Source: an optimization exercise on an open RTL-to-GDS flow (aim: small area and a short achievable clock period). Production flows keep margins and buffers that such runs may drop.
At most, simulation tests tie the RTL to the original design; equivalence was not proved.
Some runs may be left out. An edit can pass the tests and still lose a function that they never use.
No functional check of the RTL was part of runs 2 to 7.

$ cat flow/design.v
package TaskInjectorPkg;
    parameter logic [7:0] NEW_APP                = 8'h00;
    parameter logic [7:0] APP_ALLOCATION_REQUEST = 8'h01;
    parameter logic [7:0] APP_MAPPING_COMPLETE   = 8'h02;
    parameter logic [7:0] TASK_TERMINATED        = 8'h06;
    parameter logic [7:0] REQUEST_FINISH         = 8'h10;
    parameter logic [7:0] DATA_AV          = 8'h40;
    parameter logic [7:0] MESSAGE_REQUEST  = 8'h41;
    parameter logic [7:0] TASK_ALLOCATION  = 8'h42;
    parameter logic [7:0] MESSAGE_DELIVERY = 8'h43;
    parameter logic [7:0] MIGRATION_DATA   = 8'h51;
endpackage
import TaskInjectorPkg::*;
module TaskInjector
#(
    parameter logic [31:0] INJECTOR_ADDRESS = 32'hE0000000,
    parameter              FLIT_SIZE        = 32,
    parameter              INJECT_MAPPER    = 0
)
(
    input  logic                     clk_i,
    input  logic                     rst_ni,
    input  logic                     src_eoa_i,
    input  logic                     src_rx_i,
    output logic                     src_credit_o,
    input  logic [(FLIT_SIZE - 1):0] src_data_i,
    input  logic [15:0]              mapper_address_i,
    output logic                     noc_tx_o,
    output logic                     noc_eop_o,
    input  logic                     noc_credit_i,
    output logic [(FLIT_SIZE - 1):0] noc_data_o,
    input  logic                     noc_rx_i,
    input  logic                     noc_eop_i,
    output logic                     noc_credit_o,
    input  logic [(FLIT_SIZE - 1):0] noc_data_i
);
    localparam MAX_IN_SIZE = 260;   
    localparam ADDR_FIRST  = 6;     
    localparam N_ADDR      = MAX_IN_SIZE - ADDR_FIRST;
    typedef enum logic [13:0] {
        INJECTOR_IDLE             = 14'b00000000000001,
        INJECTOR_RECEIVE_APP_HASH = 14'b00000000000010,
        INJECTOR_RECEIVE_TASK_CNT = 14'b00000000000100,
        INJECTOR_SEND_DESCRIPTOR  = 14'b00000000001000,
        INJECTOR_MAP              = 14'b00000000010000,
        INJECTOR_RECEIVE_TXT_SZ   = 14'b00000000100000,
        INJECTOR_RECEIVE_DATA_SZ  = 14'b00000001000000,
        INJECTOR_RECEIVE_BSS_SZ   = 14'b00000010000000,
        INJECTOR_RECEIVE_ENTRY    = 14'b00000100000000,
        INJECTOR_SEND_TASK        = 14'b00001000000000,
        INJECTOR_NEXT_TASK        = 14'b00010000000000,
        INJECTOR_WAIT_COMPLETE    = 14'b00100000000000,
        INJECTOR_SEND_EOA         = 14'b01000000000000,
        INJECTOR_FINISHED         = 14'b10000000000000
    } inject_fsm_t;
    typedef enum logic [5:0] {
        SEND_IDLE         = 6'b000001,
        SEND_DATA_AV      = 6'b000010,
        SEND_REQUEST      = 6'b000100,
        SEND_WAIT_REQUEST = 6'b001000,
        SEND_PACKET       = 6'b010000,
        SEND_FINISHED     = 6'b100000
    } send_fsm_t;
    typedef enum logic [8:0] {
        RECEIVE_IDLE         = 9'b000000001,
        RECEIVE_PACKET       = 9'b000000010,
        RECEIVE_SERVICE      = 9'b000000100,
        RECEIVE_DELIVERY     = 9'b000001000,
        RECEIVE_DROP         = 9'b000010000,
        RECEIVE_WAIT_REQ     = 9'b000100000,
        RECEIVE_WAIT_DLVR    = 9'b001000000,
        RECEIVE_WAIT_ALLOC   = 9'b010000000,
        RECEIVE_MAP_COMPLETE = 9'b100000000
    } receive_fsm_t;
    inject_fsm_t  inject_state,  inject_next_state;
    send_fsm_t    send_state,    send_next_state;
    receive_fsm_t receive_state, receive_next_state;
    logic pass_q;     
    logic tx_q;       
    logic credit_q;   
    logic last_q;     
    logic rx_en_q;    
    logic [31:0] hdr_q;   
    assign noc_tx_o     = pass_q ? src_rx_i     : tx_q;
    assign src_credit_o = pass_q ? noc_credit_i : credit_q;
    assign noc_eop_o    = noc_credit_i & last_q;
    assign noc_data_o   = pass_q ? src_data_i   : hdr_q;
    assign noc_credit_o = rx_en_q;
    logic accept;
    logic sent;
    assign accept = noc_tx_o & noc_credit_i;
    assign sent   = accept & last_q;
    logic [8:0]  in_idx;
    logic        in_wr;
    assign in_wr = (receive_state == RECEIVE_PACKET) && noc_rx_i;
    logic [8:0]  in_idx_next;
    always_comb begin
        if (receive_state == RECEIVE_IDLE)
            in_idx_next = '0;
        else if (in_wr)
            in_idx_next = in_idx + 1'b1;
        else
            in_idx_next = in_idx;
    end
    always_ff @(posedge clk_i or negedge rst_ni) begin
        if (!rst_ni)
            in_idx <= '0;
        else
            in_idx <= in_idx_next;
    end
    logic [1:0]  svc0;       
    logic [1:0]  svc5;       
    logic [7:0]  app_id;     
    logic [15:0] in_f1;      
    logic [31:0] in_f2;      
    always_ff @(posedge clk_i) begin
        if (in_wr && in_idx == 9'd0) begin
            case (noc_data_i[23:16])
                DATA_AV:          svc0 <= 2'd1;
                MESSAGE_REQUEST:  svc0 <= 2'd2;
                MESSAGE_DELIVERY: svc0 <= 2'd3;
                default:          svc0 <= 2'd0;
            endcase
        end
        if (in_wr && in_idx == 9'd1)
            in_f1 <= noc_data_i[15:0];
        if (in_wr && in_idx == 9'd2)
            in_f2 <= noc_data_i;
        if (in_wr && in_idx == 9'd5) begin
            app_id <= noc_data_i[31:24];
            case (noc_data_i[23:16])
                APP_ALLOCATION_REQUEST: svc5 <= 2'd1;
                APP_MAPPING_COMPLETE:   svc5 <= 2'd2;
                default:                svc5 <= 2'd0;
            endcase
        end
    end
    logic [15:0] ring [N_ADDR];
    logic [7:0]  wr_pos;       
    logic [7:0]  fetch_pos;    
    logic [7:0]  current_task;
    logic [15:0] task_addr;
    logic        ring_wr;      
    logic        ring_wr_q;    
    logic        first_q;      
    logic        ring_clr_q;   
    logic        fetch_next;   
    logic [15:0] din, din_n;
    assign ring_wr = in_wr && (in_idx >= 9'(ADDR_FIRST));
    always_ff @(posedge clk_i) begin
        din   <=  noc_data_i[15:0];
        din_n <= ~noc_data_i[15:0];
    end
    always_ff @(posedge clk_i or negedge rst_ni) begin
        if (!rst_ni) begin
            ring_wr_q <= 1'b0;
            first_q   <= 1'b0;
        end
        else begin
            ring_wr_q <= ring_wr;
            first_q   <= ring_wr && (in_idx == 9'(ADDR_FIRST));
        end
    end
    for (genvar gi = 0; gi < N_ADDR; gi++) begin : gen_ring
        logic sel;
        assign sel = ring_wr_q && (wr_pos == 8'((gi + 1) % N_ADDR));
        if (gi % 2 == 0) begin : g_even
            always_ff @(posedge clk_i)
                ring[gi] <= ~((din & {16{sel}}) | ring[(gi + 1) % N_ADDR]);
        end
        else begin : g_odd
            always_ff @(posedge clk_i)
                ring[gi] <= ~(({16{ring_clr_q}} | ring[(gi + 1) % N_ADDR]) & ({16{~sel}} | din_n));
        end
    end
    function automatic logic [7:0] ring_dec(input logic [7:0] pos);
        if (pos == 8'd0)
            ring_dec = 8'(N_ADDR - 1);
        else
            ring_dec = pos - 1'b1;
    endfunction
    always_ff @(posedge clk_i or negedge rst_ni) begin
        if (!rst_ni) begin
            wr_pos    <= '0;
            fetch_pos <= '0;
        end
        else begin
            wr_pos <= ring_wr ? wr_pos : ring_dec(wr_pos);
            if (first_q)
                fetch_pos <= ring_dec(wr_pos);
            else if (!fetch_next)
                fetch_pos <= ring_dec(fetch_pos);
        end
    end
    logic [15:0] ring_tap;
    always_comb begin
        ring_tap = '0;
        for (int i = 0; i < N_ADDR; i += 8)
            ring_tap = ring_tap | (~ring[i] & {16{fetch_pos[7:3] == 5'(i / 8)}});
    end
    always_ff @(posedge clk_i) begin
        if (first_q)
            task_addr <= din;
        else if (fetch_pos[2:0] == 3'd0)
            task_addr <= ring_tap;
    end
    always_comb begin
        case (receive_state)
            RECEIVE_IDLE:
                receive_next_state = (
                    send_state == SEND_WAIT_REQUEST ||
                    inject_state == INJECTOR_MAP ||
                    inject_state == INJECTOR_WAIT_COMPLETE
                ) ? RECEIVE_PACKET : RECEIVE_IDLE;
            RECEIVE_PACKET: begin
                if (noc_rx_i) begin
                    if (noc_eop_i)
                        receive_next_state = RECEIVE_SERVICE;
                    else if (in_idx == 9'(MAX_IN_SIZE - 1))
                        receive_next_state = RECEIVE_DROP;
                    else
                        receive_next_state = RECEIVE_PACKET;
                end
                else begin
                    receive_next_state = RECEIVE_PACKET;
                end
            end
            RECEIVE_SERVICE: begin
                case (svc0)
                    2'd1:    receive_next_state = RECEIVE_WAIT_REQ;
                    2'd2:    receive_next_state = RECEIVE_WAIT_DLVR;
                    2'd3:    receive_next_state = RECEIVE_DELIVERY;
                    default: receive_next_state = RECEIVE_IDLE;
                endcase
            end
            RECEIVE_DELIVERY: begin
                case (svc5)
                    2'd1:    receive_next_state = RECEIVE_WAIT_ALLOC;
                    2'd2:    receive_next_state = RECEIVE_MAP_COMPLETE;
                    default: receive_next_state = RECEIVE_IDLE;
                endcase
            end
            RECEIVE_DROP:
                receive_next_state = noc_eop_i ? RECEIVE_IDLE : RECEIVE_DROP;
            RECEIVE_WAIT_REQ,
            RECEIVE_WAIT_DLVR:
                receive_next_state = (send_state == SEND_FINISHED) ? RECEIVE_IDLE : receive_state;
            RECEIVE_WAIT_ALLOC:
                receive_next_state = (inject_state == INJECTOR_WAIT_COMPLETE) ? RECEIVE_IDLE : RECEIVE_WAIT_ALLOC;
            default:
                receive_next_state = RECEIVE_IDLE;
        endcase
    end
    always_ff @(posedge clk_i or negedge rst_ni) begin
        if (!rst_ni) begin
            receive_state <= RECEIVE_IDLE;
            rx_en_q       <= 1'b0;
            ring_clr_q    <= 1'b1;
        end
        else begin
            receive_state <= receive_next_state;
            rx_en_q       <= (receive_next_state == RECEIVE_PACKET || receive_next_state == RECEIVE_DROP);
            ring_clr_q    <= (receive_next_state == RECEIVE_IDLE)
                          || (receive_next_state == RECEIVE_PACKET && in_idx_next == '0);
        end
    end
    logic [7:0]  task_cnt;
    logic [31:0] txt_sz;      
    logic [31:0] data_sz;     
    logic [31:0] bss_sz;      
    logic [31:0] entry;       
    always_ff @(posedge clk_i) begin
        if (src_rx_i) begin
            case (inject_state)
                INJECTOR_IDLE:             data_sz[16:0] <= src_data_i[16:0];
                INJECTOR_RECEIVE_APP_HASH: entry         <= src_data_i;
                INJECTOR_RECEIVE_TASK_CNT: task_cnt      <= src_data_i[7:0];
                INJECTOR_RECEIVE_TXT_SZ:   txt_sz        <= src_data_i;
                INJECTOR_RECEIVE_DATA_SZ:  data_sz       <= src_data_i;
                INJECTOR_RECEIVE_BSS_SZ:   bss_sz        <= src_data_i;
                INJECTOR_RECEIVE_ENTRY:    entry         <= src_data_i;
                default: ;
            endcase
        end
    end
    always_ff @(posedge clk_i or negedge rst_ni) begin
        if (!rst_ni)
            current_task <= '0;
        else begin
            case (inject_state)
                INJECTOR_MAP:       current_task <= '0;
                INJECTOR_NEXT_TASK: current_task <= current_task + 1'b1;
                default: ;
            endcase
        end
    end
    always_comb begin
        case (inject_state)
            INJECTOR_IDLE:
                inject_next_state = src_rx_i
                    ? INJECTOR_RECEIVE_APP_HASH
                    : src_eoa_i
                        ? INJECTOR_SEND_EOA
                        : INJECTOR_IDLE;
            INJECTOR_RECEIVE_APP_HASH:
                inject_next_state = src_rx_i ? INJECTOR_RECEIVE_TASK_CNT : INJECTOR_RECEIVE_APP_HASH;
            INJECTOR_RECEIVE_TASK_CNT:
                inject_next_state = src_rx_i ? INJECTOR_SEND_DESCRIPTOR : INJECTOR_RECEIVE_TASK_CNT;
            INJECTOR_SEND_DESCRIPTOR:
                inject_next_state = (send_state == SEND_FINISHED) ? INJECTOR_MAP : INJECTOR_SEND_DESCRIPTOR;
            INJECTOR_MAP:
                inject_next_state = (receive_state == RECEIVE_WAIT_ALLOC) ? INJECTOR_RECEIVE_TXT_SZ : INJECTOR_MAP;
            INJECTOR_RECEIVE_TXT_SZ:
                inject_next_state = src_rx_i ? INJECTOR_RECEIVE_DATA_SZ : INJECTOR_RECEIVE_TXT_SZ;
            INJECTOR_RECEIVE_DATA_SZ:
                inject_next_state = src_rx_i ? INJECTOR_RECEIVE_BSS_SZ : INJECTOR_RECEIVE_DATA_SZ;
            INJECTOR_RECEIVE_BSS_SZ:
                inject_next_state = src_rx_i ? INJECTOR_RECEIVE_ENTRY : INJECTOR_RECEIVE_BSS_SZ;
            INJECTOR_RECEIVE_ENTRY:
                inject_next_state = src_rx_i ? INJECTOR_SEND_TASK : INJECTOR_RECEIVE_ENTRY;
            INJECTOR_SEND_TASK:
                inject_next_state = (send_state == SEND_FINISHED) ? INJECTOR_NEXT_TASK : INJECTOR_SEND_TASK;
            INJECTOR_NEXT_TASK:
                inject_next_state = (current_task == 8'(task_cnt - 1'b1))
                    ? INJECTOR_WAIT_COMPLETE
                    : INJECTOR_RECEIVE_TXT_SZ;
            INJECTOR_WAIT_COMPLETE:
                inject_next_state = (receive_state == RECEIVE_MAP_COMPLETE) ? INJECTOR_IDLE : INJECTOR_WAIT_COMPLETE;
            INJECTOR_SEND_EOA:
                inject_next_state = (send_state == SEND_FINISHED) ? INJECTOR_FINISHED : INJECTOR_SEND_EOA;
            INJECTOR_FINISHED:
                inject_next_state = INJECTOR_FINISHED;
            default:
                inject_next_state = INJECTOR_IDLE;
        endcase
    end
    always_ff @(posedge clk_i or negedge rst_ni) begin
        if (!rst_ni)
            inject_state <= INJECTOR_IDLE;
        else
            inject_state <= inject_next_state;
    end
    always_comb begin
        case (send_state)
            SEND_IDLE: begin
                if (receive_state == RECEIVE_WAIT_REQ)
                    send_next_state = SEND_REQUEST;
                else if (inject_state == INJECTOR_SEND_DESCRIPTOR || inject_state == INJECTOR_SEND_EOA)
                    send_next_state = SEND_DATA_AV;
                else if (inject_state == INJECTOR_SEND_TASK)
                    send_next_state = SEND_PACKET;
                else
                    send_next_state = SEND_IDLE;
            end
            SEND_DATA_AV:
                send_next_state = sent ? SEND_WAIT_REQUEST : SEND_DATA_AV;
            SEND_REQUEST:
                send_next_state = sent ? SEND_FINISHED : SEND_REQUEST;
            SEND_WAIT_REQUEST:
                send_next_state = (receive_state == RECEIVE_WAIT_DLVR) ? SEND_PACKET : SEND_WAIT_REQUEST;
            SEND_PACKET:
                send_next_state = sent ? SEND_FINISHED : SEND_PACKET;
            default:
                send_next_state = SEND_IDLE;
        endcase
    end
    logic [3:0] hdr_idx, hdr_idx_next;
    logic [3:0] hdr_size;
    always_comb begin
        case (inject_state)
            INJECTOR_SEND_DESCRIPTOR: hdr_size = 4'd8;
            INJECTOR_SEND_EOA:        hdr_size = 4'd6;
            default:                  hdr_size = 4'd7;
        endcase
    end
    logic in_body;
    assign in_body = (hdr_idx == hdr_size);
    always_comb begin
        if (send_state == SEND_IDLE || send_state == SEND_WAIT_REQUEST)
            hdr_idx_next = '0;
        else if (accept && !(send_state == SEND_PACKET && in_body))
            hdr_idx_next = hdr_idx + 1'b1;
        else
            hdr_idx_next = hdr_idx;
    end
    logic [17:0] remain, remain_next;
    logic [17:0] remain_dec;
    logic [17:0] task_len;
    logic [17:0] app_len;
    assign remain_dec = remain - 1'b1;
    assign task_len = 18'(txt_sz[15:2]) + 18'(data_sz[15:2])
                    + 18'(|txt_sz[1:0]) + 18'(|data_sz[1:0]) + 18'd6;
    assign app_len  = 18'(data_sz[16:0]) + 18'({task_cnt, 1'b0}) + 18'd7;
    logic remain_load;    
    always_comb begin
        remain_next = remain;
        remain_load = 1'b0;
        if (send_state == SEND_IDLE || send_state == SEND_WAIT_REQUEST) begin
            if (receive_state == RECEIVE_WAIT_REQ) begin
                remain_next = 18'd2;
                remain_load = 1'b1;
            end
            else begin
                case (inject_state)
                    INJECTOR_RECEIVE_BSS_SZ,
                    INJECTOR_RECEIVE_ENTRY: begin
                        remain_next = task_len;
                        remain_load = 1'b1;
                    end
                    INJECTOR_SEND_DESCRIPTOR: begin
                        remain_next = (send_state == SEND_IDLE) ? 18'd2 : app_len;
                        remain_load = 1'b1;
                    end
                    INJECTOR_SEND_EOA: begin
                        remain_next = (send_state == SEND_IDLE) ? 18'd2 : 18'd5;
                        remain_load = 1'b1;
                    end
                    default: ;
                endcase
            end
        end
        else if (accept)
            remain_next = remain_dec;
    end
    logic last_next;
    always_comb begin
        if (remain_load)
            last_next = 1'b0;
        else if ((send_state != SEND_IDLE && send_state != SEND_WAIT_REQUEST) && accept)
            last_next = (remain == 18'd1);
        else
            last_next = last_q;
    end
    logic [31:0] hdr_adv;    
    logic [31:0] hdr_next;
    always_comb begin
        hdr_adv = '0;
        case (send_state)
            SEND_DATA_AV: begin
                case (hdr_idx)
                    4'd0:    hdr_adv = INJECTOR_ADDRESS;
                    default: hdr_adv = {16'hFFFF, 16'h0000};
                endcase
            end
            SEND_REQUEST: begin
                case (hdr_idx)
                    4'd0:    hdr_adv = INJECTOR_ADDRESS;
                    default: hdr_adv = {in_f2[31:16], 16'hFFFF};
                endcase
            end
            default: begin
                if (inject_state == INJECTOR_SEND_TASK) begin
                    case (hdr_idx)
                        4'd0:    hdr_adv = entry;
                        4'd1:    hdr_adv = txt_sz;
                        4'd2:    hdr_adv = data_sz;
                        4'd3:    hdr_adv = bss_sz;
                        4'd4:    hdr_adv = {app_id, current_task, mapper_address_i};
                        default: hdr_adv = '0;
                    endcase
                end
                else begin
                    case (hdr_idx)
                        4'd0:    hdr_adv = INJECTOR_ADDRESS;
                        4'd1:    hdr_adv = {16'hFFFF, in_f2[15:0]};
                        4'd2:    hdr_adv = '0;
                        4'd3:    hdr_adv = (inject_state == INJECTOR_SEND_EOA)
                                    ? 32'h00000004
                                    : {12'h000, remain_dec, 2'b00};
                        4'd4:    hdr_adv = (inject_state == INJECTOR_SEND_EOA)
                                    ? {8'h00, REQUEST_FINISH, 16'h0000}
                                    : {task_cnt, NEW_APP, 16'h0000};
                        4'd5:    hdr_adv = INJECTOR_ADDRESS;
                        default: hdr_adv = entry;
                    endcase
                end
            end
        endcase
    end
    assign fetch_next = (send_state == SEND_IDLE) && (receive_state != RECEIVE_WAIT_REQ)
                     && (inject_state == INJECTOR_SEND_TASK);
    always_comb begin
        hdr_next = hdr_q;
        case (send_state)
            SEND_IDLE: begin
                if (receive_state == RECEIVE_WAIT_REQ)
                    hdr_next = {8'h00, MESSAGE_REQUEST, in_f1};
                else if (inject_state == INJECTOR_SEND_TASK)
                    hdr_next = {8'h00, TASK_ALLOCATION, task_addr};
                else
                    hdr_next = {8'h00, DATA_AV, mapper_address_i};
            end
            SEND_WAIT_REQUEST:
                hdr_next = {8'h00, MESSAGE_DELIVERY, in_f1};
            default:
                if (accept)
                    hdr_next = hdr_adv;
        endcase
    end
    always_ff @(posedge clk_i) begin
        hdr_q <= hdr_next;
    end
    always_ff @(posedge clk_i or negedge rst_ni) begin
        if (!rst_ni) begin
            send_state <= SEND_IDLE;
            hdr_idx    <= '0;
            remain     <= '0;
            pass_q     <= 1'b0;
            tx_q       <= 1'b0;
            credit_q   <= 1'b1;
            last_q     <= 1'b0;
        end
        else begin
            send_state <= send_next_state;
            hdr_idx    <= hdr_idx_next;
            remain     <= remain_next;
            pass_q     <= (send_next_state == SEND_PACKET) && (hdr_idx_next == hdr_size);
            tx_q       <= ((send_next_state == SEND_PACKET) && (hdr_idx_next != hdr_size))
                       || send_next_state == SEND_DATA_AV
                       || send_next_state == SEND_REQUEST;
            credit_q   <= (send_next_state != SEND_PACKET) && (
                              inject_next_state == INJECTOR_IDLE             ||
                              inject_next_state == INJECTOR_RECEIVE_APP_HASH ||
                              inject_next_state == INJECTOR_RECEIVE_TXT_SZ   ||
                              inject_next_state == INJECTOR_RECEIVE_DATA_SZ  ||
                              inject_next_state == INJECTOR_RECEIVE_BSS_SZ   ||
                              inject_next_state == INJECTOR_RECEIVE_ENTRY    ||
                              inject_next_state == INJECTOR_RECEIVE_TASK_CNT
                          );
            last_q     <= last_next;
        end
    end
endmodule
$ cat flow/run.sh
#!/bin/bash
# synth_recipe.tcl (not shown) runs the flow's synth.tcl, then flattens the netlist and writes it again
# the make line also repeats each setting of config.mk as NAME=value (left out here)
make -C /OpenROAD-flow-scripts/flow DESIGN_CONFIG=/design/flow/config.mk WORK_HOME=/design/flow/orfs CLKGATE_MAP_FILE= SYNTH_SCRIPT=/design/flow/synth_recipe.tcl finish
$ cat flow/config.mk
export PLATFORM = sky130hd
export DESIGN_NAME = TaskInjector
export DESIGN_NICKNAME = TaskInjector
export VERILOG_FILES = /design/flow/design.v
export SDC_FILE = /design/flow/constraint.sdc
export NUM_CORES = 4
export LEC_CHECK = 0
export ABC_CLOCK_PERIOD_IN_PS = 3000
export CAP_MARGIN = 20
export CORE_MARGIN = 2
export CORE_UTILIZATION = 50
export SETUP_SLACK_MARGIN = 2.4
export SLEW_MARGIN = 20
$ cat flow/constraint.sdc
create_clock -name core_clock -period 5.5 [get_ports {clk_i}]
set_input_delay 1.1000 -clock core_clock [delete_from_list [all_inputs] [get_ports {clk_i}]]
set_output_delay 1.1000 -clock core_clock [all_outputs]
set_load 0.01 [all_outputs]
Run 1, metal layers overlaid:
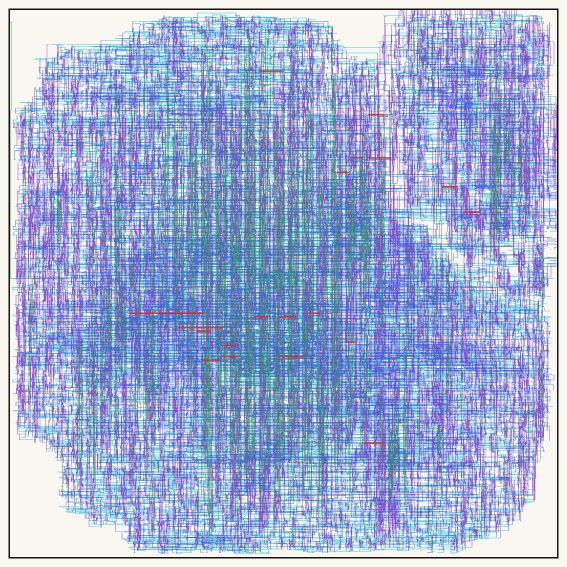
- M3: blue (wire length 64.6 mm)
- M2: purple (wire length 223 mm)
- M5: red (wire length 344 um)
- M4: green (wire length 42.8 mm)
- M1: cyan (wire length 210 mm)

Run 1, cells coloured by class:
Bar = 200 um.
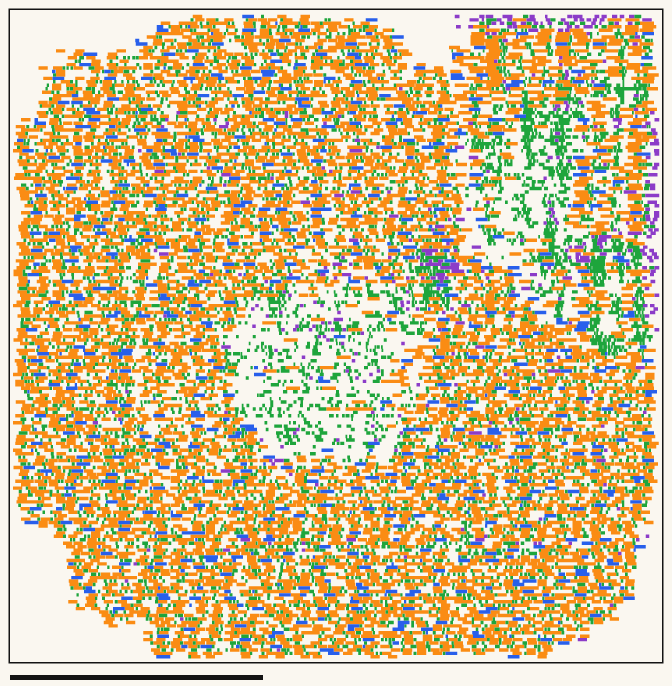
- clock drivers and dummy loads: blue (cells 774; share of their area 9.9%)
- remaining buffers and delay cells: purple (cells 412; share of their area 2.8%)
- remaining logic cells: green (cells 6090; share of their area 25%)
- registers: orange (cells 4432; share of their area 63%)

Run 1, sequential cells grouped by signal name:
Other sequential cells in the stronger grey, the rest of the logic in the fainter grey.
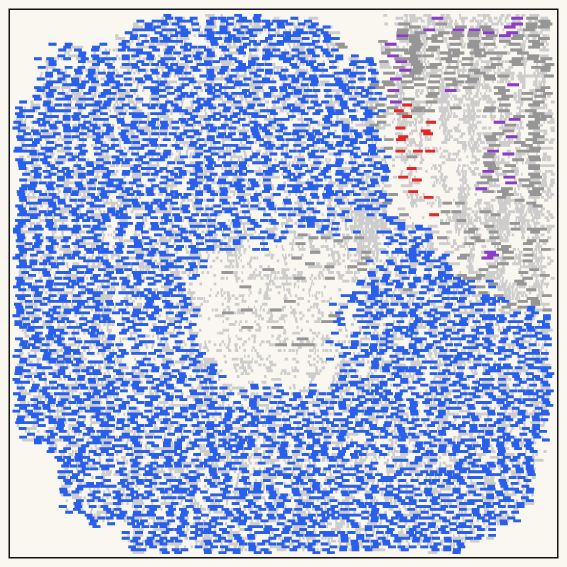
- ring: blue (placed flops 4064; where widely spread)
- in_f2: purple (placed flops 32; where top right)
- remain: red (placed flops 18; where top right)

Run 1, clock tree branches:
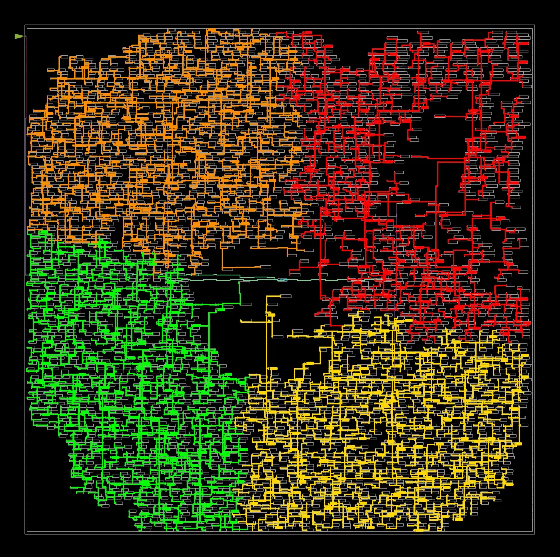
CTS Buf Count: 421
CTS Root Cell: clkbuf_16

==> qor.csv, run 1 <==
stage;metric;value;unit
timing;max-slew violations;0;
routing;Via Count;100000;
cells_and_area;share of layout cells above drive strength 1;11.7;%
timing;Final Skew;0.0810;ns
synth;number of library cell types mapped by synthesis;83;
cts;clk slew on worst S/H paths;0.06;ns
timing;setup TNS;0;ns
setup_path;Critical Path End Type;primary output;
setup_path;critical path depth;5;
cells_and_area;multi-input logic cell count;6020;
run_status;status;no timing/DRC/antenna violations;
synth;number of synthesized flops with an enable pin;244;
synth;Yosys top cell area share;62.8;%
synth;post-synthesis simple-gate area fraction;3.75;%
cells_and_area;design area;151000;um2
cts;setup repair bufs after CTS;42;
setup_path;Buf/Inv on CP;4;
timing;Final period util;61.8;%
synth;Syn Nets;11800;
cts;worst skew pair latency;1.00;ns
cts;CTS max path bufs;4;
synth;mux share of post-synthesis cell area;0.386;%
setup_path;Setup crit start kind;register;
floorplan;Die Width;515;um
cts;TritonCTS clock tree;built;
routing;wl on met1;210000;um
setup_path;origin of the worst setup path;pass_q;
floorplan;total die area;265000;um2
routing;number of vias per cell;6.63;
cts;Gates resized, CTS repair;282;
timing;unrepaired setup endpoints after global routing;true;
grt;vias in the first global route;93800;
setup_path;R2R setup slack;2.15;ns
placement;GP Congestion;1.15;
synth;proportion of synthesized flip-flops having asynchronous set or reset;2.08;%
routing;drt drc;0;
cells_and_area;top cell category;flip-flops and latches;
setup_path;end point of the critical path;noc_data_o[4];
grt;GR Util met1;50.5;%
setup_path;Slowest cell on crit path;dfrtp_4;
synth;synth top area cells;dfxtp_1, o22ai_1, a21oi_1;
cells_and_area;Largest Register;ring;
synth;register area share after synthesis;70.2;%
grt;pin count of the biggest net entering global routing;215;
timing;final hold violation count;0;
timing;worst-margin pin slew;1.31;ns
cells_and_area;Fillers;21300;
synth;Commonest cells post-synth;dfxtp_1, o22ai_1, a21oi_1;
cells_and_area;multi-input combinational area share;23.7;%
timing;minimum hold slack;0.189;ns
timing;fin crit period;3.40;ns
grt;global-route met2 utilization;56.0;%
setup_path;Crit Path Category;reg2out;
floorplan;Initial Utilization;50.3;%
cells_and_area;Post-Route Utilization;58.1;%
timing;f_max;0.294;GHz
placement;PortBufs;122;
cells_and_area;commonest non-fill, non-tap cell in the layout;dfxtp_1;
cells_and_area;Seq cells;4432;
cells_and_area;inverters;70;
setup_path;critical path, cell by cell;buf_6, buf_16, buf_12, mux2_2, buf_6;
routing;drt pass-1 iters;9;
floorplan;chip height;515;um
floorplan;Core Area;260000;um2
cells_and_area;antenna cell count;45;
synth;cell area after synthesis;131000;um2
placement;Placed Cells incl. Taps;14300;
floorplan;Top Ports;123;
cells_and_area;Layout Nets;11500;
==> run 2: changes to the inputs <==
--- a/flow/design.v
+++ b/flow/design.v
@@ -95,11 +95,2 @@
     assign in_wr = (receive_state == RECEIVE_PACKET) && noc_rx_i;
-    logic [8:0]  in_idx_next;
-    always_comb begin
-        if (receive_state == RECEIVE_IDLE)
-            in_idx_next = '0;
-        else if (in_wr)
-            in_idx_next = in_idx + 1'b1;
-        else
-            in_idx_next = in_idx;
-    end
     always_ff @(posedge clk_i or negedge rst_ni) begin
@@ -107,4 +98,6 @@
             in_idx <= '0;
-        else
-            in_idx <= in_idx_next;
+        else if (receive_state == RECEIVE_IDLE)
+            in_idx <= '0;
+        else if (in_wr)
+            in_idx <= in_idx + 1'b1;
     end
@@ -142,33 +135,13 @@
     logic [15:0] task_addr;
-    logic        ring_wr;      
-    logic        ring_wr_q;    
-    logic        first_q;      
-    logic        ring_clr_q;   
+    logic        ring_wr;
+    logic        ring_keep;
     logic        fetch_next;   
-    logic [15:0] din, din_n;
-    assign ring_wr = in_wr && (in_idx >= 9'(ADDR_FIRST));
-    always_ff @(posedge clk_i) begin
-        din   <=  noc_data_i[15:0];
-        din_n <= ~noc_data_i[15:0];
-    end
-    always_ff @(posedge clk_i or negedge rst_ni) begin
-        if (!rst_ni) begin
-            ring_wr_q <= 1'b0;
-            first_q   <= 1'b0;
-        end
-        else begin
-            ring_wr_q <= ring_wr;
-            first_q   <= ring_wr && (in_idx == 9'(ADDR_FIRST));
-        end
-    end
+    assign ring_wr   = in_wr && (in_idx >= 9'(ADDR_FIRST));
+    assign ring_keep = (receive_state != RECEIVE_IDLE);
     for (genvar gi = 0; gi < N_ADDR; gi++) begin : gen_ring
-        logic sel;
-        assign sel = ring_wr_q && (wr_pos == 8'((gi + 1) % N_ADDR));
-        if (gi % 2 == 0) begin : g_even
-            always_ff @(posedge clk_i)
-                ring[gi] <= ~((din & {16{sel}}) | ring[(gi + 1) % N_ADDR]);
-        end
-        else begin : g_odd
-            always_ff @(posedge clk_i)
-                ring[gi] <= ~(({16{ring_clr_q}} | ring[(gi + 1) % N_ADDR]) & ({16{~sel}} | din_n));
+        logic we;
+        assign we = ring_wr && (wr_pos == 8'(gi));
+        always_ff @(posedge clk_i) begin
+            ring[gi] <= (noc_data_i[15:0] & {16{we}})
+                      | (ring[(gi + 1) % N_ADDR] & {16{ring_keep}});
         end
@@ -188,4 +161,4 @@
             wr_pos <= ring_wr ? wr_pos : ring_dec(wr_pos);
-            if (first_q)
-                fetch_pos <= ring_dec(wr_pos);
+            if (ring_wr && in_idx == 9'(ADDR_FIRST))
+                fetch_pos <= wr_pos;
             else if (!fetch_next)
@@ -198,7 +171,7 @@
         for (int i = 0; i < N_ADDR; i += 8)
-            ring_tap = ring_tap | (~ring[i] & {16{fetch_pos[7:3] == 5'(i / 8)}});
+            ring_tap = ring_tap | (ring[i] & {16{fetch_pos[7:3] == 5'(i / 8)}});
     end
     always_ff @(posedge clk_i) begin
-        if (first_q)
-            task_addr <= din;
+        if (ring_wr && in_idx == 9'(ADDR_FIRST))
+            task_addr <= noc_data_i[15:0];
         else if (fetch_pos[2:0] == 3'd0)
@@ -257,3 +230,2 @@
             rx_en_q       <= 1'b0;
-            ring_clr_q    <= 1'b1;
         end
@@ -262,4 +234,2 @@
             rx_en_q       <= (receive_next_state == RECEIVE_PACKET || receive_next_state == RECEIVE_DROP);
-            ring_clr_q    <= (receive_next_state == RECEIVE_IDLE)
-                          || (receive_next_state == RECEIVE_PACKET && in_idx_next == '0);
         end
@@ -393,11 +363,7 @@
     assign app_len  = 18'(data_sz[16:0]) + 18'({task_cnt, 1'b0}) + 18'd7;
-    logic remain_load;    
     always_comb begin
         remain_next = remain;
-        remain_load = 1'b0;
         if (send_state == SEND_IDLE || send_state == SEND_WAIT_REQUEST) begin
-            if (receive_state == RECEIVE_WAIT_REQ) begin
+            if (receive_state == RECEIVE_WAIT_REQ)
                 remain_next = 18'd2;
-                remain_load = 1'b1;
-            end
             else begin
@@ -405,14 +371,8 @@
                     INJECTOR_RECEIVE_BSS_SZ,
-                    INJECTOR_RECEIVE_ENTRY: begin
+                    INJECTOR_RECEIVE_ENTRY:
                         remain_next = task_len;
-                        remain_load = 1'b1;
-                    end
-                    INJECTOR_SEND_DESCRIPTOR: begin
+                    INJECTOR_SEND_DESCRIPTOR:
                         remain_next = (send_state == SEND_IDLE) ? 18'd2 : app_len;
-                        remain_load = 1'b1;
-                    end
-                    INJECTOR_SEND_EOA: begin
+                    INJECTOR_SEND_EOA:
                         remain_next = (send_state == SEND_IDLE) ? 18'd2 : 18'd5;
-                        remain_load = 1'b1;
-                    end
                     default: ;
@@ -424,11 +384,2 @@
     end
-    logic last_next;
-    always_comb begin
-        if (remain_load)
-            last_next = 1'b0;
-        else if ((send_state != SEND_IDLE && send_state != SEND_WAIT_REQUEST) && accept)
-            last_next = (remain == 18'd1);
-        else
-            last_next = last_q;
-    end
     logic [31:0] hdr_adv;    
@@ -529,3 +480,3 @@
                           );
-            last_q     <= last_next;
+            last_q     <= (remain_next == '0);
         end
--- a/flow/config.mk
+++ b/flow/config.mk
@@ -7,7 +7,5 @@
 export LEC_CHECK = 0
-export ABC_CLOCK_PERIOD_IN_PS = 3000
 export CAP_MARGIN = 20
 export CORE_MARGIN = 2
-export CORE_UTILIZATION = 50
-export SETUP_SLACK_MARGIN = 2.4
+export CORE_UTILIZATION = 40
 export SLEW_MARGIN = 20
Run 2, clock tree branches:
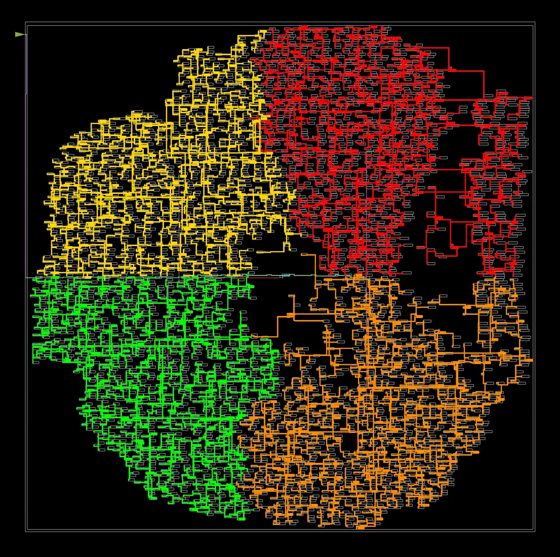
CTS Buf Count: 430
CTS Sinks: 4397

Run 2, metal layers overlaid:
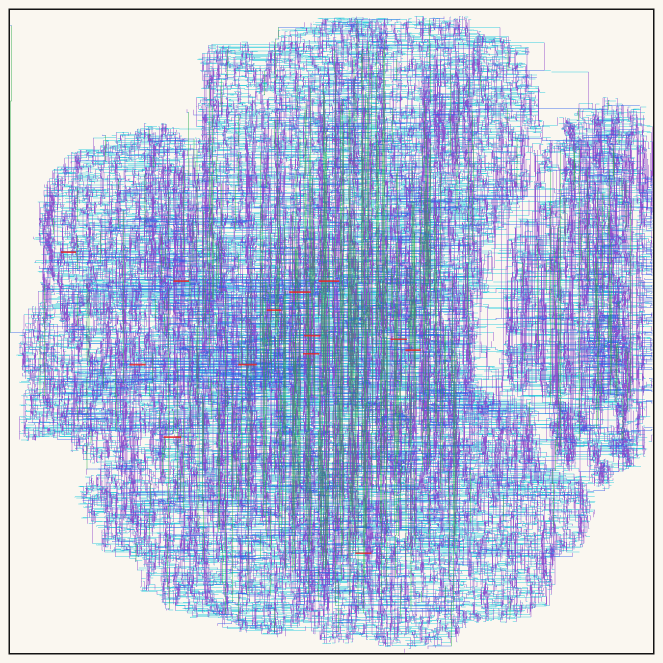
- M5: red (wire length 186 um)
- M3: blue (wire length 42.3 mm)
- M1: cyan (wire length 219 mm)
- M2: purple (wire length 223 mm)
- M4: green (wire length 35.8 mm)

==> qor.csv, run 2 <==
stage;metric;value;unit
setup_path;R2R setup slack;1.20;ns
synth;register area share after synthesis;63.4;%
cells_and_area;share of layout cells above drive strength 1;10.6;%
cells_and_area;design area;164000;um2
grt;global-route met2 utilization;41.1;%
cts;CTS Root Cell;clkbuf_16;
routing;first-iteration detailed-routing DRC count;12100;
cells_and_area;Layout Nets;11500;
setup_path;CP max stage delay;0.55;ns
routing;wl on met1;219000;um
synth;leading area contributor after synthesis;dfxtp_1;
setup_path;Buf/Inv on CP;0;
timing;setup TNS;0;ns
synth;cell area after synthesis;143000;um2
timing;Final period util;78.1;%
cells_and_area;Seq cells;4397;
timing;fin crit period;4.30;ns
synth;top-count cell post-synth;a22o_1;
setup_path;Worst path most repeated cell;o21ai_0;
floorplan;tap cells;4751;
floorplan;Initial Utilization;40.3;%
run_status;status;no timing/DRC/antenna violations;
floorplan;Top Ports;123;
grt;met3 Track Usage GR;5.88;%
cts;H-tree levels;5;
placement;Place WS;1.09;ns
timing;worst-margin pin slew;1.31;ns
cells_and_area;antenna cell count;15;
timing;final hold violation count;0;
setup_path;Slowest cell on crit path;or4_1;
cells_and_area;multi-input combinational area share;28.8;%
synth;mux share of post-synthesis cell area;0.311;%
placement;GP Congestion;1.01;
cells_and_area;Largest Register;ring;
cells_and_area;Fillers;31900;
floorplan;total die area;363000;um2
setup_path;critical path depth;11;
synth;Mapped Cells;11700;
setup_path;Worst path top cell family by delay;simple AND/OR/NAND/NOR gates;
grt;vias in the first global route;96000;
synth;post-synthesis simple-gate area fraction;3.30;%
timing;Final Skew;0.0713;ns
cts;Gates resized, CTS repair;0;
grt;GR Util met1;36.6;%
timing;f_max;0.233;GHz
synth;adder-cell area share of the yosys netlist;0.600;%
floorplan;Die Width;603;um
synth;number of synthesized flops with an enable pin;244;
cts;worst skew pair latency;1.01;ns
synth;largest family of logic cells by synthesized area;compound AO/OA/AOI/OAI gates;
placement;PortBufs;122;
setup_path;end point of the critical path;last_q;
setup_path;Critical Path End Type;register;
cts;setup repair bufs after CTS;0;
grt;pin count of the biggest net entering global routing;275;
routing;antenna viol nets, final;0;
routing;drt pass-1 iters;6;
cells_and_area;Non-clk bufs;547;
cts;clk slew on worst S/H paths;0.06;ns
setup_path;worst r2r path cells;11;
routing;Routed met2 length;223000;um
cts;TritonCTS clock tree;built;
cts;Hold Buf Count CTS;0;
cells_and_area;top cell category;flip-flops and latches;
cells_and_area;inverters;32;
setup_path;Crit Path Category;reg2reg;
synth;Syn Nets;11900;
synth;number of library cell types mapped by synthesis;87;
setup_path;critical path, cell by cell;or2_2, fa_1, ha_1, a211oi_1, o21ai_0, a31oi_1, xor2_1, o21ai_0, or4_1, nor4_1, and4_1;
cells_and_area;commonest non-fill, non-tap cell in the layout;a22o_1;
timing;unrepaired setup endpoints after global routing;false;
floorplan;Core Area;356000;um2
floorplan;chip height;603;um
synth;proportion of synthesized flip-flops having asynchronous set or reset;2.02;%
grt;GRT Residual Overflow;0;
routing;Via Count;101000;
timing;Slew headroom;12.8;%
synth;synth top area cells;dfxtp_1, a22o_1, edfxtp_1;
setup_path;worst r2r dst;last_q;
cells_and_area;Post-Route Utilization;46.2;%
grt;first-pass GRT wire length;735000;um
setup_path;origin of the worst setup path;data_sz[0];
routing;drt drc;0;
cells_and_area;multi-input logic cell count;5954;
placement;Placed Cells incl. Taps;15700;
routing;number of vias per cell;6.15;
timing;minimum hold slack;0.234;ns
cts;CTS max path bufs;4;
synth;Yosys top cell area share;56.7;%
timing;max-slew violations;0;
synth;Commonest cells post-synth;a22o_1, dfxtp_1, clkbuf_1;
setup_path;Setup crit start kind;register;
Run 2, cells coloured by class:
Bar = 200 um.
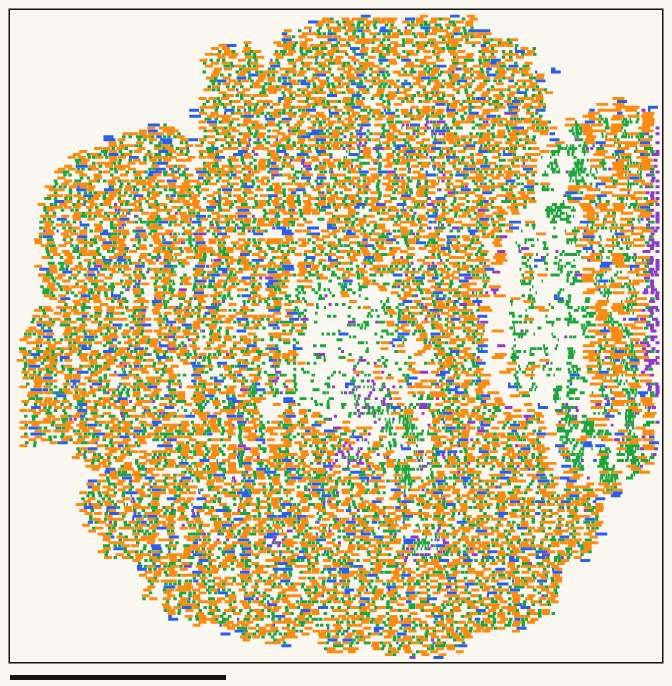
- clock drivers and dummy loads: blue (cells 793; share of their area 9.4%)
- remaining logic cells: green (cells 5986; share of their area 30%)
- remaining buffers and delay cells: purple (cells 547; share of their area 3.2%)
- registers: orange (cells 4397; share of their area 57%)

Run 2, sequential cells grouped by signal name:
Other sequential cells in the stronger grey, the rest of the logic in the fainter grey.
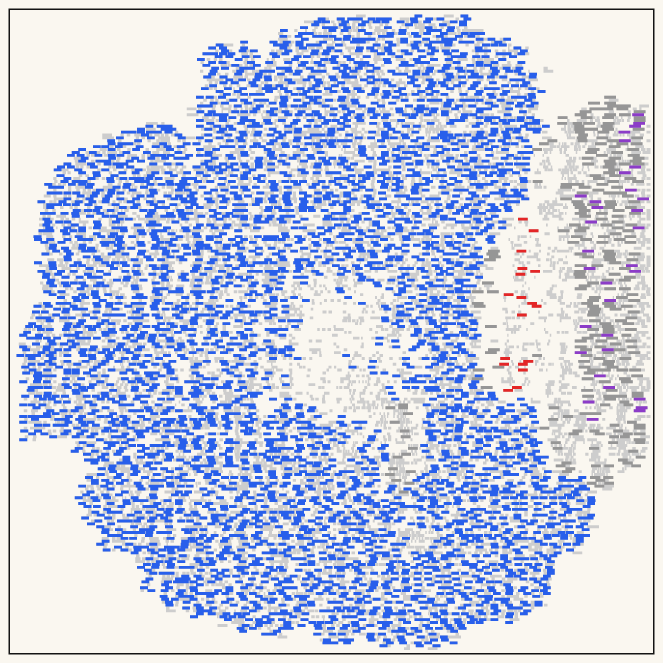

==> run 3: a larger rewrite; changed files in full <==
==> flow/design.v <==
package TaskInjectorPkg;
    parameter logic [7:0] NEW_APP                = 8'h00;
    parameter logic [7:0] APP_ALLOCATION_REQUEST = 8'h01;
    parameter logic [7:0] APP_MAPPING_COMPLETE   = 8'h02;
    parameter logic [7:0] TASK_TERMINATED        = 8'h06;
    parameter logic [7:0] REQUEST_FINISH         = 8'h10;
    parameter logic [7:0] DATA_AV          = 8'h40;
    parameter logic [7:0] MESSAGE_REQUEST  = 8'h41;
    parameter logic [7:0] TASK_ALLOCATION  = 8'h42;
    parameter logic [7:0] MESSAGE_DELIVERY = 8'h43;
    parameter logic [7:0] MIGRATION_DATA   = 8'h51;
endpackage
import TaskInjectorPkg::*;
module TaskInjector
#(
    parameter logic [31:0] INJECTOR_ADDRESS = 32'hE0000000,
    parameter              FLIT_SIZE        = 32,
    parameter              INJECT_MAPPER    = 0
)
(
    input  logic                     clk_i,
    input  logic                     rst_ni,
    input  logic                     src_eoa_i,
    input  logic                     src_rx_i,
    output logic                     src_credit_o,
    input  logic [(FLIT_SIZE - 1):0] src_data_i,
    input  logic [15:0]              mapper_address_i,
    output logic                     noc_tx_o,
    output logic                     noc_eop_o,
    input  logic                     noc_credit_i,
    output logic [(FLIT_SIZE - 1):0] noc_data_o,
    input  logic                     noc_rx_i,
    input  logic                     noc_eop_i,
    output logic                     noc_credit_o,
    input  logic [(FLIT_SIZE - 1):0] noc_data_i
);
    localparam MAX_IN_SIZE  = 260;  
    localparam MAX_OUT_SIZE = 9;  
    typedef enum logic [13:0] {
        INJECTOR_IDLE             = 14'b00000000000001,
        INJECTOR_RECEIVE_APP_HASH = 14'b00000000000010,
        INJECTOR_RECEIVE_TASK_CNT = 14'b00000000000100,
        INJECTOR_SEND_DESCRIPTOR  = 14'b00000000001000,
        INJECTOR_MAP              = 14'b00000000010000,
        INJECTOR_RECEIVE_TXT_SZ   = 14'b00000000100000,
        INJECTOR_RECEIVE_DATA_SZ  = 14'b00000001000000,
        INJECTOR_RECEIVE_BSS_SZ   = 14'b00000010000000,
        INJECTOR_RECEIVE_ENTRY    = 14'b00000100000000,
        INJECTOR_SEND_TASK        = 14'b00001000000000,
        INJECTOR_NEXT_TASK        = 14'b00010000000000,
        INJECTOR_WAIT_COMPLETE    = 14'b00100000000000,
        INJECTOR_SEND_EOA         = 14'b01000000000000,
        INJECTOR_FINISHED         = 14'b10000000000000
    } inject_fsm_t;
    inject_fsm_t inject_state;
    typedef enum logic [5:0] {
        SEND_IDLE         = 6'b000001,
        SEND_DATA_AV      = 6'b000010,
        SEND_REQUEST      = 6'b000100,
        SEND_WAIT_REQUEST = 6'b001000,
        SEND_PACKET       = 6'b010000,
        SEND_FINISHED     = 6'b100000
    } send_fsm_t;
    send_fsm_t send_state;
    logic [($clog2(MAX_OUT_SIZE+1)-1):0] out_header_idx;
    logic [($clog2(MAX_OUT_SIZE+1)-1):0] out_header_size;
    typedef enum logic [8:0] {
        RECEIVE_IDLE         = 9'b000000001,
        RECEIVE_PACKET       = 9'b000000010,
        RECEIVE_SERVICE      = 9'b000000100,
        RECEIVE_DELIVERY     = 9'b000001000,
        RECEIVE_DROP         = 9'b000010000,
        RECEIVE_WAIT_REQ     = 9'b000100000,
        RECEIVE_WAIT_DLVR    = 9'b001000000,
        RECEIVE_WAIT_ALLOC   = 9'b010000000,
        RECEIVE_MAP_COMPLETE = 9'b100000000 
    } receive_fsm_t;
    receive_fsm_t receive_state;
    /*verilator lint_off UNUSEDSIGNAL*/
    logic [(MAX_IN_SIZE * FLIT_SIZE - 1):0] in_buffer;
    logic [16:0] graph_size;
    logic [31:0] app_hash;
    logic [ 8:0] task_cnt;
    always_ff @(posedge clk_i or negedge rst_ni) begin
        if (!rst_ni) begin
            graph_size <= '0;
            task_cnt   <= '0;
        end
        else if (src_rx_i) begin
            case (inject_state)
                INJECTOR_IDLE:             graph_size <= src_data_i[16:0];
                INJECTOR_RECEIVE_TASK_CNT: task_cnt   <= src_data_i[8:0];
                default: ;
            endcase
        end
    end
    always_ff @(posedge clk_i) begin
        if (src_rx_i && inject_state == INJECTOR_RECEIVE_APP_HASH)
            app_hash <= src_data_i;
    end
    logic [7:0] current_task;
    always_ff @(posedge clk_i or negedge rst_ni) begin
        if (!rst_ni)
            current_task <= '0;
        else begin
            case (inject_state)
                INJECTOR_MAP:       current_task <= INJECT_MAPPER;
                INJECTOR_NEXT_TASK: current_task <= current_task + 1'b1;
                default: ;
            endcase
        end
    end
    inject_fsm_t inject_next_state;
    always_comb begin
        case (inject_state)
            INJECTOR_IDLE:
                inject_next_state = src_rx_i 
                    ? INJECTOR_RECEIVE_APP_HASH 
                    : src_eoa_i
                        ? INJECTOR_SEND_EOA
                        : INJECTOR_IDLE;
            INJECTOR_RECEIVE_APP_HASH:
                inject_next_state = src_rx_i 
                    ? INJECTOR_RECEIVE_TASK_CNT 
                    : INJECTOR_RECEIVE_APP_HASH;
            INJECTOR_RECEIVE_TASK_CNT:
                inject_next_state = src_rx_i 
                    ? INJECTOR_SEND_DESCRIPTOR 
                    : INJECTOR_RECEIVE_TASK_CNT;
            INJECTOR_SEND_DESCRIPTOR:
                inject_next_state = (send_state == SEND_FINISHED) 
                    ? INJECTOR_MAP 
                    : INJECTOR_SEND_DESCRIPTOR;
            INJECTOR_MAP:
                inject_next_state = !(receive_state == RECEIVE_WAIT_ALLOC) 
                    ? INJECTOR_MAP 
                    : (INJECT_MAPPER && task_cnt == 9'b1)
                        ? INJECTOR_WAIT_COMPLETE
                        : INJECTOR_RECEIVE_TXT_SZ;
            INJECTOR_RECEIVE_TXT_SZ:
                inject_next_state = src_rx_i 
                    ? INJECTOR_RECEIVE_DATA_SZ 
                    : INJECTOR_RECEIVE_TXT_SZ;
            INJECTOR_RECEIVE_DATA_SZ:
                inject_next_state = src_rx_i 
                    ? INJECTOR_RECEIVE_BSS_SZ 
                    : INJECTOR_RECEIVE_DATA_SZ;
            INJECTOR_RECEIVE_BSS_SZ:
                inject_next_state = src_rx_i 
                    ? INJECTOR_RECEIVE_ENTRY 
                    : INJECTOR_RECEIVE_BSS_SZ;
            INJECTOR_RECEIVE_ENTRY:
                inject_next_state = src_rx_i 
                    ? INJECTOR_SEND_TASK 
                    : INJECTOR_RECEIVE_ENTRY;
            INJECTOR_SEND_TASK:
                inject_next_state = !(send_state == SEND_FINISHED) 
                    ? INJECTOR_SEND_TASK
                    : (INJECT_MAPPER && task_cnt == '0)
                        ? INJECTOR_IDLE 
                        : INJECTOR_NEXT_TASK;
            INJECTOR_NEXT_TASK:
                inject_next_state = (current_task == 8'(task_cnt - 1'b1)) 
                    ? INJECTOR_WAIT_COMPLETE 
                    : INJECTOR_RECEIVE_TXT_SZ;
            INJECTOR_WAIT_COMPLETE:
                inject_next_state = (receive_state == RECEIVE_MAP_COMPLETE) 
                    ? INJECTOR_IDLE 
                    : INJECTOR_WAIT_COMPLETE;
            INJECTOR_SEND_EOA:
                inject_next_state = (send_state == SEND_FINISHED)
                    ? INJECTOR_FINISHED
                    : INJECTOR_SEND_EOA;
            INJECTOR_FINISHED:
                inject_next_state = INJECTOR_FINISHED;
            default:
                inject_next_state = INJECTOR_IDLE;
        endcase
    end
    always_ff @(posedge clk_i or negedge rst_ni) begin
        if (!rst_ni)
            inject_state <= INJECT_MAPPER 
                ? INJECTOR_RECEIVE_TXT_SZ 
                : INJECTOR_IDLE;
        else
            inject_state <= inject_next_state;
    end
    always_comb begin
        if (send_state == SEND_PACKET) begin
            if (
                out_header_idx == out_header_size 
            )
                src_credit_o = noc_credit_i;
            else
                src_credit_o = 1'b0;
        end
        else begin
            src_credit_o = (
                inject_state == INJECTOR_IDLE             ||
                inject_state == INJECTOR_RECEIVE_APP_HASH ||
                inject_state == INJECTOR_RECEIVE_TXT_SZ   ||
                inject_state == INJECTOR_RECEIVE_DATA_SZ  ||
                inject_state == INJECTOR_RECEIVE_BSS_SZ   ||
                inject_state == INJECTOR_RECEIVE_ENTRY    ||
                inject_state == INJECTOR_RECEIVE_TASK_CNT
            );
        end
    end
    always_ff @(posedge clk_i or negedge rst_ni) begin
        if (!rst_ni) begin
            out_header_idx <= '0;
        end
        else begin
            if ((send_state == SEND_IDLE || send_state == SEND_WAIT_REQUEST))
                out_header_idx <= '0;
            else if ((noc_tx_o && noc_credit_i) && out_header_idx != out_header_size) begin
                out_header_idx <= out_header_idx + 1'b1;
            end
        end
    end
    logic [(FLIT_SIZE - 1):0] out_total_size;
    logic [(MAX_OUT_SIZE - 1):0][(FLIT_SIZE - 1):0] out_header;
    always_ff @(posedge clk_i or negedge rst_ni) begin
        if (!rst_ni) begin
            out_header      <= '0;
            out_header_size <= '0;
        end
        else begin
            if (receive_state == RECEIVE_WAIT_REQ) begin
                out_header_size <= 3;
                out_total_size  <= 3;
                out_header      <= '0;
                out_header[0]   <= {8'h00, MESSAGE_REQUEST, in_buffer[(1)*FLIT_SIZE + 0 +: 16]};  
                out_header[1]   <= INJECTOR_ADDRESS;                              
                out_header[2]   <= {in_buffer[(2)*FLIT_SIZE + 16 +: 16], 16'hFFFF};               
            end
            else begin
                case (inject_state)  
                    INJECTOR_RECEIVE_TXT_SZ: begin
                        out_header_size <= 7;
                        out_total_size  <= ((src_data_i + 32'h00000003) & 32'hFFFFFFFC);  
                        out_header      <= '0;
                        out_header[0]   <= (INJECT_MAPPER && task_cnt == '0)  
                            ? {8'h00, TASK_ALLOCATION, mapper_address_i}
                            : {8'h00, TASK_ALLOCATION, in_buffer[(current_task + 6)*FLIT_SIZE + 0 +: 16]};
                        out_header[2]   <= src_data_i;                        
                        out_header[5]   <= (INJECT_MAPPER && task_cnt == '0)  
                            ? {16'h0000, 16'hFFFF}
                            : {in_buffer[(5)*FLIT_SIZE + 24 +: 8], current_task[7:0], mapper_address_i};
                        out_header[6]   <= (INJECT_MAPPER && task_cnt == '0)  
                            ? {16'h0000, 8'h00, 8'hFF}
                            : {16'h0000, 8'h00, 8'h00};
                    end
                    INJECTOR_RECEIVE_DATA_SZ: begin
                        out_header[3] <= src_data_i;  
                        if (src_rx_i)
                            out_total_size <= out_total_size + ((src_data_i + 32'h00000003) & 32'hFFFFFFFC);
                    end
                    INJECTOR_RECEIVE_BSS_SZ: begin
                        out_header[4] <= src_data_i;  
                        if (src_rx_i)
                            out_total_size <= {2'b0, out_total_size[(FLIT_SIZE - 1):2]};
                    end
                    INJECTOR_RECEIVE_ENTRY: begin
                        out_header[1] <= src_data_i;  
                        if (src_rx_i)
                            out_total_size <= out_total_size + 7;
                    end
                    INJECTOR_SEND_DESCRIPTOR,
                    INJECTOR_SEND_EOA:          begin   
                        case (send_state)
                            SEND_IDLE: begin
                                out_header_size <= 3;
                                out_total_size  <= 3;
                                out_header      <= '0;
                                out_header[0]   <= {8'h00, DATA_AV, mapper_address_i};  
                                out_header[1]   <= INJECTOR_ADDRESS;                    
                                out_header[2]   <= {16'hFFFF, 16'h0000};                
                            end
                            SEND_WAIT_REQUEST: begin
                                out_header      <= '0;
                                out_header[0]   <= {8'h00, MESSAGE_DELIVERY, in_buffer[(1)*FLIT_SIZE + 0 +: 16]};  
                                out_header[1]   <= INJECTOR_ADDRESS;                               
                                out_header[2]   <= {16'hFFFF, in_buffer[(2)*FLIT_SIZE + 0 +: 16]};                 
                                case (inject_state)
                                    INJECTOR_SEND_DESCRIPTOR: begin
                                        out_header_size <= 8;
                                        out_total_size  <= (32'({task_cnt, 1'b0}) + 32'(graph_size) + 8);
                                        out_header[4]   <= {(30'({task_cnt, 1'b0}) + 30'(graph_size) + 30'h3), 2'b0};
                                        out_header[5]   <= {8'(task_cnt), NEW_APP, 16'h0000};
                                        out_header[6]   <= INJECTOR_ADDRESS;
                                        out_header[7]   <= app_hash;
                                    end
                                    INJECTOR_SEND_EOA: begin
                                        out_header_size <= 6;
                                        out_total_size  <= 6;
                                        out_header[4]   <= 32'h00000004;
                                        out_header[5]   <= {8'h00, REQUEST_FINISH, 16'h0000};
                                    end
                                    default: ;
                                endcase
                            end
                            default: ;
                        endcase
                    end
                    default: ;
                endcase
            end
        end
    end
    logic [(FLIT_SIZE - 1):0] out_sent_cnt;
    always_ff @(posedge clk_i or negedge rst_ni) begin
        if (!rst_ni) begin
            out_sent_cnt <= '0;
        end
        else begin
            if ((send_state == SEND_IDLE || send_state == SEND_WAIT_REQUEST))
                out_sent_cnt <= '0;
            else if (noc_tx_o && noc_credit_i)
                out_sent_cnt <= out_sent_cnt + 1'b1;
        end
    end
    logic sent;
    assign sent      = (noc_tx_o && noc_credit_i) && (out_sent_cnt == (out_total_size - 1));
    assign noc_eop_o = sent;
    send_fsm_t send_next_state;
    always_comb begin
        case (send_state)
            SEND_IDLE: begin
                if (receive_state == RECEIVE_WAIT_REQ) begin
                    send_next_state = SEND_REQUEST;
                end
                else begin
                    case (inject_state)
                        INJECTOR_SEND_DESCRIPTOR,
                        INJECTOR_SEND_EOA: 
                            send_next_state = SEND_DATA_AV;
                        INJECTOR_SEND_TASK:
                            send_next_state = SEND_PACKET;
                        default: 
                            send_next_state = SEND_IDLE;
                    endcase
                end
            end
            SEND_DATA_AV:
                send_next_state = sent ? SEND_WAIT_REQUEST : SEND_DATA_AV;
            SEND_REQUEST:
                send_next_state = sent ? SEND_FINISHED : SEND_REQUEST;
            SEND_WAIT_REQUEST: 
                send_next_state = (receive_state == RECEIVE_WAIT_DLVR) 
                    ? SEND_PACKET 
                    : SEND_WAIT_REQUEST;
            SEND_PACKET:
                send_next_state = sent ? SEND_FINISHED : SEND_PACKET;
            SEND_FINISHED:
                send_next_state = SEND_IDLE;
            default:
                send_next_state = SEND_IDLE;
        endcase
    end
    always_ff @(posedge clk_i or negedge rst_ni) begin
        if (!rst_ni)
            send_state <= SEND_IDLE;
        else
            send_state <= send_next_state;
    end
    always_comb begin
        if (send_state == SEND_PACKET) begin
            if (
                out_header_idx == out_header_size 
            )
                noc_tx_o = src_rx_i;
            else
                noc_tx_o = 1'b1;
        end
        else begin
            noc_tx_o = (send_state == SEND_DATA_AV || send_state == SEND_REQUEST);
        end
    end
    always_comb begin
        if (out_header_idx != out_header_size)
            noc_data_o = out_header[out_header_idx];
        else
            noc_data_o = src_data_i;
    end
    logic [($clog2(MAX_IN_SIZE)):0] in_buffer_idx;
    logic [($clog2(MAX_IN_SIZE)):0] in_buffer_size;
    always_ff @(posedge clk_i or negedge rst_ni) begin
        if (!rst_ni) begin
            in_buffer_idx <= '0;
        end
        else begin
            if (receive_state == RECEIVE_IDLE)
                in_buffer_idx <= '0;
            else if (receive_state == RECEIVE_PACKET && noc_rx_i && noc_credit_o)
                in_buffer_idx <= in_buffer_idx + 1'b1;
        end
    end
    for (genvar gi = 0; gi < MAX_IN_SIZE; gi++) begin : gen_in_buffer
        always_ff @(posedge clk_i) begin
            if (receive_state == RECEIVE_PACKET && noc_rx_i && noc_credit_o && 32'(in_buffer_idx) == gi) begin
                in_buffer[gi*FLIT_SIZE +: FLIT_SIZE] <= noc_data_i;
            end
        end
    end
    receive_fsm_t receive_next_state;
    always_comb begin
        case (receive_state)
            RECEIVE_IDLE: begin
                if (send_state == SEND_WAIT_REQUEST) begin
                    receive_next_state = RECEIVE_PACKET;
                end
                else begin
                    case (inject_state)
                        INJECTOR_MAP,
                        INJECTOR_WAIT_COMPLETE:
                            receive_next_state = RECEIVE_PACKET;
                        default:
                            receive_next_state = RECEIVE_IDLE;
                    endcase
                end
            end
            RECEIVE_PACKET: begin
                if (noc_rx_i) begin
                    if (noc_eop_i)
                        receive_next_state = RECEIVE_SERVICE;
                    else if (32'(in_buffer_idx) == (MAX_IN_SIZE - 1))
                        receive_next_state = RECEIVE_DROP;
                    else
                        receive_next_state = RECEIVE_PACKET;
                end
                else begin
                    receive_next_state = RECEIVE_PACKET;
                end
            end
            RECEIVE_SERVICE: begin
                case (in_buffer[(0)*FLIT_SIZE + 16 +: 8])
                    DATA_AV:          receive_next_state = RECEIVE_WAIT_REQ;
                    MESSAGE_REQUEST:  receive_next_state = RECEIVE_WAIT_DLVR;
                    MESSAGE_DELIVERY: receive_next_state = RECEIVE_DELIVERY;
                    default:          receive_next_state = RECEIVE_IDLE;       
                endcase
            end
            RECEIVE_DELIVERY: begin
                case (in_buffer[(5)*FLIT_SIZE + 16 +: 8])
                    APP_ALLOCATION_REQUEST: 
                        receive_next_state = RECEIVE_WAIT_ALLOC;
                    APP_MAPPING_COMPLETE:
                        receive_next_state = RECEIVE_MAP_COMPLETE;
                    default:
                        receive_next_state = RECEIVE_IDLE;          
                endcase
            end
            RECEIVE_DROP:
                receive_next_state = (noc_eop_i) 
                    ? RECEIVE_IDLE 
                    : RECEIVE_DROP;
            RECEIVE_WAIT_REQ:
                receive_next_state = (send_state == SEND_FINISHED) 
                    ? RECEIVE_IDLE 
                    : RECEIVE_WAIT_REQ;
            RECEIVE_WAIT_DLVR:
                receive_next_state = (send_state == SEND_FINISHED)
                    ? RECEIVE_IDLE 
                    : RECEIVE_WAIT_DLVR;
            RECEIVE_WAIT_ALLOC:
                receive_next_state = (inject_state == INJECTOR_WAIT_COMPLETE) 
                    ? RECEIVE_IDLE 
                    : RECEIVE_WAIT_ALLOC;
            RECEIVE_MAP_COMPLETE: 
                receive_next_state = RECEIVE_IDLE;
            default:
                receive_next_state = RECEIVE_IDLE;
        endcase
    end
    always_ff @(posedge clk_i or negedge rst_ni) begin
        if (!rst_ni)
            receive_state <= RECEIVE_IDLE;
        else
            receive_state <= receive_next_state;
    end
    assign noc_credit_o = (
        receive_state == RECEIVE_PACKET ||
        receive_state == RECEIVE_DROP
    );
endmodule
Run 3, sequential cells grouped by signal name:
Other sequential cells in the stronger grey, the rest of the logic in the fainter grey.
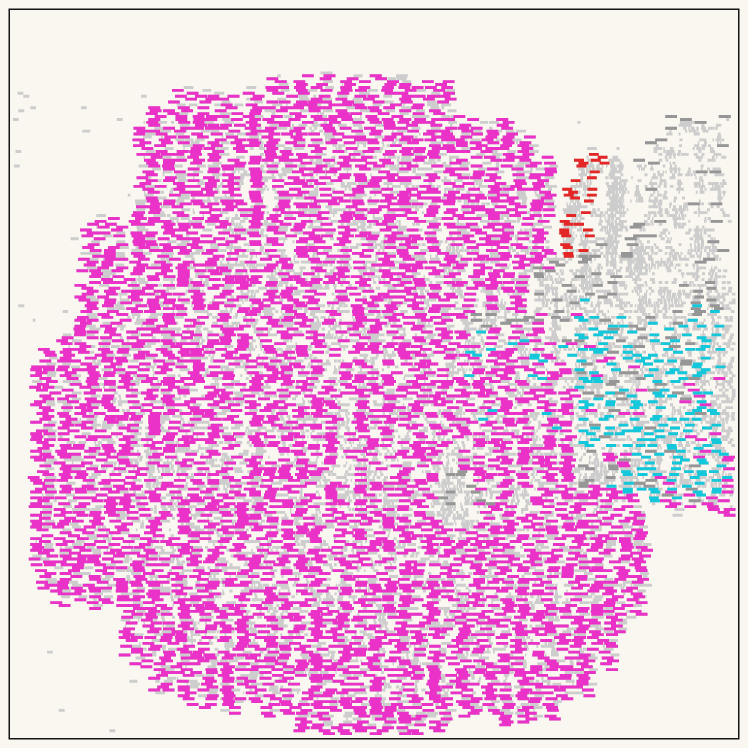
- in_buffer: magenta (placed flops 4136)
- out_header: cyan (placed flops 212; where right middle)
- out_sent_cnt: red (placed flops 32; where top right)
- not coloured: 145

Run 3, cells coloured by class:
Bar = 200 um.
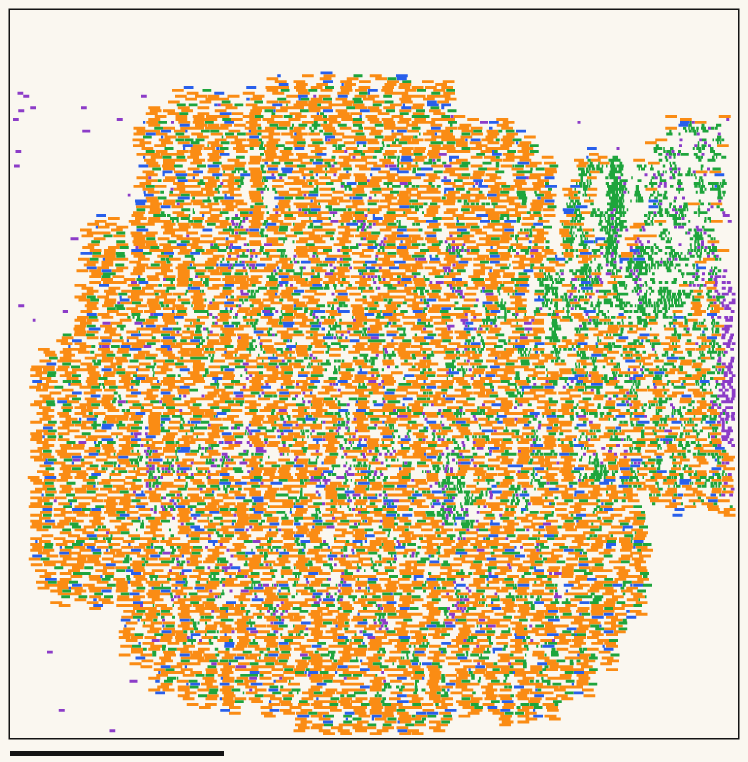
- registers: orange (cells 4525; share of their area 66%)
- clock drivers and dummy loads: blue (cells 825; share of their area 7.1%)
- remaining logic cells: green (cells 4886; share of their area 23%)
- remaining buffers and delay cells: purple (cells 936; share of their area 4.0%)

Run 3, clock tree branches:
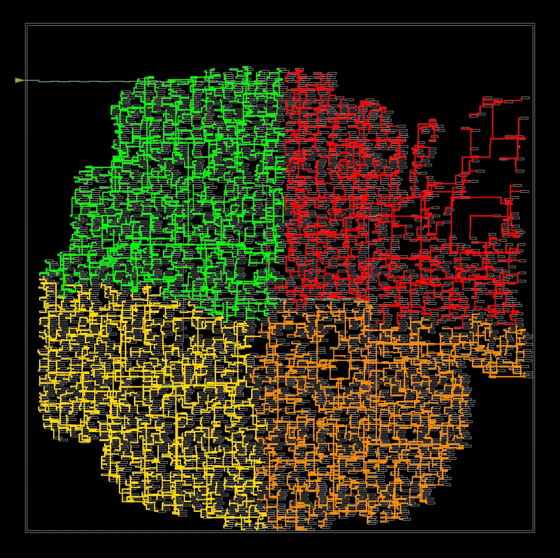
CTS Sinks: 4525
H-tree levels: 5
CTS Buf Count: 449
Seq cells: 4525

==> qor.csv, run 3 <==
stage;metric;value;unit
synth;number of library cell types mapped by synthesis;90;
grt;GRT busiest layer;met2;
cells_and_area;clock buffer count;566;
cells_and_area;most frequent cells in the layout;edfxtp_1, mux4_2, buf_4;
synth;largest family of logic cells by synthesized area;multiplexers;
timing;# setup viols final;0;
hold_path;hold depth;1;
setup_path;critical path depth;6;
synth;adder-cell area share of the yosys netlist;0.457;%
timing;max-slew violations;0;
cts;TritonCTS clock tree;built;
synth;Compound-Gate Fraction of Synth Area;5.52;%
routing;wl on met1;231000;um
setup_path;Buf/Inv on CP;2;
timing;Slew headroom;16.0;%
floorplan;Die Width;680;um
grt;met3 Track Usage GR;5.90;%
floorplan;Core Area;456000;um2
placement;PortBufs;122;
synth;YS warnings;1;
synth;proportion of synthesized flip-flops having asynchronous set or reset;7.18;%
synth;flops & latches, synth;4525;
cells_and_area;Syn-to-layout area delta;15.6;%
synth;Avg Inst Size Synth;18.2;um2
placement;dpl cell area;197000;um2
setup_path;Crit Path Category;reg2out;
cells_and_area;register share of the cell area;63.5;%
cts;CTS max path bufs;4;
routing;Routed met2 length;275000;um
synth;ys flop type;edfxtp_1;
setup_path;Slowest cell on crit path;clkdlybuf4s50_1;
grt;initial antenna violation count;52;
timing;unrepaired setup endpoints after global routing;false;
routing;wire per inst;35.5;um
routing;first-iteration detailed-routing DRC count;16900;
timing;fin crit period;5.45;ns
synth;cell area after synthesis;183000;um2
timing;final hold violation count;0;
timing;f_max;0.184;GHz
floorplan;row cnt;248;
synth;top-count cell post-synth;edfxtp_1;
setup_path;R2R setup slack;0.57;ns
cells_and_area;Storage cell area;134000;um2
cells_and_area;antenna cell count;24;
timing;Final WS setup;0.0524;ns
floorplan;Initial Utilization;40.1;%
setup_path;Worst path top cell family by delay;buffers and inverters;
grt;pin count of the biggest net entering global routing;167;
setup_path;Critical Path End Type;primary output;
floorplan;total die area;463000;um2
cts;worst skew pair latency;1.04;ns
synth;post-synthesis simple-gate area fraction;4.11;%
cells_and_area;share of layout cells above drive strength 1;24.0;%
setup_path;Reg2Reg Launch Point;current_task[1];
cells_and_area;Post-Route Utilization;46.4;%
setup_path;CP max stage delay;0.59;ns
setup_path;worst r2r dst;out_header[11];
setup_path;origin of the worst setup path;out_header_idx[3];
floorplan;tap cells;6000;
synth;Commonest cells post-synth;edfxtp_1, mux4_2, nor2_1;
cts;setup repair bufs after CTS;15;
routing;Via Count;107000;
cells_and_area;multi-input logic cell count;4825;
setup_path;worst r2r path cells;9;
timing;minimum hold slack;0.460;ns
placement;Place WS;-0.186;ns
routing;number of vias per cell;6.25;
grt;GRT Residual Overflow;0;
timing;worst-margin pin slew;1.26;ns
placement;Placed Cells incl. Taps;16300;
cells_and_area;top cell category;flip-flops and latches;
setup_path;Setup crit start kind;register;
floorplan;chip height;680;um
cells_and_area;Non-clk bufs;936;
grt;first-pass GRT wire length;843000;um
cells_and_area;inverters;61;
setup_path;Worst Path Max Fanout;40;
synth;mux share of post-synthesis cell area;14.0;%
cells_and_area;non-filler cells, final;17200;
routing;Detailed Route WL;610000;um
hold_path;Worst Hold Class;reg2reg;
floorplan;Top Ports;123;
routing;drt pass-1 iters;6;
setup_path;critical path, cell by cell;xor2_1, nor4_2, buf_4, or2_2, o21ai_0, clkdlybuf4s50_1;
cells_and_area;clock network area share;6.84;%
synth;register area share after synthesis;73.4;%
timing;Final period util;99.0;%
grt;vias in the first global route;105000;
timing;Final Skew;0.0563;ns
timing;setup TNS;0;ns
grt;GR Util met1;35.2;%
cts;CTS Root Cell;clkbuf_16;
cells_and_area;buffering overhead;3.90;%
cts;clk slew on worst S/H paths;0.06;ns
flow_run;max-cap viol count;0;
grt;global-route met2 utilization;39.5;%
cells_and_area;commonest non-fill, non-tap cell in the layout;edfxtp_1;
synth;synth top area cells;edfxtp_1, mux4_2, dfrtp_1;
run_status;status;no timing/DRC/antenna violations;
cells_and_area;design area;211000;um2
cells_and_area;area of the multi-input gates;46600;um2
placement;GP Congestion;0.943;
setup_path;end point of the critical path;noc_data_o[1];
cells_and_area;multi-input combinational area share;22.0;%
setup_path;worst path arrival time;4.35;ns
cells_and_area;Largest Register;in_buffer;
routing;drt drc;0;
routing;metal3 WL;69300;um
synth;Yosys top cell area share;68.9;%
synth;Mapped Cells;10100;
routing;antenna viol nets, final;0;
hold_path;hold endpoint;out_header[232];
cells_and_area;Layout Nets;11000;
cts;Gates resized, CTS repair;17;
hold_path;Worst Min Path Start;app_hash[8];
synth;Syn Nets;10200;
cells_and_area;Fillers;38100;
synth;number of synthesized flops with an enable pin;4200;
cts;Hold Buf Count CTS;1;
setup_path;worst endpoint required time;4.40;ns
synth;leading area contributor after synthesis;edfxtp_1;
placement;HPWL Detailed;386000;um
Run 3, metal layers overlaid:
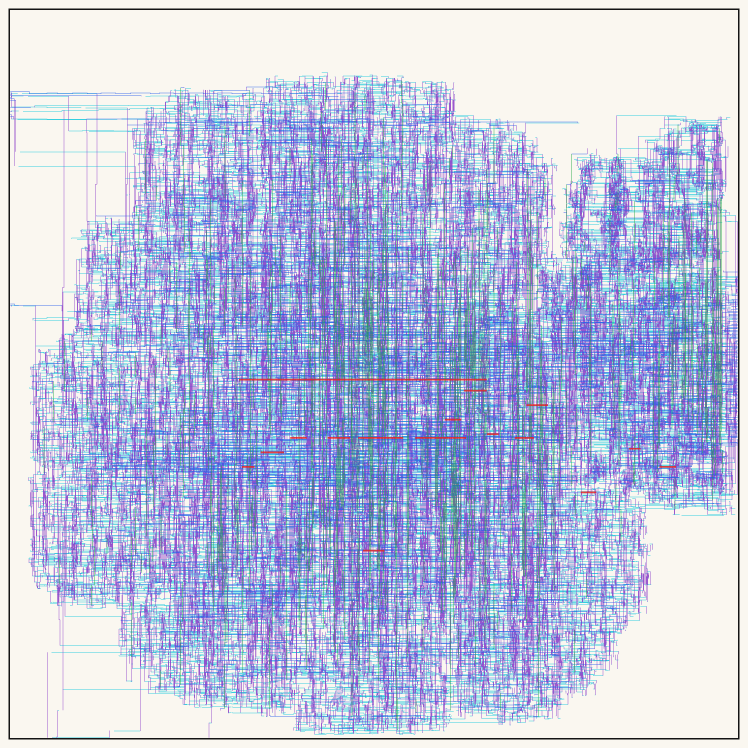

==> run 4: a larger rewrite; changed files in full <==
==> flow/design.v <==
package TaskInjectorPkg;
    parameter logic [7:0] NEW_APP                = 8'h00;
    parameter logic [7:0] APP_ALLOCATION_REQUEST = 8'h01;
    parameter logic [7:0] APP_MAPPING_COMPLETE   = 8'h02;
    parameter logic [7:0] TASK_TERMINATED        = 8'h06;
    parameter logic [7:0] REQUEST_FINISH         = 8'h10;
    parameter logic [7:0] DATA_AV          = 8'h40;
    parameter logic [7:0] MESSAGE_REQUEST  = 8'h41;
    parameter logic [7:0] TASK_ALLOCATION  = 8'h42;
    parameter logic [7:0] MESSAGE_DELIVERY = 8'h43;
    parameter logic [7:0] MIGRATION_DATA   = 8'h51;
endpackage
import TaskInjectorPkg::*;
module TaskInjector
#(
    parameter logic [31:0] INJECTOR_ADDRESS = 32'hE0000000,
    parameter              FLIT_SIZE        = 32,
    parameter              INJECT_MAPPER    = 0
)
(
    input  logic                     clk_i,
    input  logic                     rst_ni,
    input  logic                     src_eoa_i,
    input  logic                     src_rx_i,
    output logic                     src_credit_o,
    input  logic [(FLIT_SIZE - 1):0] src_data_i,
    input  logic [15:0]              mapper_address_i,
    output logic                     noc_tx_o,
    output logic                     noc_eop_o,
    input  logic                     noc_credit_i,
    output logic [(FLIT_SIZE - 1):0] noc_data_o,
    input  logic                     noc_rx_i,
    input  logic                     noc_eop_i,
    output logic                     noc_credit_o,
    input  logic [(FLIT_SIZE - 1):0] noc_data_i
);
    localparam MAX_IN_SIZE = 260;   
    localparam ADDR_FIRST  = 6;     
    localparam N_ADDR      = MAX_IN_SIZE - ADDR_FIRST;
    localparam I_IDLE     = 0;
    localparam I_HASH     = 1;
    localparam I_TASK_CNT = 2;
    localparam I_SEND_DSC = 3;
    localparam I_MAP      = 4;
    localparam I_TXT_SZ   = 5;
    localparam I_DATA_SZ  = 6;
    localparam I_BSS_SZ   = 7;
    localparam I_ENTRY    = 8;
    localparam I_SEND_TSK = 9;
    localparam I_NEXT_TSK = 10;
    localparam I_WAIT_CMP = 11;
    localparam I_SEND_EOA = 12;
    localparam I_FINISHED = 13;
    localparam S_IDLE     = 0;
    localparam S_DATA_AV  = 1;
    localparam S_REQUEST  = 2;
    localparam S_WAIT_REQ = 3;
    localparam S_PACKET   = 4;
    localparam S_FINISHED = 5;
    localparam R_IDLE     = 0;
    localparam R_PACKET   = 1;
    localparam R_SERVICE  = 2;
    localparam R_DELIVERY = 3;
    localparam R_DROP     = 4;
    localparam R_WAIT_REQ = 5;
    localparam R_WAIT_DLV = 6;
    localparam R_WAIT_ALC = 7;
    localparam R_MAP_CMP  = 8;
    logic [13:0] is_q, is_d;
    logic [5:0]  ss_q, ss_d;
    logic [8:0]  rs_q, rs_d;
    logic pass_q;     
    logic pass_dq;    
    logic tx_q;       
    logic credit_q;   
    logic last_q;     
    logic rx_en_q;    
    logic [31:0] hdr_q;   
    assign noc_tx_o     = (pass_q & src_rx_i)     | tx_q;
    assign src_credit_o = (pass_q & noc_credit_i) | credit_q;
    assign noc_eop_o    = noc_credit_i & last_q;
    assign noc_data_o   = (src_data_i & {FLIT_SIZE{pass_dq}}) | hdr_q;
    assign noc_credit_o = rx_en_q;
    logic accept;
    logic sent;
    assign accept = noc_tx_o & noc_credit_i;
    assign sent   = accept & last_q;
    logic [8:0] in_idx, in_idx_d;
    logic       in_wr;
    assign in_wr = rs_q[R_PACKET] && noc_rx_i;
    always_comb begin
        if (rs_q[R_IDLE])
            in_idx_d = '0;
        else if (in_wr)
            in_idx_d = in_idx + 1'b1;
        else
            in_idx_d = in_idx;
    end
    logic        svc0_av, svc0_req, svc0_dlv;   
    logic        svc5_alc, svc5_cmp;            
    logic [7:0]  app_id;                        
    logic [15:0] in_f1;                         
    logic [31:0] in_f2;                         
    always_ff @(posedge clk_i) begin
        if (in_wr && in_idx == 9'd0) begin
            svc0_av  <= (noc_data_i[23:16] == DATA_AV);
            svc0_req <= (noc_data_i[23:16] == MESSAGE_REQUEST);
            svc0_dlv <= (noc_data_i[23:16] == MESSAGE_DELIVERY);
        end
        if (in_wr && in_idx == 9'd1)
            in_f1 <= noc_data_i[15:0];
        if (in_wr && in_idx == 9'd2)
            in_f2 <= noc_data_i;
        if (in_wr && in_idx == 9'd5) begin
            app_id   <= noc_data_i[31:24];
            svc5_alc <= (noc_data_i[23:16] == APP_ALLOCATION_REQUEST);
            svc5_cmp <= (noc_data_i[23:16] == APP_MAPPING_COMPLETE);
        end
    end
    logic [15:0] ring [N_ADDR];
    logic [7:0]  wr_pos;       
    logic [7:0]  fetch_pos;    
    logic [15:0] task_addr;
    logic        ring_wr;      
    logic        ring_wr_q;    
    logic        first_q;      
    logic        ring_clr_q;   
    logic        fetch_next;   
    logic [15:0] din, din_n;
    assign ring_wr = in_wr && (in_idx >= 9'(ADDR_FIRST));
    always_ff @(posedge clk_i) begin
        din   <=  noc_data_i[15:0];
        din_n <= ~noc_data_i[15:0];
    end
    for (genvar gi = 0; gi < N_ADDR; gi++) begin : gen_ring
        logic sel;
        assign sel = ring_wr_q && (wr_pos == 8'((gi + 1) % N_ADDR));
        if (gi % 2 == 0) begin : g_even
            always_ff @(posedge clk_i)
                ring[gi] <= ~((din & {16{sel}}) | ring[(gi + 1) % N_ADDR]);
        end
        else begin : g_odd
            always_ff @(posedge clk_i)
                ring[gi] <= ~(({16{ring_clr_q}} | ring[(gi + 1) % N_ADDR]) & ({16{~sel}} | din_n));
        end
    end
    function automatic logic [7:0] ring_dec(input logic [7:0] pos);
        if (pos == 8'd0)
            ring_dec = 8'(N_ADDR - 1);
        else
            ring_dec = pos - 1'b1;
    endfunction
    always_ff @(posedge clk_i or negedge rst_ni) begin
        if (!rst_ni) begin
            wr_pos     <= '0;
            fetch_pos  <= '0;
            ring_wr_q  <= 1'b0;
            first_q    <= 1'b0;
            ring_clr_q <= 1'b1;
        end
        else begin
            wr_pos     <= ring_wr ? wr_pos : ring_dec(wr_pos);
            if (first_q)
                fetch_pos <= ring_dec(wr_pos);
            else if (!fetch_next)
                fetch_pos <= ring_dec(fetch_pos);
            ring_wr_q  <= ring_wr;
            first_q    <= ring_wr && (in_idx == 9'(ADDR_FIRST));
            ring_clr_q <= rs_d[R_IDLE] || (rs_d[R_PACKET] && in_idx_d == '0);
        end
    end
    logic [15:0] ring_tap;
    always_comb begin
        ring_tap = '0;
        for (int i = 0; i < N_ADDR; i += 8)
            ring_tap = ring_tap | (~ring[i] & {16{fetch_pos[7:3] == 5'(i / 8)}});
    end
    always_ff @(posedge clk_i) begin
        if (first_q)
            task_addr <= din;
        else if (fetch_pos[2:0] == 3'd0)
            task_addr <= ring_tap;
    end
    logic in_last;    
    assign in_last = (in_idx == 9'(MAX_IN_SIZE - 1));
    logic rx_start;
    assign rx_start = ss_q[S_WAIT_REQ] || is_q[I_MAP] || is_q[I_WAIT_CMP];
    always_comb begin
        rs_d = '0;
        rs_d[R_IDLE]     = (rs_q[R_IDLE] && !rx_start)
                        || (rs_q[R_SERVICE] && !svc0_av && !svc0_req && !svc0_dlv)
                        || (rs_q[R_DELIVERY] && !svc5_alc && !svc5_cmp)
                        || (rs_q[R_DROP] && noc_eop_i)
                        || ((rs_q[R_WAIT_REQ] || rs_q[R_WAIT_DLV]) && ss_q[S_FINISHED])
                        || (rs_q[R_WAIT_ALC] && is_q[I_WAIT_CMP])
                        || rs_q[R_MAP_CMP];
        rs_d[R_PACKET]   = (rs_q[R_IDLE] && rx_start)
                        || (rs_q[R_PACKET] && !(noc_rx_i && (noc_eop_i || in_last)));
        rs_d[R_SERVICE]  = rs_q[R_PACKET] && noc_rx_i && noc_eop_i;
        rs_d[R_DELIVERY] = rs_q[R_SERVICE] && svc0_dlv;
        rs_d[R_DROP]     = (rs_q[R_PACKET] && noc_rx_i && !noc_eop_i && in_last)
                        || (rs_q[R_DROP] && !noc_eop_i);
        rs_d[R_WAIT_REQ] = (rs_q[R_SERVICE] && svc0_av)
                        || (rs_q[R_WAIT_REQ] && !ss_q[S_FINISHED]);
        rs_d[R_WAIT_DLV] = (rs_q[R_SERVICE] && svc0_req)
                        || (rs_q[R_WAIT_DLV] && !ss_q[S_FINISHED]);
        rs_d[R_WAIT_ALC] = (rs_q[R_DELIVERY] && svc5_alc)
                        || (rs_q[R_WAIT_ALC] && !is_q[I_WAIT_CMP]);
        rs_d[R_MAP_CMP]  = rs_q[R_DELIVERY] && svc5_cmp;
    end
    always_ff @(posedge clk_i or negedge rst_ni) begin
        if (!rst_ni) begin
            rs_q    <= 9'(1 << R_IDLE);
            in_idx  <= '0;
            rx_en_q <= 1'b0;
        end
        else begin
            rs_q    <= rs_d;
            in_idx  <= in_idx_d;
            rx_en_q <= rs_d[R_PACKET] || rs_d[R_DROP];
        end
    end
    logic [7:0]  task_cnt;
    logic [7:0]  current_task;
    logic [31:0] txt_sz;      
    logic [31:0] data_sz;     
    logic [31:0] bss_sz;      
    logic [31:0] entry;       
    always_ff @(posedge clk_i) begin
        if (src_rx_i) begin
            if (is_q[I_IDLE])     data_sz[16:0] <= src_data_i[16:0];
            if (is_q[I_HASH])     entry         <= src_data_i;
            if (is_q[I_TASK_CNT]) task_cnt      <= src_data_i[7:0];
            if (is_q[I_TXT_SZ])   txt_sz        <= src_data_i;
            if (is_q[I_DATA_SZ])  data_sz       <= src_data_i;
            if (is_q[I_BSS_SZ])   bss_sz        <= src_data_i;
            if (is_q[I_ENTRY])    entry         <= src_data_i;
        end
    end
    logic last_task;
    assign last_task = (current_task == task_cnt - 1'b1);
    always_comb begin
        is_d = '0;
        is_d[I_IDLE]     = (is_q[I_IDLE] && !src_rx_i && !src_eoa_i)
                        || (is_q[I_WAIT_CMP] && rs_q[R_MAP_CMP]);
        is_d[I_HASH]     = (is_q[I_IDLE] && src_rx_i) || (is_q[I_HASH] && !src_rx_i);
        is_d[I_TASK_CNT] = (is_q[I_HASH] && src_rx_i) || (is_q[I_TASK_CNT] && !src_rx_i);
        is_d[I_SEND_DSC] = (is_q[I_TASK_CNT] && src_rx_i) || (is_q[I_SEND_DSC] && !ss_q[S_FINISHED]);
        is_d[I_MAP]      = (is_q[I_SEND_DSC] && ss_q[S_FINISHED]) || (is_q[I_MAP] && !rs_q[R_WAIT_ALC]);
        is_d[I_TXT_SZ]   = (is_q[I_MAP] && rs_q[R_WAIT_ALC])
                        || (is_q[I_TXT_SZ] && !src_rx_i)
                        || (is_q[I_NEXT_TSK] && !last_task);
        is_d[I_DATA_SZ]  = (is_q[I_TXT_SZ] && src_rx_i) || (is_q[I_DATA_SZ] && !src_rx_i);
        is_d[I_BSS_SZ]   = (is_q[I_DATA_SZ] && src_rx_i) || (is_q[I_BSS_SZ] && !src_rx_i);
        is_d[I_ENTRY]    = (is_q[I_BSS_SZ] && src_rx_i) || (is_q[I_ENTRY] && !src_rx_i);
        is_d[I_SEND_TSK] = (is_q[I_ENTRY] && src_rx_i) || (is_q[I_SEND_TSK] && !ss_q[S_FINISHED]);
        is_d[I_NEXT_TSK] = is_q[I_SEND_TSK] && ss_q[S_FINISHED];
        is_d[I_WAIT_CMP] = (is_q[I_NEXT_TSK] && last_task) || (is_q[I_WAIT_CMP] && !rs_q[R_MAP_CMP]);
        is_d[I_SEND_EOA] = (is_q[I_IDLE] && !src_rx_i && src_eoa_i) || (is_q[I_SEND_EOA] && !ss_q[S_FINISHED]);
        is_d[I_FINISHED] = (is_q[I_SEND_EOA] && ss_q[S_FINISHED]) || is_q[I_FINISHED];
    end
    always_ff @(posedge clk_i or negedge rst_ni) begin
        if (!rst_ni) begin
            is_q         <= 14'(1 << I_IDLE);
            current_task <= '0;
        end
        else begin
            is_q <= is_d;
            if (is_q[I_MAP])
                current_task <= '0;
            else if (is_q[I_NEXT_TSK])
                current_task <= current_task + 1'b1;
        end
    end
    logic send_msg;    
    assign send_msg = is_q[I_SEND_DSC] || is_q[I_SEND_EOA];
    always_comb begin
        ss_d = '0;
        ss_d[S_IDLE]     = (ss_q[S_IDLE] && !rs_q[R_WAIT_REQ] && !send_msg && !is_q[I_SEND_TSK])
                        || ss_q[S_FINISHED];
        ss_d[S_DATA_AV]  = (ss_q[S_IDLE] && !rs_q[R_WAIT_REQ] && send_msg)
                        || (ss_q[S_DATA_AV] && !sent);
        ss_d[S_REQUEST]  = (ss_q[S_IDLE] && rs_q[R_WAIT_REQ])
                        || (ss_q[S_REQUEST] && !sent);
        ss_d[S_WAIT_REQ] = (ss_q[S_DATA_AV] && sent)
                        || (ss_q[S_WAIT_REQ] && !rs_q[R_WAIT_DLV]);
        ss_d[S_PACKET]   = (ss_q[S_IDLE] && !rs_q[R_WAIT_REQ] && !send_msg && is_q[I_SEND_TSK])
                        || (ss_q[S_WAIT_REQ] && rs_q[R_WAIT_DLV])
                        || (ss_q[S_PACKET] && !sent);
        ss_d[S_FINISHED] = (ss_q[S_REQUEST] || ss_q[S_PACKET]) && sent;
    end
    logic [3:0] hdr_idx, hdr_idx_d;
    logic [3:0] hdr_size;
    assign hdr_size = is_q[I_SEND_DSC] ? 4'd8 : is_q[I_SEND_EOA] ? 4'd6 : 4'd7;
    always_comb begin
        if (ss_q[S_IDLE] || ss_q[S_WAIT_REQ])
            hdr_idx_d = '0;
        else if (accept && !pass_q)
            hdr_idx_d = hdr_idx + 1'b1;
        else
            hdr_idx_d = hdr_idx;
    end
    logic [17:0] remain, remain_d;
    logic [17:0] remain_dec;
    assign remain_dec = remain - 1'b1;
    always_comb begin
        remain_d = remain;
        if (is_q[I_SEND_DSC] && ss_q[S_IDLE])
            remain_d = 18'(data_sz[16:0]) + 18'({task_cnt, 1'b0}) + 18'd7;
        else if (is_q[I_DATA_SZ])
            remain_d = 18'(txt_sz[17:2]) + 18'(|txt_sz[1:0]) + 18'd6;
        else if (is_q[I_BSS_SZ] && src_rx_i)
            remain_d = remain + 18'(data_sz[17:2]) + 18'(|data_sz[1:0]);
        else if (ss_q[S_PACKET] && accept)
            remain_d = remain_dec;
    end
    logic last_d;
    always_comb begin
        if (ss_d[S_DATA_AV] || ss_d[S_REQUEST])
            last_d = (hdr_idx_d == 4'd2);
        else if (is_q[I_SEND_EOA])
            last_d = (hdr_idx_d == 4'd5);
        else if (ss_q[S_PACKET] && accept)
            last_d = (remain == 18'd1);
        else
            last_d = (remain == 18'd0);
    end
    logic [31:0] hdr_adv;
    always_comb begin
        hdr_adv = '0;
        if (ss_q[S_DATA_AV]) begin
            case (hdr_idx)
                4'd0:    hdr_adv = INJECTOR_ADDRESS;
                default: hdr_adv = {16'hFFFF, 16'h0000};
            endcase
        end
        else if (ss_q[S_REQUEST]) begin
            case (hdr_idx)
                4'd0:    hdr_adv = INJECTOR_ADDRESS;
                default: hdr_adv = {in_f2[31:16], 16'hFFFF};
            endcase
        end
        else if (is_q[I_SEND_TSK]) begin
            case (hdr_idx)
                4'd0:    hdr_adv = entry;
                4'd1:    hdr_adv = txt_sz;
                4'd2:    hdr_adv = data_sz;
                4'd3:    hdr_adv = bss_sz;
                4'd4:    hdr_adv = {app_id, current_task, mapper_address_i};
                default: hdr_adv = '0;
            endcase
        end
        else begin
            case (hdr_idx)
                4'd0:    hdr_adv = INJECTOR_ADDRESS;
                4'd1:    hdr_adv = {16'hFFFF, in_f2[15:0]};
                4'd2:    hdr_adv = '0;
                4'd3:    hdr_adv = is_q[I_SEND_EOA]
                            ? 32'h00000004
                            : {12'h000, remain_dec, 2'b00};
                4'd4:    hdr_adv = is_q[I_SEND_EOA]
                            ? {8'h00, REQUEST_FINISH, 16'h0000}
                            : {task_cnt, NEW_APP, 16'h0000};
                4'd5:    hdr_adv = INJECTOR_ADDRESS;
                4'd6:    hdr_adv = entry;
                default: hdr_adv = '0;
            endcase
        end
    end
    assign fetch_next = ss_q[S_IDLE] && !rs_q[R_WAIT_REQ] && is_q[I_SEND_TSK];
    logic [31:0] hdr_d;
    always_comb begin
        hdr_d = hdr_q;
        if (ss_q[S_IDLE]) begin
            if (rs_q[R_WAIT_REQ])
                hdr_d = {8'h00, MESSAGE_REQUEST, in_f1};
            else if (is_q[I_SEND_TSK])
                hdr_d = {8'h00, TASK_ALLOCATION, task_addr};
            else
                hdr_d = {8'h00, DATA_AV, mapper_address_i};
        end
        else if (ss_q[S_WAIT_REQ])
            hdr_d = {8'h00, MESSAGE_DELIVERY, in_f1};
        else if (accept)
            hdr_d = hdr_adv;
    end
    logic pass_d;
    assign pass_d = ss_d[S_PACKET] && (hdr_idx_d == hdr_size);
    always_ff @(posedge clk_i) begin
        hdr_q   <= hdr_d;
        pass_dq <= pass_d;
    end
    always_ff @(posedge clk_i or negedge rst_ni) begin
        if (!rst_ni) begin
            ss_q     <= 6'(1 << S_IDLE);
            hdr_idx  <= '0;
            remain   <= '0;
            pass_q   <= 1'b0;
            tx_q     <= 1'b0;
            credit_q <= 1'b1;
            last_q   <= 1'b0;
        end
        else begin
            ss_q     <= ss_d;
            hdr_idx  <= hdr_idx_d;
            remain   <= remain_d;
            pass_q   <= pass_d;
            tx_q     <= (ss_d[S_PACKET] && (hdr_idx_d != hdr_size))
                     || ss_d[S_DATA_AV] || ss_d[S_REQUEST];
            credit_q <= !ss_d[S_PACKET] && (
                            is_d[I_IDLE]   || is_d[I_HASH]    || is_d[I_TASK_CNT] ||
                            is_d[I_TXT_SZ] || is_d[I_DATA_SZ] || is_d[I_BSS_SZ]   ||
                            is_d[I_ENTRY]
                        );
            last_q   <= last_d;
        end
    end
endmodule
==> flow/config.mk <==
export PLATFORM = sky130hd
export DESIGN_NAME = TaskInjector
export DESIGN_NICKNAME = TaskInjector
export VERILOG_FILES = /design/flow/design.v
export SDC_FILE = /design/flow/constraint.sdc
export NUM_CORES = 4
export LEC_CHECK = 0
export ABC_CLOCK_PERIOD_IN_PS = 2800
export CAP_MARGIN = 20
export CORE_MARGIN = 2
export CORE_UTILIZATION = 55
export CTS_CLUSTER_DIAMETER = 60
export CTS_CLUSTER_SIZE = 25
export SETUP_SLACK_MARGIN = 2.6
export SLEW_MARGIN = 20
Run 4, metal layers overlaid:
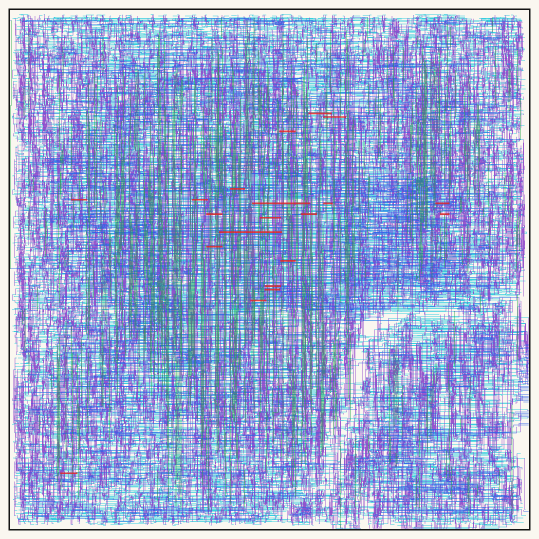
- M5: red (wire length 361 um)
- M4: green (wire length 35.4 mm)
- M2: purple (wire length 217 mm)
- M1: cyan (wire length 211 mm)
- M3: blue (wire length 62.5 mm)

Run 4, cells coloured by class:
Bar = 100 um.
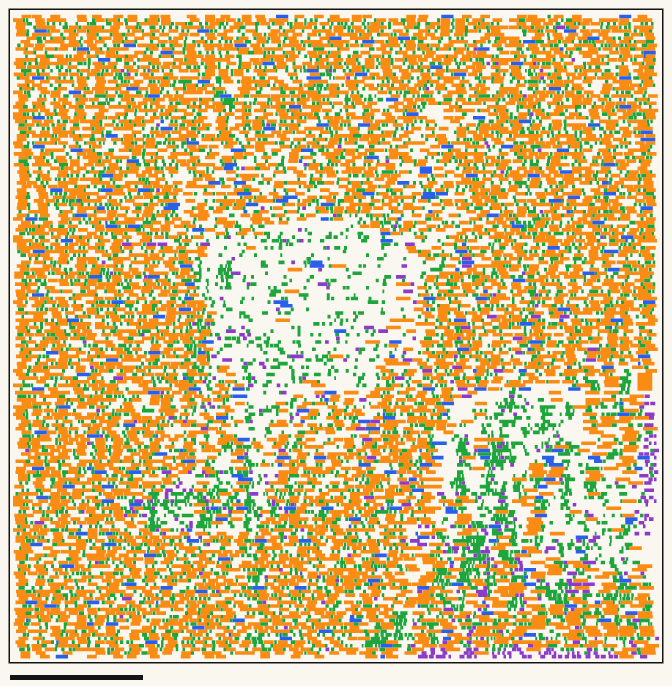
- registers: orange (cells 4433; share of their area 66%)
- clock drivers and dummy loads: blue (cells 324; share of their area 4.9%)
- remaining logic cells: green (cells 5986; share of their area 26%)
- remaining buffers and delay cells: purple (cells 438; share of their area 3.1%)

Run 4, cells by drive strength:
Bar = 100 um.
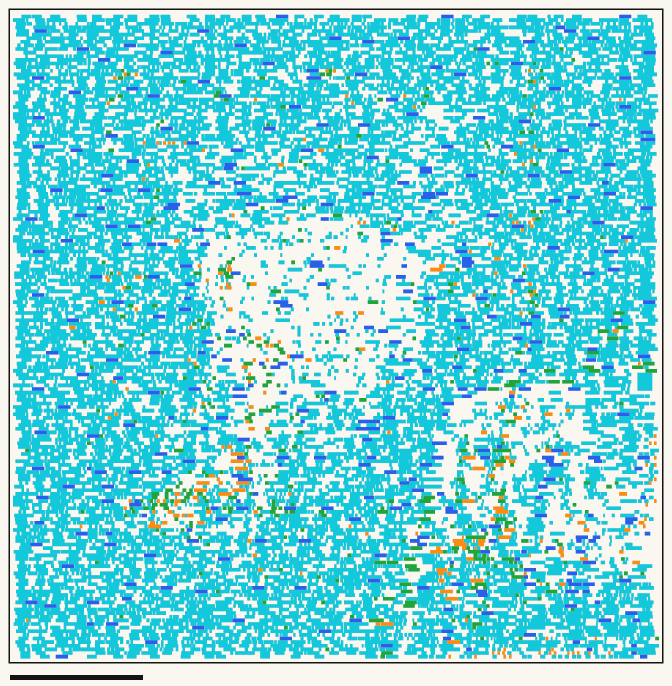
- x1 and smaller: cyan (cells 10149; share 91%; most used dfxtp_1)
- x6 and larger: blue (cells 367; share 3.3%; most used clkbuf_16)
- x3 and x4: green (cells 409; share 3.7%; most used buf_4)
- x2: orange (cells 256; share 2.3%; most used nand2_2)

==> qor.csv, run 4 <==
stage;metric;value;unit
run_status;status;no timing/DRC/antenna violations;
setup_path;Critical Path End Type;register;
grt;global-route met2 utilization;59.1;%
placement;GP Congestion;1.05;
cells_and_area;multi-input logic cell count;5900;
cells_and_area;Largest Register;ring;
synth;post-synthesis simple-gate area fraction;3.13;%
setup_path;Worst path most repeated cell;fa_2;
routing;Via Count;98300;
synth;proportion of synthesized flip-flops having asynchronous set or reset;2.05;%
cts;setup repair bufs after CTS;54;
synth;top-count cell post-synth;dfxtp_1;
timing;Final Skew;0.0692;ns
cts;worst skew pair latency;0.93;ns
synth;register area share after synthesis;70.4;%
grt;vias in the first global route;90500;
cells_and_area;inverters;86;
routing;wire per inst;36.6;um
routing;wl on met1;211000;um
cts;Hold Buf Count CTS;0;
synth;largest family of logic cells by synthesized area;compound AO/OA/AOI/OAI gates;
placement;PortBufs;122;
cells_and_area;Post-Route Utilization;60.7;%
floorplan;row cnt;178;
setup_path;origin of the worst setup path;data_sz[1];
timing;unrepaired setup endpoints after global routing;true;
setup_path;Buf/Inv on CP;2;
grt;initial antenna violation count;56;
synth;Compound-Gate Fraction of Synth Area;21.6;%
timing;fin crit period;3.18;ns
placement;Placed Cells incl. Taps;13900;
grt;GRT busiest layer;met2;
cts;TritonCTS clock tree;built;
hold_path;Worst Hold Class;in2async;
setup_path;worst r2r path cells;12;
routing;metal3 WL;62500;um
synth;Syn Nets;11700;
synth;leading area contributor after synthesis;dfxtp_1;
cells_and_area;top cell category;flip-flops and latches;
setup_path;critical path depth;12;
setup_path;CP max stage delay;0.40;ns
setup_path;worst r2r dst;remain[10];
cells_and_area;design area;143000;um2
cells_and_area;Storage cell area;91800;um2
cells_and_area;multi-input combinational area share;24.9;%
setup_path;Worst path top cell family by delay;compound AO/OA/AOI/OAI gates;
floorplan;tap cells;3150;
cells_and_area;buffering overhead;2.97;%
synth;adder-cell area share of the yosys netlist;0.556;%
timing;Final WS setup;2.32;ns
grt;pin count of the biggest net entering global routing;195;
routing;number of vias per cell;6.84;
cells_and_area;Layout Nets;11200;
setup_path;worst endpoint required time;6.26;ns
cells_and_area;share of layout cells above drive strength 1;9.23;%
synth;mux share of post-synthesis cell area;0.305;%
grt;first-pass GRT wire length;721000;um
cells_and_area;commonest non-fill, non-tap cell in the layout;dfxtp_1;
cells_and_area;area of the multi-input gates;35600;um2
synth;Yosys top cell area share;63.0;%
grt;met3 Track Usage GR;12.6;%
floorplan;chip height;490;um
timing;Slew headroom;17.7;%
timing;minimum hold slack;0.153;ns
setup_path;Slowest cell on crit path;edfxtp_1;
cells_and_area;register share of the cell area;64.3;%
synth;ys flop type;dfxtp_1;
Run 4, clock tree branches:
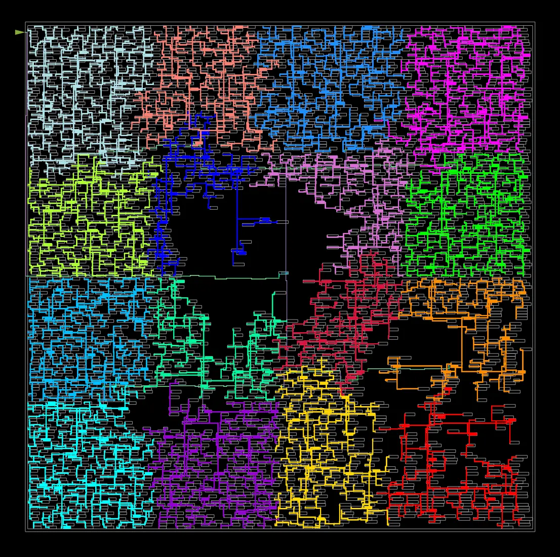

==> run 5: changes to the inputs <==
--- a/flow/design.v
+++ b/flow/design.v
@@ -73,2 +73,3 @@
     logic pass_dq;    
+    logic tx_dq;
     logic tx_q;       
@@ -78,2 +79,3 @@
     logic [31:0] hdr_q;   
+    logic [31:0] pm_q;    
     assign noc_tx_o     = (pass_q & src_rx_i)     | tx_q;
@@ -81,3 +83,3 @@
     assign noc_eop_o    = noc_credit_i & last_q;
-    assign noc_data_o   = (src_data_i & {FLIT_SIZE{pass_dq}}) | hdr_q;
+    assign noc_data_o   = (src_data_i & pm_q) | hdr_q;
     assign noc_credit_o = rx_en_q;
@@ -85,3 +87,3 @@
     logic sent;
-    assign accept = noc_tx_o & noc_credit_i;
+    assign accept = ((pass_dq & src_rx_i) | tx_dq) & noc_credit_i;
     assign sent   = accept & last_q;
@@ -124,18 +126,37 @@
     logic        ring_wr;      
-    logic        ring_wr_q;    
-    logic        first_q;      
     logic        ring_clr_q;   
     logic        fetch_next;   
-    logic [15:0] din, din_n;
+    logic [15:0] din, din2;    
+    logic        din_v, din_first;     
+    logic        pend_q, pend_first;   
+    logic [7:0]  pend_pos;             
+    function automatic logic [7:0] ring_dec(input logic [7:0] pos);
+        if (pos == 8'd0)
+            ring_dec = 8'(N_ADDR - 1);
+        else
+            ring_dec = pos - 1'b1;
+    endfunction
+    logic [7:0]  din_pos;      
+    logic        din_now;      
+    logic [7:0]  w_pos;
+    logic        w_en, w_first;
+    logic [15:0] w_data;
     assign ring_wr = in_wr && (in_idx >= 9'(ADDR_FIRST));
+    assign din_pos = ring_dec(wr_pos);
+    assign din_now = din_v && !din_pos[0];
+    assign w_en    = pend_q || din_now;
+    assign w_pos   = pend_q ? pend_pos   : din_pos;
+    assign w_data  = pend_q ? din2       : din;
+    assign w_first = pend_q ? pend_first : din_first;
     always_ff @(posedge clk_i) begin
-        din   <=  noc_data_i[15:0];
-        din_n <= ~noc_data_i[15:0];
+        din      <= noc_data_i[15:0];
+        din2     <= din;
+        pend_pos <= ring_dec(din_pos);
     end
     for (genvar gi = 0; gi < N_ADDR; gi++) begin : gen_ring
-        logic sel;
-        assign sel = ring_wr_q && (wr_pos == 8'((gi + 1) % N_ADDR));
         if (gi % 2 == 0) begin : g_even
+            logic sel;
+            assign sel = w_en && (w_pos[7:1] == 7'(gi / 2));
             always_ff @(posedge clk_i)
-                ring[gi] <= ~((din & {16{sel}}) | ring[(gi + 1) % N_ADDR]);
+                ring[gi] <= ~((w_data & {16{sel}}) | ring[(gi + 1) % N_ADDR]);
         end
@@ -143,11 +164,5 @@
             always_ff @(posedge clk_i)
-                ring[gi] <= ~(({16{ring_clr_q}} | ring[(gi + 1) % N_ADDR]) & ({16{~sel}} | din_n));
+                ring[gi] <= ~({16{ring_clr_q}} | ring[(gi + 1) % N_ADDR]);
         end
     end
-    function automatic logic [7:0] ring_dec(input logic [7:0] pos);
-        if (pos == 8'd0)
-            ring_dec = 8'(N_ADDR - 1);
-        else
-            ring_dec = pos - 1'b1;
-    endfunction
     always_ff @(posedge clk_i or negedge rst_ni) begin
@@ -156,4 +171,6 @@
             fetch_pos  <= '0;
-            ring_wr_q  <= 1'b0;
-            first_q    <= 1'b0;
+            din_v      <= 1'b0;
+            din_first  <= 1'b0;
+            pend_q     <= 1'b0;
+            pend_first <= 1'b0;
             ring_clr_q <= 1'b1;
@@ -162,8 +179,10 @@
             wr_pos     <= ring_wr ? wr_pos : ring_dec(wr_pos);
-            if (first_q)
-                fetch_pos <= ring_dec(wr_pos);
+            if (din_first)
+                fetch_pos <= din_pos;
             else if (!fetch_next)
                 fetch_pos <= ring_dec(fetch_pos);
-            ring_wr_q  <= ring_wr;
-            first_q    <= ring_wr && (in_idx == 9'(ADDR_FIRST));
+            din_v      <= ring_wr;
+            din_first  <= ring_wr && (in_idx == 9'(ADDR_FIRST));
+            pend_q     <= din_v && din_pos[0];
+            pend_first <= din_first;
             ring_clr_q <= rs_d[R_IDLE] || (rs_d[R_PACKET] && in_idx_d == '0);
@@ -178,4 +197,4 @@
     always_ff @(posedge clk_i) begin
-        if (first_q)
-            task_addr <= din;
+        if (w_en && w_first)
+            task_addr <= w_data;
         else if (fetch_pos[2:0] == 3'd0)
@@ -305,2 +324,8 @@
     assign remain_dec = remain - 1'b1;
+    logic [18:0] txt_words_x, task_words_x;
+    logic [17:0] txt_words, task_words;
+    assign txt_words_x  = {txt_sz[17:2], (|txt_sz[1:0])} + {18'd6, (|txt_sz[1:0])};
+    assign task_words_x = {remain, (|data_sz[1:0])} + {data_sz[17:2], (|data_sz[1:0])};
+    assign txt_words    = txt_words_x[18:1];
+    assign task_words   = task_words_x[18:1];
     always_comb begin
@@ -310,5 +335,5 @@
         else if (is_q[I_DATA_SZ])
-            remain_d = 18'(txt_sz[17:2]) + 18'(|txt_sz[1:0]) + 18'd6;
+            remain_d = txt_words;
         else if (is_q[I_BSS_SZ] && src_rx_i)
-            remain_d = remain + 18'(data_sz[17:2]) + 18'(|data_sz[1:0]);
+            remain_d = task_words;
         else if (ss_q[S_PACKET] && accept)
@@ -386,7 +411,11 @@
     end
-    logic pass_d;
+    logic pass_d, tx_d;
     assign pass_d = ss_d[S_PACKET] && (hdr_idx_d == hdr_size);
+    assign tx_d   = (ss_d[S_PACKET] && (hdr_idx_d != hdr_size))
+                 || ss_d[S_DATA_AV] || ss_d[S_REQUEST];
     always_ff @(posedge clk_i) begin
         hdr_q   <= hdr_d;
+        pm_q    <= hdr_d | {32{pass_d}};
         pass_dq <= pass_d;
+        tx_dq   <= tx_d;
     end
@@ -407,4 +436,3 @@
             pass_q   <= pass_d;
-            tx_q     <= (ss_d[S_PACKET] && (hdr_idx_d != hdr_size))
-                     || ss_d[S_DATA_AV] || ss_d[S_REQUEST];
+            tx_q     <= tx_d;
             credit_q <= !ss_d[S_PACKET] && (
--- a/flow/config.mk
+++ b/flow/config.mk
@@ -7,3 +7,3 @@
 export LEC_CHECK = 0
-export ABC_CLOCK_PERIOD_IN_PS = 2800
+export ABC_CLOCK_PERIOD_IN_PS = 2000
 export CAP_MARGIN = 20
@@ -13,3 +13,3 @@
 export CTS_CLUSTER_SIZE = 25
-export SETUP_SLACK_MARGIN = 2.6
+export SETUP_SLACK_MARGIN = 2.75
 export SLEW_MARGIN = 20
Run 5, clock tree branches:
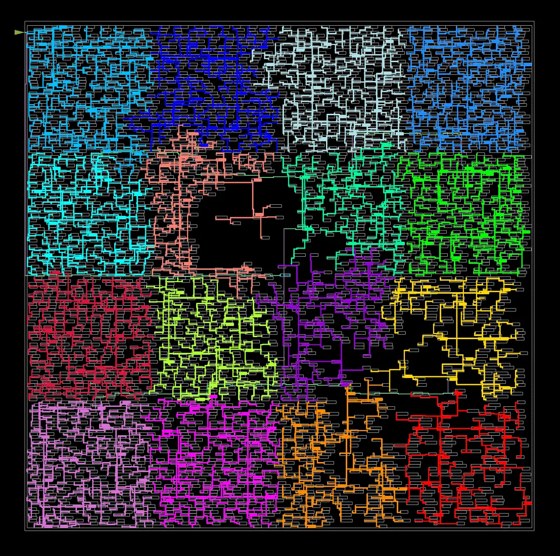
CTS Sinks: 4475
Seq cells: 4475

Run 5, cells by drive strength:
Bar = 100 um.
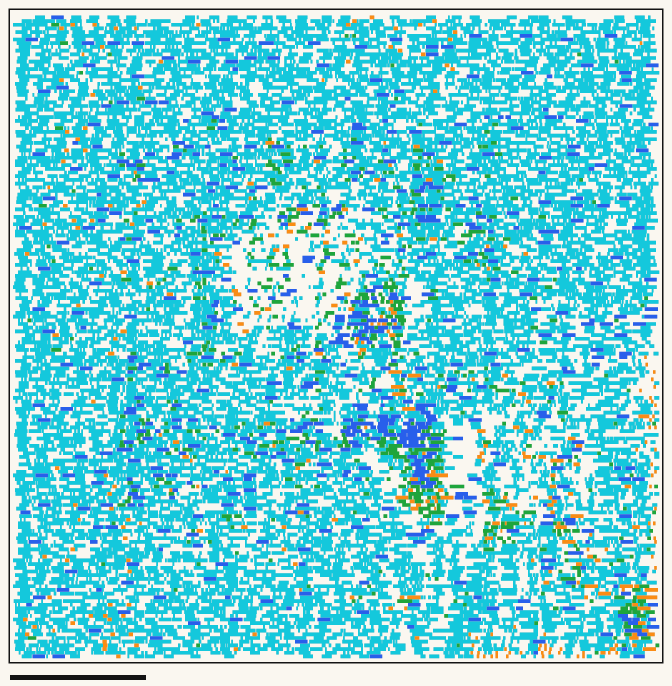
- x6 and larger: blue (cells 601; share 5.2%; most used clkbuf_16)
- x2: orange (cells 343; share 3.0%; most used a21oi_2)
- x3 and x4: green (cells 645; share 5.6%; most used buf_4)
- x1 and smaller: cyan (cells 9908; share 86%; most used dfxtp_1)

==> qor.csv, run 5 <==
stage;metric;value;unit
run_status;status;no timing/DRC/antenna violations;
synth;ys flop type;dfxtp_1;
cells_and_area;design area;145000;um2
setup_path;critical path depth;9;
timing;fin crit period;3.23;ns
setup_path;Worst path top cell family by delay;simple AND/OR/NAND/NOR gates;
synth;register area share after synthesis;74.0;%
setup_path;worst r2r path cells;9;
cells_and_area;Non-clk bufs;739;
setup_path;Crit Path Category;reg2reg;
cells_and_area;Syn-to-layout area delta;16.0;%
synth;cell area after synthesis;125000;um2
synth;largest family of logic cells by synthesized area;compound AO/OA/AOI/OAI gates;
cells_and_area;Fillers;17600;
setup_path;Critical Path End Type;register;
cts;CTS Root Cell;clkbuf_16;
floorplan;tap cells;2992;
synth;YS warnings;2;
synth;flops & latches, synth;4475;
cts;CTS max path bufs;3;
cells_and_area;clock buffer count;255;
cells_and_area;commonest non-fill, non-tap cell in the layout;dfxtp_1;
cells_and_area;multi-input logic cell count;5900;
synth;Yosys top cell area share;67.0;%
floorplan;Die Width;480;um
placement;dpl cell area;129000;um2
cts;Hold Buf Count CTS;0;
cells_and_area;inverters;58;
hold_path;Worst Hold Class;in2async;
setup_path;Slowest cell on crit path;nand4_1;
synth;top-count cell post-synth;dfxtp_1;
setup_path;Reg2Reg Launch Point;fetch_pos[4];
grt;first-pass GRT wire length;624000;um
routing;drt drc;0;
cts;Gates resized, CTS repair;790;
cells_and_area;non-filler cells, final;14500;
grt;initial antenna violation count;46;
grt;GRT busiest layer;met2;
synth;Mapped Cells;11100;
routing;first-iteration detailed-routing DRC count;10600;
setup_path;R2R setup slack;2.27;ns
setup_path;origin of the worst setup path;fetch_pos[4];
timing;final hold violation count;0;
synth;Syn Nets;11300;
setup_path;worst r2r dst;task_addr[9];
placement;GP Congestion;1.07;
timing;Final Skew;0.0293;ns
cells_and_area;antenna cell count;17;
placement;Place WS;1.56;ns
timing;Final WS setup;2.27;ns
routing;Via Count;86400;
synth;post-synthesis simple-gate area fraction;9.47;%
timing;# setup viols final;0;
synth;adder-cell area share of the yosys netlist;0.554;%
setup_path;CP max stage delay;0.54;ns
timing;Final period util;58.7;%
placement;HPWL Detailed;287000;um
synth;Avg Inst Size Synth;11.2;um2
grt;global-route met2 utilization;55.5;%
cells_and_area;register share of the cell area;63.8;%
timing;unrepaired setup endpoints after global routing;true;
timing;f_max;0.310;GHz
synth;number of synthesized flops with an enable pin;213;
routing;metal3 WL;51600;um
cells_and_area;area of the multi-input gates;33400;um2
cells_and_area;Storage cell area;92200;um2
cells_and_area;Layout Nets;11500;
cts;TritonCTS clock tree;built;
cells_and_area;share of layout cells above drive strength 1;13.8;%
routing;Routed met2 length;195000;um
cells_and_area;top cell category;flip-flops and latches;
setup_path;worst endpoint required time;6.15;ns
setup_path;Setup crit start kind;register;
timing;worst-margin pin slew;1.19;ns
routing;wire per inst;32.2;um
cells_and_area;buffering overhead;5.68;%
placement;PortBufs;122;
grt;GRT Residual Overflow;0;
cells_and_area;Largest Register;ring;
grt;vias in the first global route;78900;
setup_path;critical path, cell by cell;buf_4, nor2b_4, nand2_4, buf_6, o22ai_1, or4_4, nor4_4, nand4_1, mux2_4;
timing;setup TNS;0;ns
synth;Compound-Gate Fraction of Synth Area;12.4;%
grt;pin count of the biggest net entering global routing;213;
timing;minimum hold slack;0.275;ns
cells_and_area;clock network area share;4.65;%
floorplan;Initial Utilization;55.4;%
synth;leading area contributor after synthesis;dfxtp_1;
synth;Commonest cells post-synth;dfxtp_1, nor2_1, a21oi_1;
flow_run;max-cap viol count;0;
cts;clk slew on worst S/H paths;0.10;ns
setup_path;worst path arrival time;3.88;ns
timing;max-slew violations;0;
routing;number of vias per cell;5.96;
placement;Placed Cells incl. Taps;13700;
synth;mux share of post-synthesis cell area;0.568;%
Run 5, sequential cells grouped by signal name:
Other sequential cells in the stronger grey, the rest of the logic in the fainter grey.
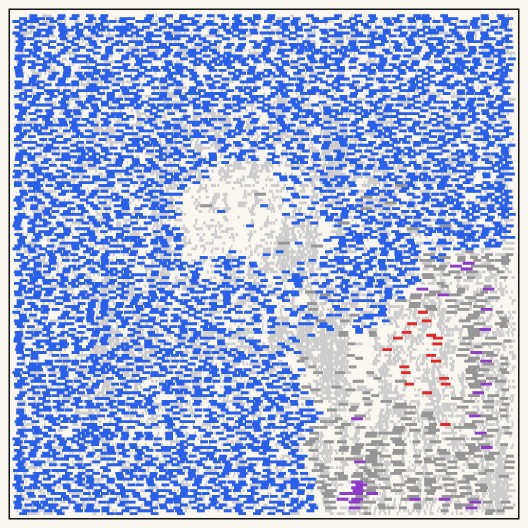
- ring: blue (placed flops 4064; where widely spread)
- remain: red (placed flops 18)
- in_f2: purple (placed flops 32)

Run 5, cells coloured by class:
Bar = 100 um.
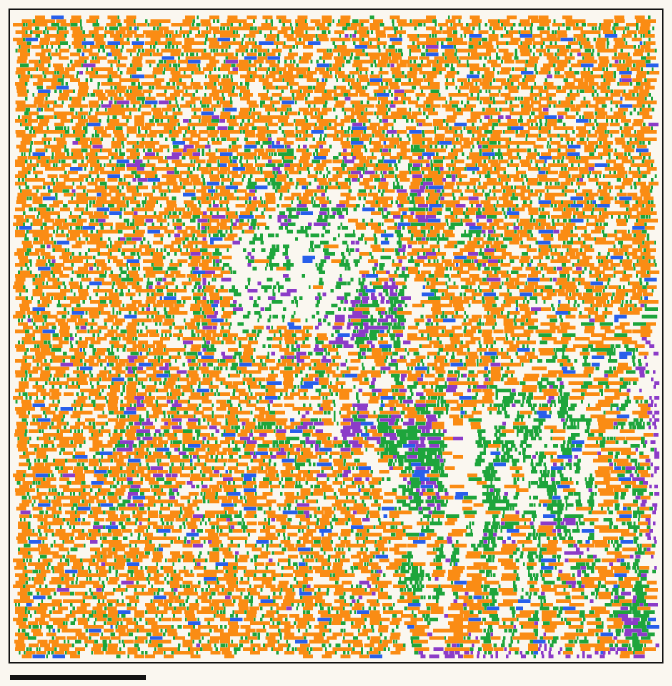

==> run 6: changes to the inputs <==
==> flow/flow/run.sh (new file) <==
#!/bin/bash
# The standard layout (standard.sh), unchanged except that the input and
# output port buffers are plain buffers (buf_4) instead of the delay buffer
# that buffer_ports picks on its own. The make output goes to standard_flow.log;
# ORFS keeps each step's log under orfs/logs/.
set -euo pipefail
export BUFFER_PORTS_ARGS="-buffer_cell sky130_fd_sc_hd__buf_4"
bash standard.sh > standard_flow.log 2>&1
==> flow/standard.sh (new file) <==
#!/bin/bash
# synth_recipe.tcl (not shown) runs the flow's synth.tcl, then flattens the netlist and writes it again
# the make line also repeats each setting of config.mk as NAME=value (left out here)
make -C /OpenROAD-flow-scripts/flow DESIGN_CONFIG=/design/flow/config.mk WORK_HOME=/design/flow/orfs CLKGATE_MAP_FILE= SYNTH_SCRIPT=/design/flow/synth_recipe.tcl "${@:-finish}"
removed: flow/run.sh
Run 6, cells coloured by class:
Bar = 100 um.
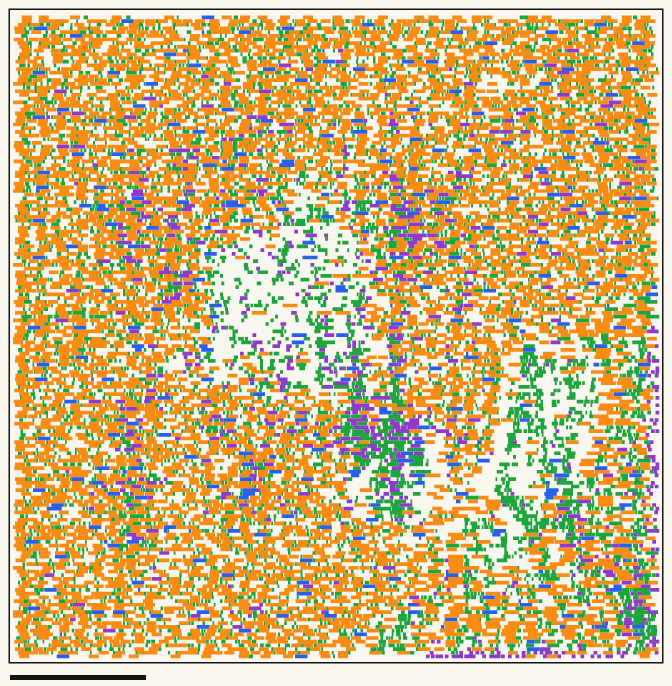
- clock drivers and dummy loads: blue (cells 314; share of their area 4.7%)
- registers: orange (cells 4475; share of their area 64%)
- remaining buffers and delay cells: purple (cells 786; share of their area 6.8%)
- remaining logic cells: green (cells 5951; share of their area 24%)

Run 6, sequential cells grouped by signal name:
Other sequential cells in the stronger grey, the rest of the logic in the fainter grey.
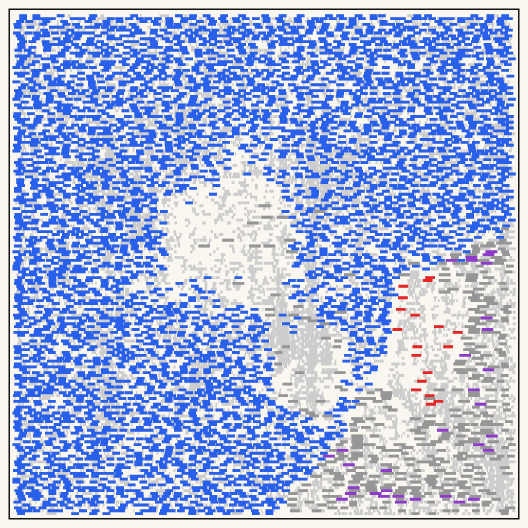
- remain: red (placed flops 18)
- ring: blue (placed flops 4064; where widely spread)
- in_f2: purple (placed flops 32)
- not coloured: 361

Run 6, metal layers overlaid:
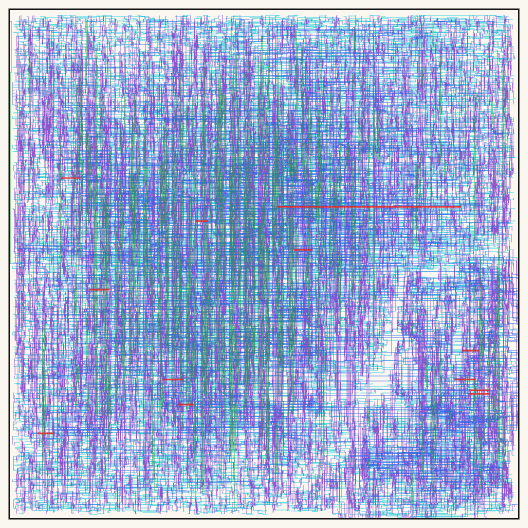
- M4: green (wire length 36.8 mm)
- M2: purple (wire length 199 mm)
- M3: blue (wire length 52.1 mm)
- M1: cyan (wire length 187 mm)
- M5: red (wire length 345 um)

==> qor.csv, run 6 <==
stage;metric;value;unit
run_status;status;no timing/DRC/antenna violations;
setup_path;Buf/Inv on CP;2;
cts;CTS Sinks;4475;
cells_and_area;Largest Register;ring;
timing;setup TNS;0;ns
cells_and_area;share of layout cells above drive strength 1;18.2;%
synth;leading area contributor after synthesis;dfxtp_1;
routing;first-iteration detailed-routing DRC count;10600;
floorplan;row cnt;174;
setup_path;critical path depth;8;
placement;HPWL Detailed;297000;um
synth;proportion of synthesized flip-flops having asynchronous set or reset;2.08;%
timing;fin crit period;3.20;ns
placement;GP Congestion;1.09;
routing;number of vias per cell;6.01;
cells_and_area;Non-clk bufs;786;
cells_and_area;Seq cells;4475;
grt;met3 Track Usage GR;9.81;%
timing;Slew headroom;21.3;%
cells_and_area;top cell category;flip-flops and latches;
synth;YS warnings;2;
setup_path;worst r2r path cells;8;
synth;Yosys top cell area share;67.0;%
placement;Placed Cells incl. Taps;13700;
cells_and_area;Syn-to-layout area delta;18.3;%
cells_and_area;design area;147000;um2
cells_and_area;multi-input combinational area share;23.6;%
synth;number of library cell types mapped by synthesis;83;
cells_and_area;Storage cell area;92200;um2
routing;metal3 WL;52100;um
floorplan;total die area;230000;um2
grt;global-route met2 utilization;55.2;%
synth;post-synthesis simple-gate area fraction;9.47;%
synth;largest family of logic cells by synthesized area;compound AO/OA/AOI/OAI gates;
cts;CTS Root Cell;clkbuf_16;
setup_path;R2R setup slack;2.30;ns
setup_path;Slowest cell on crit path;nand4_1;
synth;top-count cell post-synth;dfxtp_1;
setup_path;Worst path top cell family by delay;simple AND/OR/NAND/NOR gates;
routing;wl on met1;187000;um
cells_and_area;Post-Route Utilization;65.5;%
cts;H-tree levels;4;
setup_path;Reg2Reg Launch Point;fetch_pos[6];
floorplan;chip height;480;um
setup_path;end point of the critical path;task_addr[11];
cts;Gates resized, CTS repair;432;
synth;ys flop type;dfxtp_1;
synth;register area share after synthesis;74.0;%
setup_path;Crit Path Category;reg2reg;
grt;GRT busiest layer;met2;
cells_and_area;multi-input logic cell count;5893;
grt;GR Util met1;51.4;%
cts;worst skew pair latency;0.93;ns
flow_run;max-cap viol count;0;
grt;first-pass GRT wire length;617000;um
grt;pin count of the biggest net entering global routing;158;
timing;Final period util;58.1;%
cells_and_area;antenna cell count;21;
cells_and_area;most frequent cells in the layout;dfxtp_1, nor2_1, a21oi_1;
synth;number of synthesized flops with an enable pin;213;
cts;Hold Buf Count CTS;0;
setup_path;Worst Path Max Fanout;8;
setup_path;critical path, cell by cell;and3b_2, buf_6, nand2_2, buf_4, o22ai_1, nor4_4, nand4_1, mux2_4;
floorplan;Core Area;225000;um2
timing;worst-margin pin slew;1.18;ns
routing;wire per inst;32.7;um
synth;Commonest cells post-synth;dfxtp_1, nor2_1, a21oi_1;
setup_path;Critical Path End Type;register;
timing;unrepaired setup endpoints after global routing;true;
cells_and_area;buffering overhead;6.61;%
grt;GRT Residual Overflow;0;
floorplan;Die Width;480;um
synth;adder-cell area share of the yosys netlist;0.554;%
timing;Final Skew;0.0502;ns
synth;synth top area cells;dfxtp_1, a21oi_1, nor2_1;
cells_and_area;register share of the cell area;62.5;%
synth;flops & latches, synth;4475;
cells_and_area;Layout Nets;11600;
floorplan;tap cells;2992;
routing;drt drc;0;
placement;Place WS;1.46;ns
timing;minimum hold slack;0.306;ns
setup_path;worst r2r dst;task_addr[11];
routing;Detailed Route WL;475000;um
timing;f_max;0.313;GHz
timing;# setup viols final;0;
setup_path;worst endpoint required time;6.12;ns
routing;Routed met2 length;199000;um
cells_and_area;commonest non-fill, non-tap cell in the layout;dfxtp_1;
cells_and_area;area of the multi-input gates;34700;um2
setup_path;CP max stage delay;0.50;ns
cells_and_area;clock network area share;4.56;%
cts;setup repair bufs after CTS;171;
setup_path;worst path arrival time;3.82;ns
Run 6, clock tree branches:
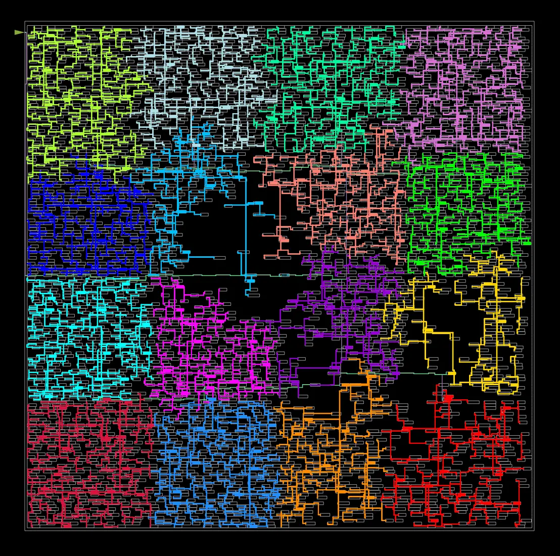

==> run 7: too many edits to list; what changed since run 6 <==
flow/design.v: 446 -> 492 lines; modules unchanged: 0
  TaskInjector: edited, 433 -> 479 lines
==> flow/run.sh (new file) <==
#!/bin/bash
# synth_recipe.tcl (not shown) runs the flow's synth.tcl, then flattens the netlist and writes it again
# the make line also repeats each setting of config.mk as NAME=value (left out here)
make -C /OpenROAD-flow-scripts/flow DESIGN_CONFIG=/design/flow/config.mk WORK_HOME=/design/flow/orfs CLKGATE_MAP_FILE= SYNTH_SCRIPT=/design/flow/synth_recipe.tcl finish
--- a/flow/config.mk
+++ b/flow/config.mk
@@ -6,5 +6,5 @@
 export NUM_CORES = 4
 export LEC_CHECK = 0
-export ABC_CLOCK_PERIOD_IN_PS = 2000
+export ABC_CLOCK_PERIOD_IN_PS = 1500
 export CAP_MARGIN = 20
 export CORE_MARGIN = 2
removed: flow/flow/run.sh
removed: flow/standard.sh
Run 7, clock tree branches:
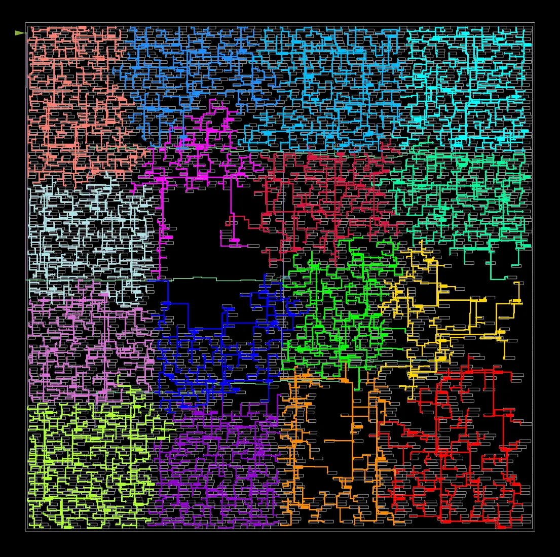
Seq cells: 4515
CTS Buf Count: 223
H-tree levels: 4
CTS Sinks: 4515

Run 7, metal layers overlaid:
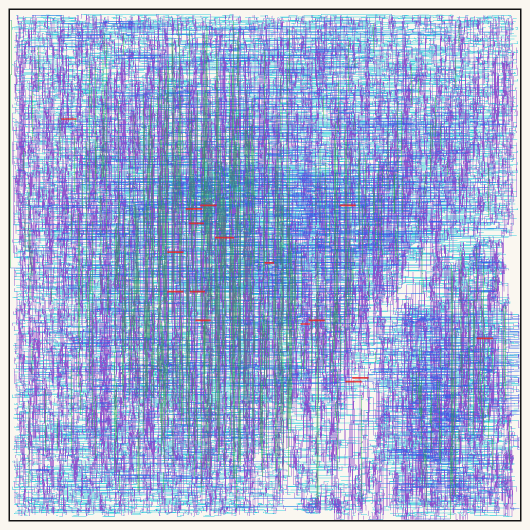
- M4: green (wire length 32.1 mm)
- M3: blue (wire length 49.1 mm)
- M2: purple (wire length 205 mm)
- M5: red (wire length 207 um)
- M1: cyan (wire length 190 mm)

Run 7, sequential cells grouped by signal name:
Other sequential cells in the stronger grey, the rest of the logic in the fainter grey.
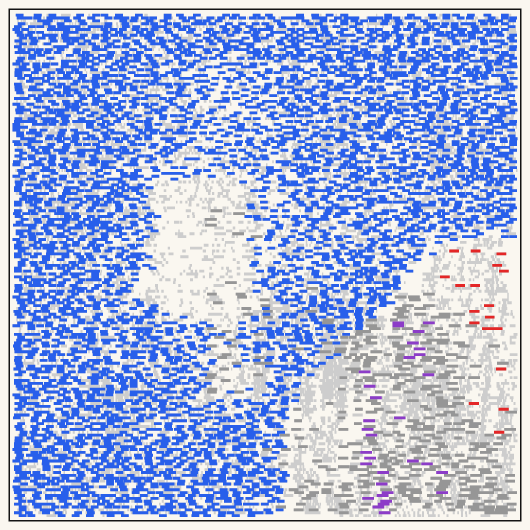
- in_f2: purple (placed flops 32; where bottom right)
- remain: red (placed flops 18; where right middle)
- ring: blue (placed flops 4064; where widely spread)
- not coloured: 401

==> qor.csv, run 7 <==
stage;metric;value;unit
run_status;status;no timing/DRC/antenna violations;
cells_and_area;register share of the cell area;64.0;%
timing;setup TNS;0;ns
cells_and_area;Non-clk bufs;719;
routing;drt drc;0;
cts;worst skew pair latency;0.94;ns
cts;setup repair bufs after CTS;124;
synth;YS warnings;2;
floorplan;Die Width;482;um
synth;Yosys top cell area share;66.4;%
synth;Commonest cells post-synth;dfxtp_1, nor2_1, a21oi_1;
timing;minimum hold slack;0.159;ns
cells_and_area;multi-input logic cell count;5922;
synth;leading area contributor after synthesis;dfxtp_1;
grt;initial antenna violation count;58;
cells_and_area;multi-input combinational area share;22.8;%
synth;Syn Nets;11400;
setup_path;Worst path top cell family by delay;compound AO/OA/AOI/OAI gates;
flow_run;max-cap viol count;0;
timing;# setup viols final;0;
routing;number of vias per cell;6.02;
setup_path;R2R setup slack;2.48;ns
grt;GRT Residual Overflow;0;
cts;TritonCTS clock tree;built;
timing;final hold violation count;0;
synth;register area share after synthesis;74.1;%
cells_and_area;Syn-to-layout area delta;15.8;%
synth;ys flop type;dfxtp_1;
synth;largest family of logic cells by synthesized area;compound AO/OA/AOI/OAI gates;
grt;met3 Track Usage GR;10.1;%
floorplan;Top Ports;123;
setup_path;Reg2Reg Launch Point;tap_q[19];
routing;wl on met1;190000;um
cells_and_area;buffering overhead;5.50;%
timing;Final period util;54.9;%
floorplan;tap cells;3009;
setup_path;Slowest cell on crit path;o22ai_1;
synth;flops & latches, synth;4515;
cts;CTS max path bufs;3;
routing;metal3 WL;49100;um
synth;Avg Inst Size Synth;11.2;um2
cells_and_area;clock buffer count;260;
floorplan;row cnt;175;
setup_path;Critical Path End Type;register;
timing;max-slew violations;0;
synth;top-count cell post-synth;dfxtp_1;
cells_and_area;share of layout cells above drive strength 1;14.6;%
floorplan;total die area;232000;um2
setup_path;worst path arrival time;3.71;ns
synth;cell area after synthesis;126000;um2
floorplan;chip height;482;um
cells_and_area;design area;146000;um2
cells_and_area;Layout Nets;11600;
cells_and_area;antenna cell count;27;
timing;fin crit period;3.02;ns
cts;CTS Root Cell;clkbuf_16;
routing;wire per inst;32.6;um
routing;Via Count;87900;
setup_path;Setup crit start kind;register;
placement;GP Congestion;1.08;
routing;drt pass-1 iters;6;
synth;adder-cell area share of the yosys netlist;0.440;%

## port drivers added, routing unchanged
Ports are ideal in the flow. The routed layouts listed here were re-timed in OpenROAD. Step 1 assumes that a clkbuf_16 drives the clock port and a buf_2 every other input. Step 2 moves the port delays by t, midway between the first and last clock arrival at a register: inputs arrive t later, outputs are due t later. That takes back most of the time a late clock gives input paths. Slacks: ideal ports / drivers / drivers and shift; pairs: ideal ports / drivers.
run | shift t [ns] | slack for setup (ns) | worst setup path at the end | worst data-port slew with drivers (ns)
run 1 | 1.061 | 2.102 / 2.005 / 1.496 | input to register | 0.21
run 2 | 1.084 | 1.203 / 1.203 / 1.124 | input to register | 0.09
run 3 | 1.127 | 0.052 / -0.072 / -0.353 | input to register | 0.16
run 4 | 0.992 | 2.319 / 2.235 / 2.131 | input to register | 0.10
run 5 | 0.992 | 2.271 / 2.271 / 1.987 | input to register | 0.08
run 6 | 0.996 | 2.302 / 2.302 / 2.046 | input to register | 0.10
run 7 | 1.000 | 2.482 / 2.482 / 1.990 | input to register | 0.12
With both steps, setup timing fails in run 3, where it was met with ideal ports. The setup slack of run 1, which loses most, moves by -0.097 ns with the drivers and by -0.606 ns with both steps.
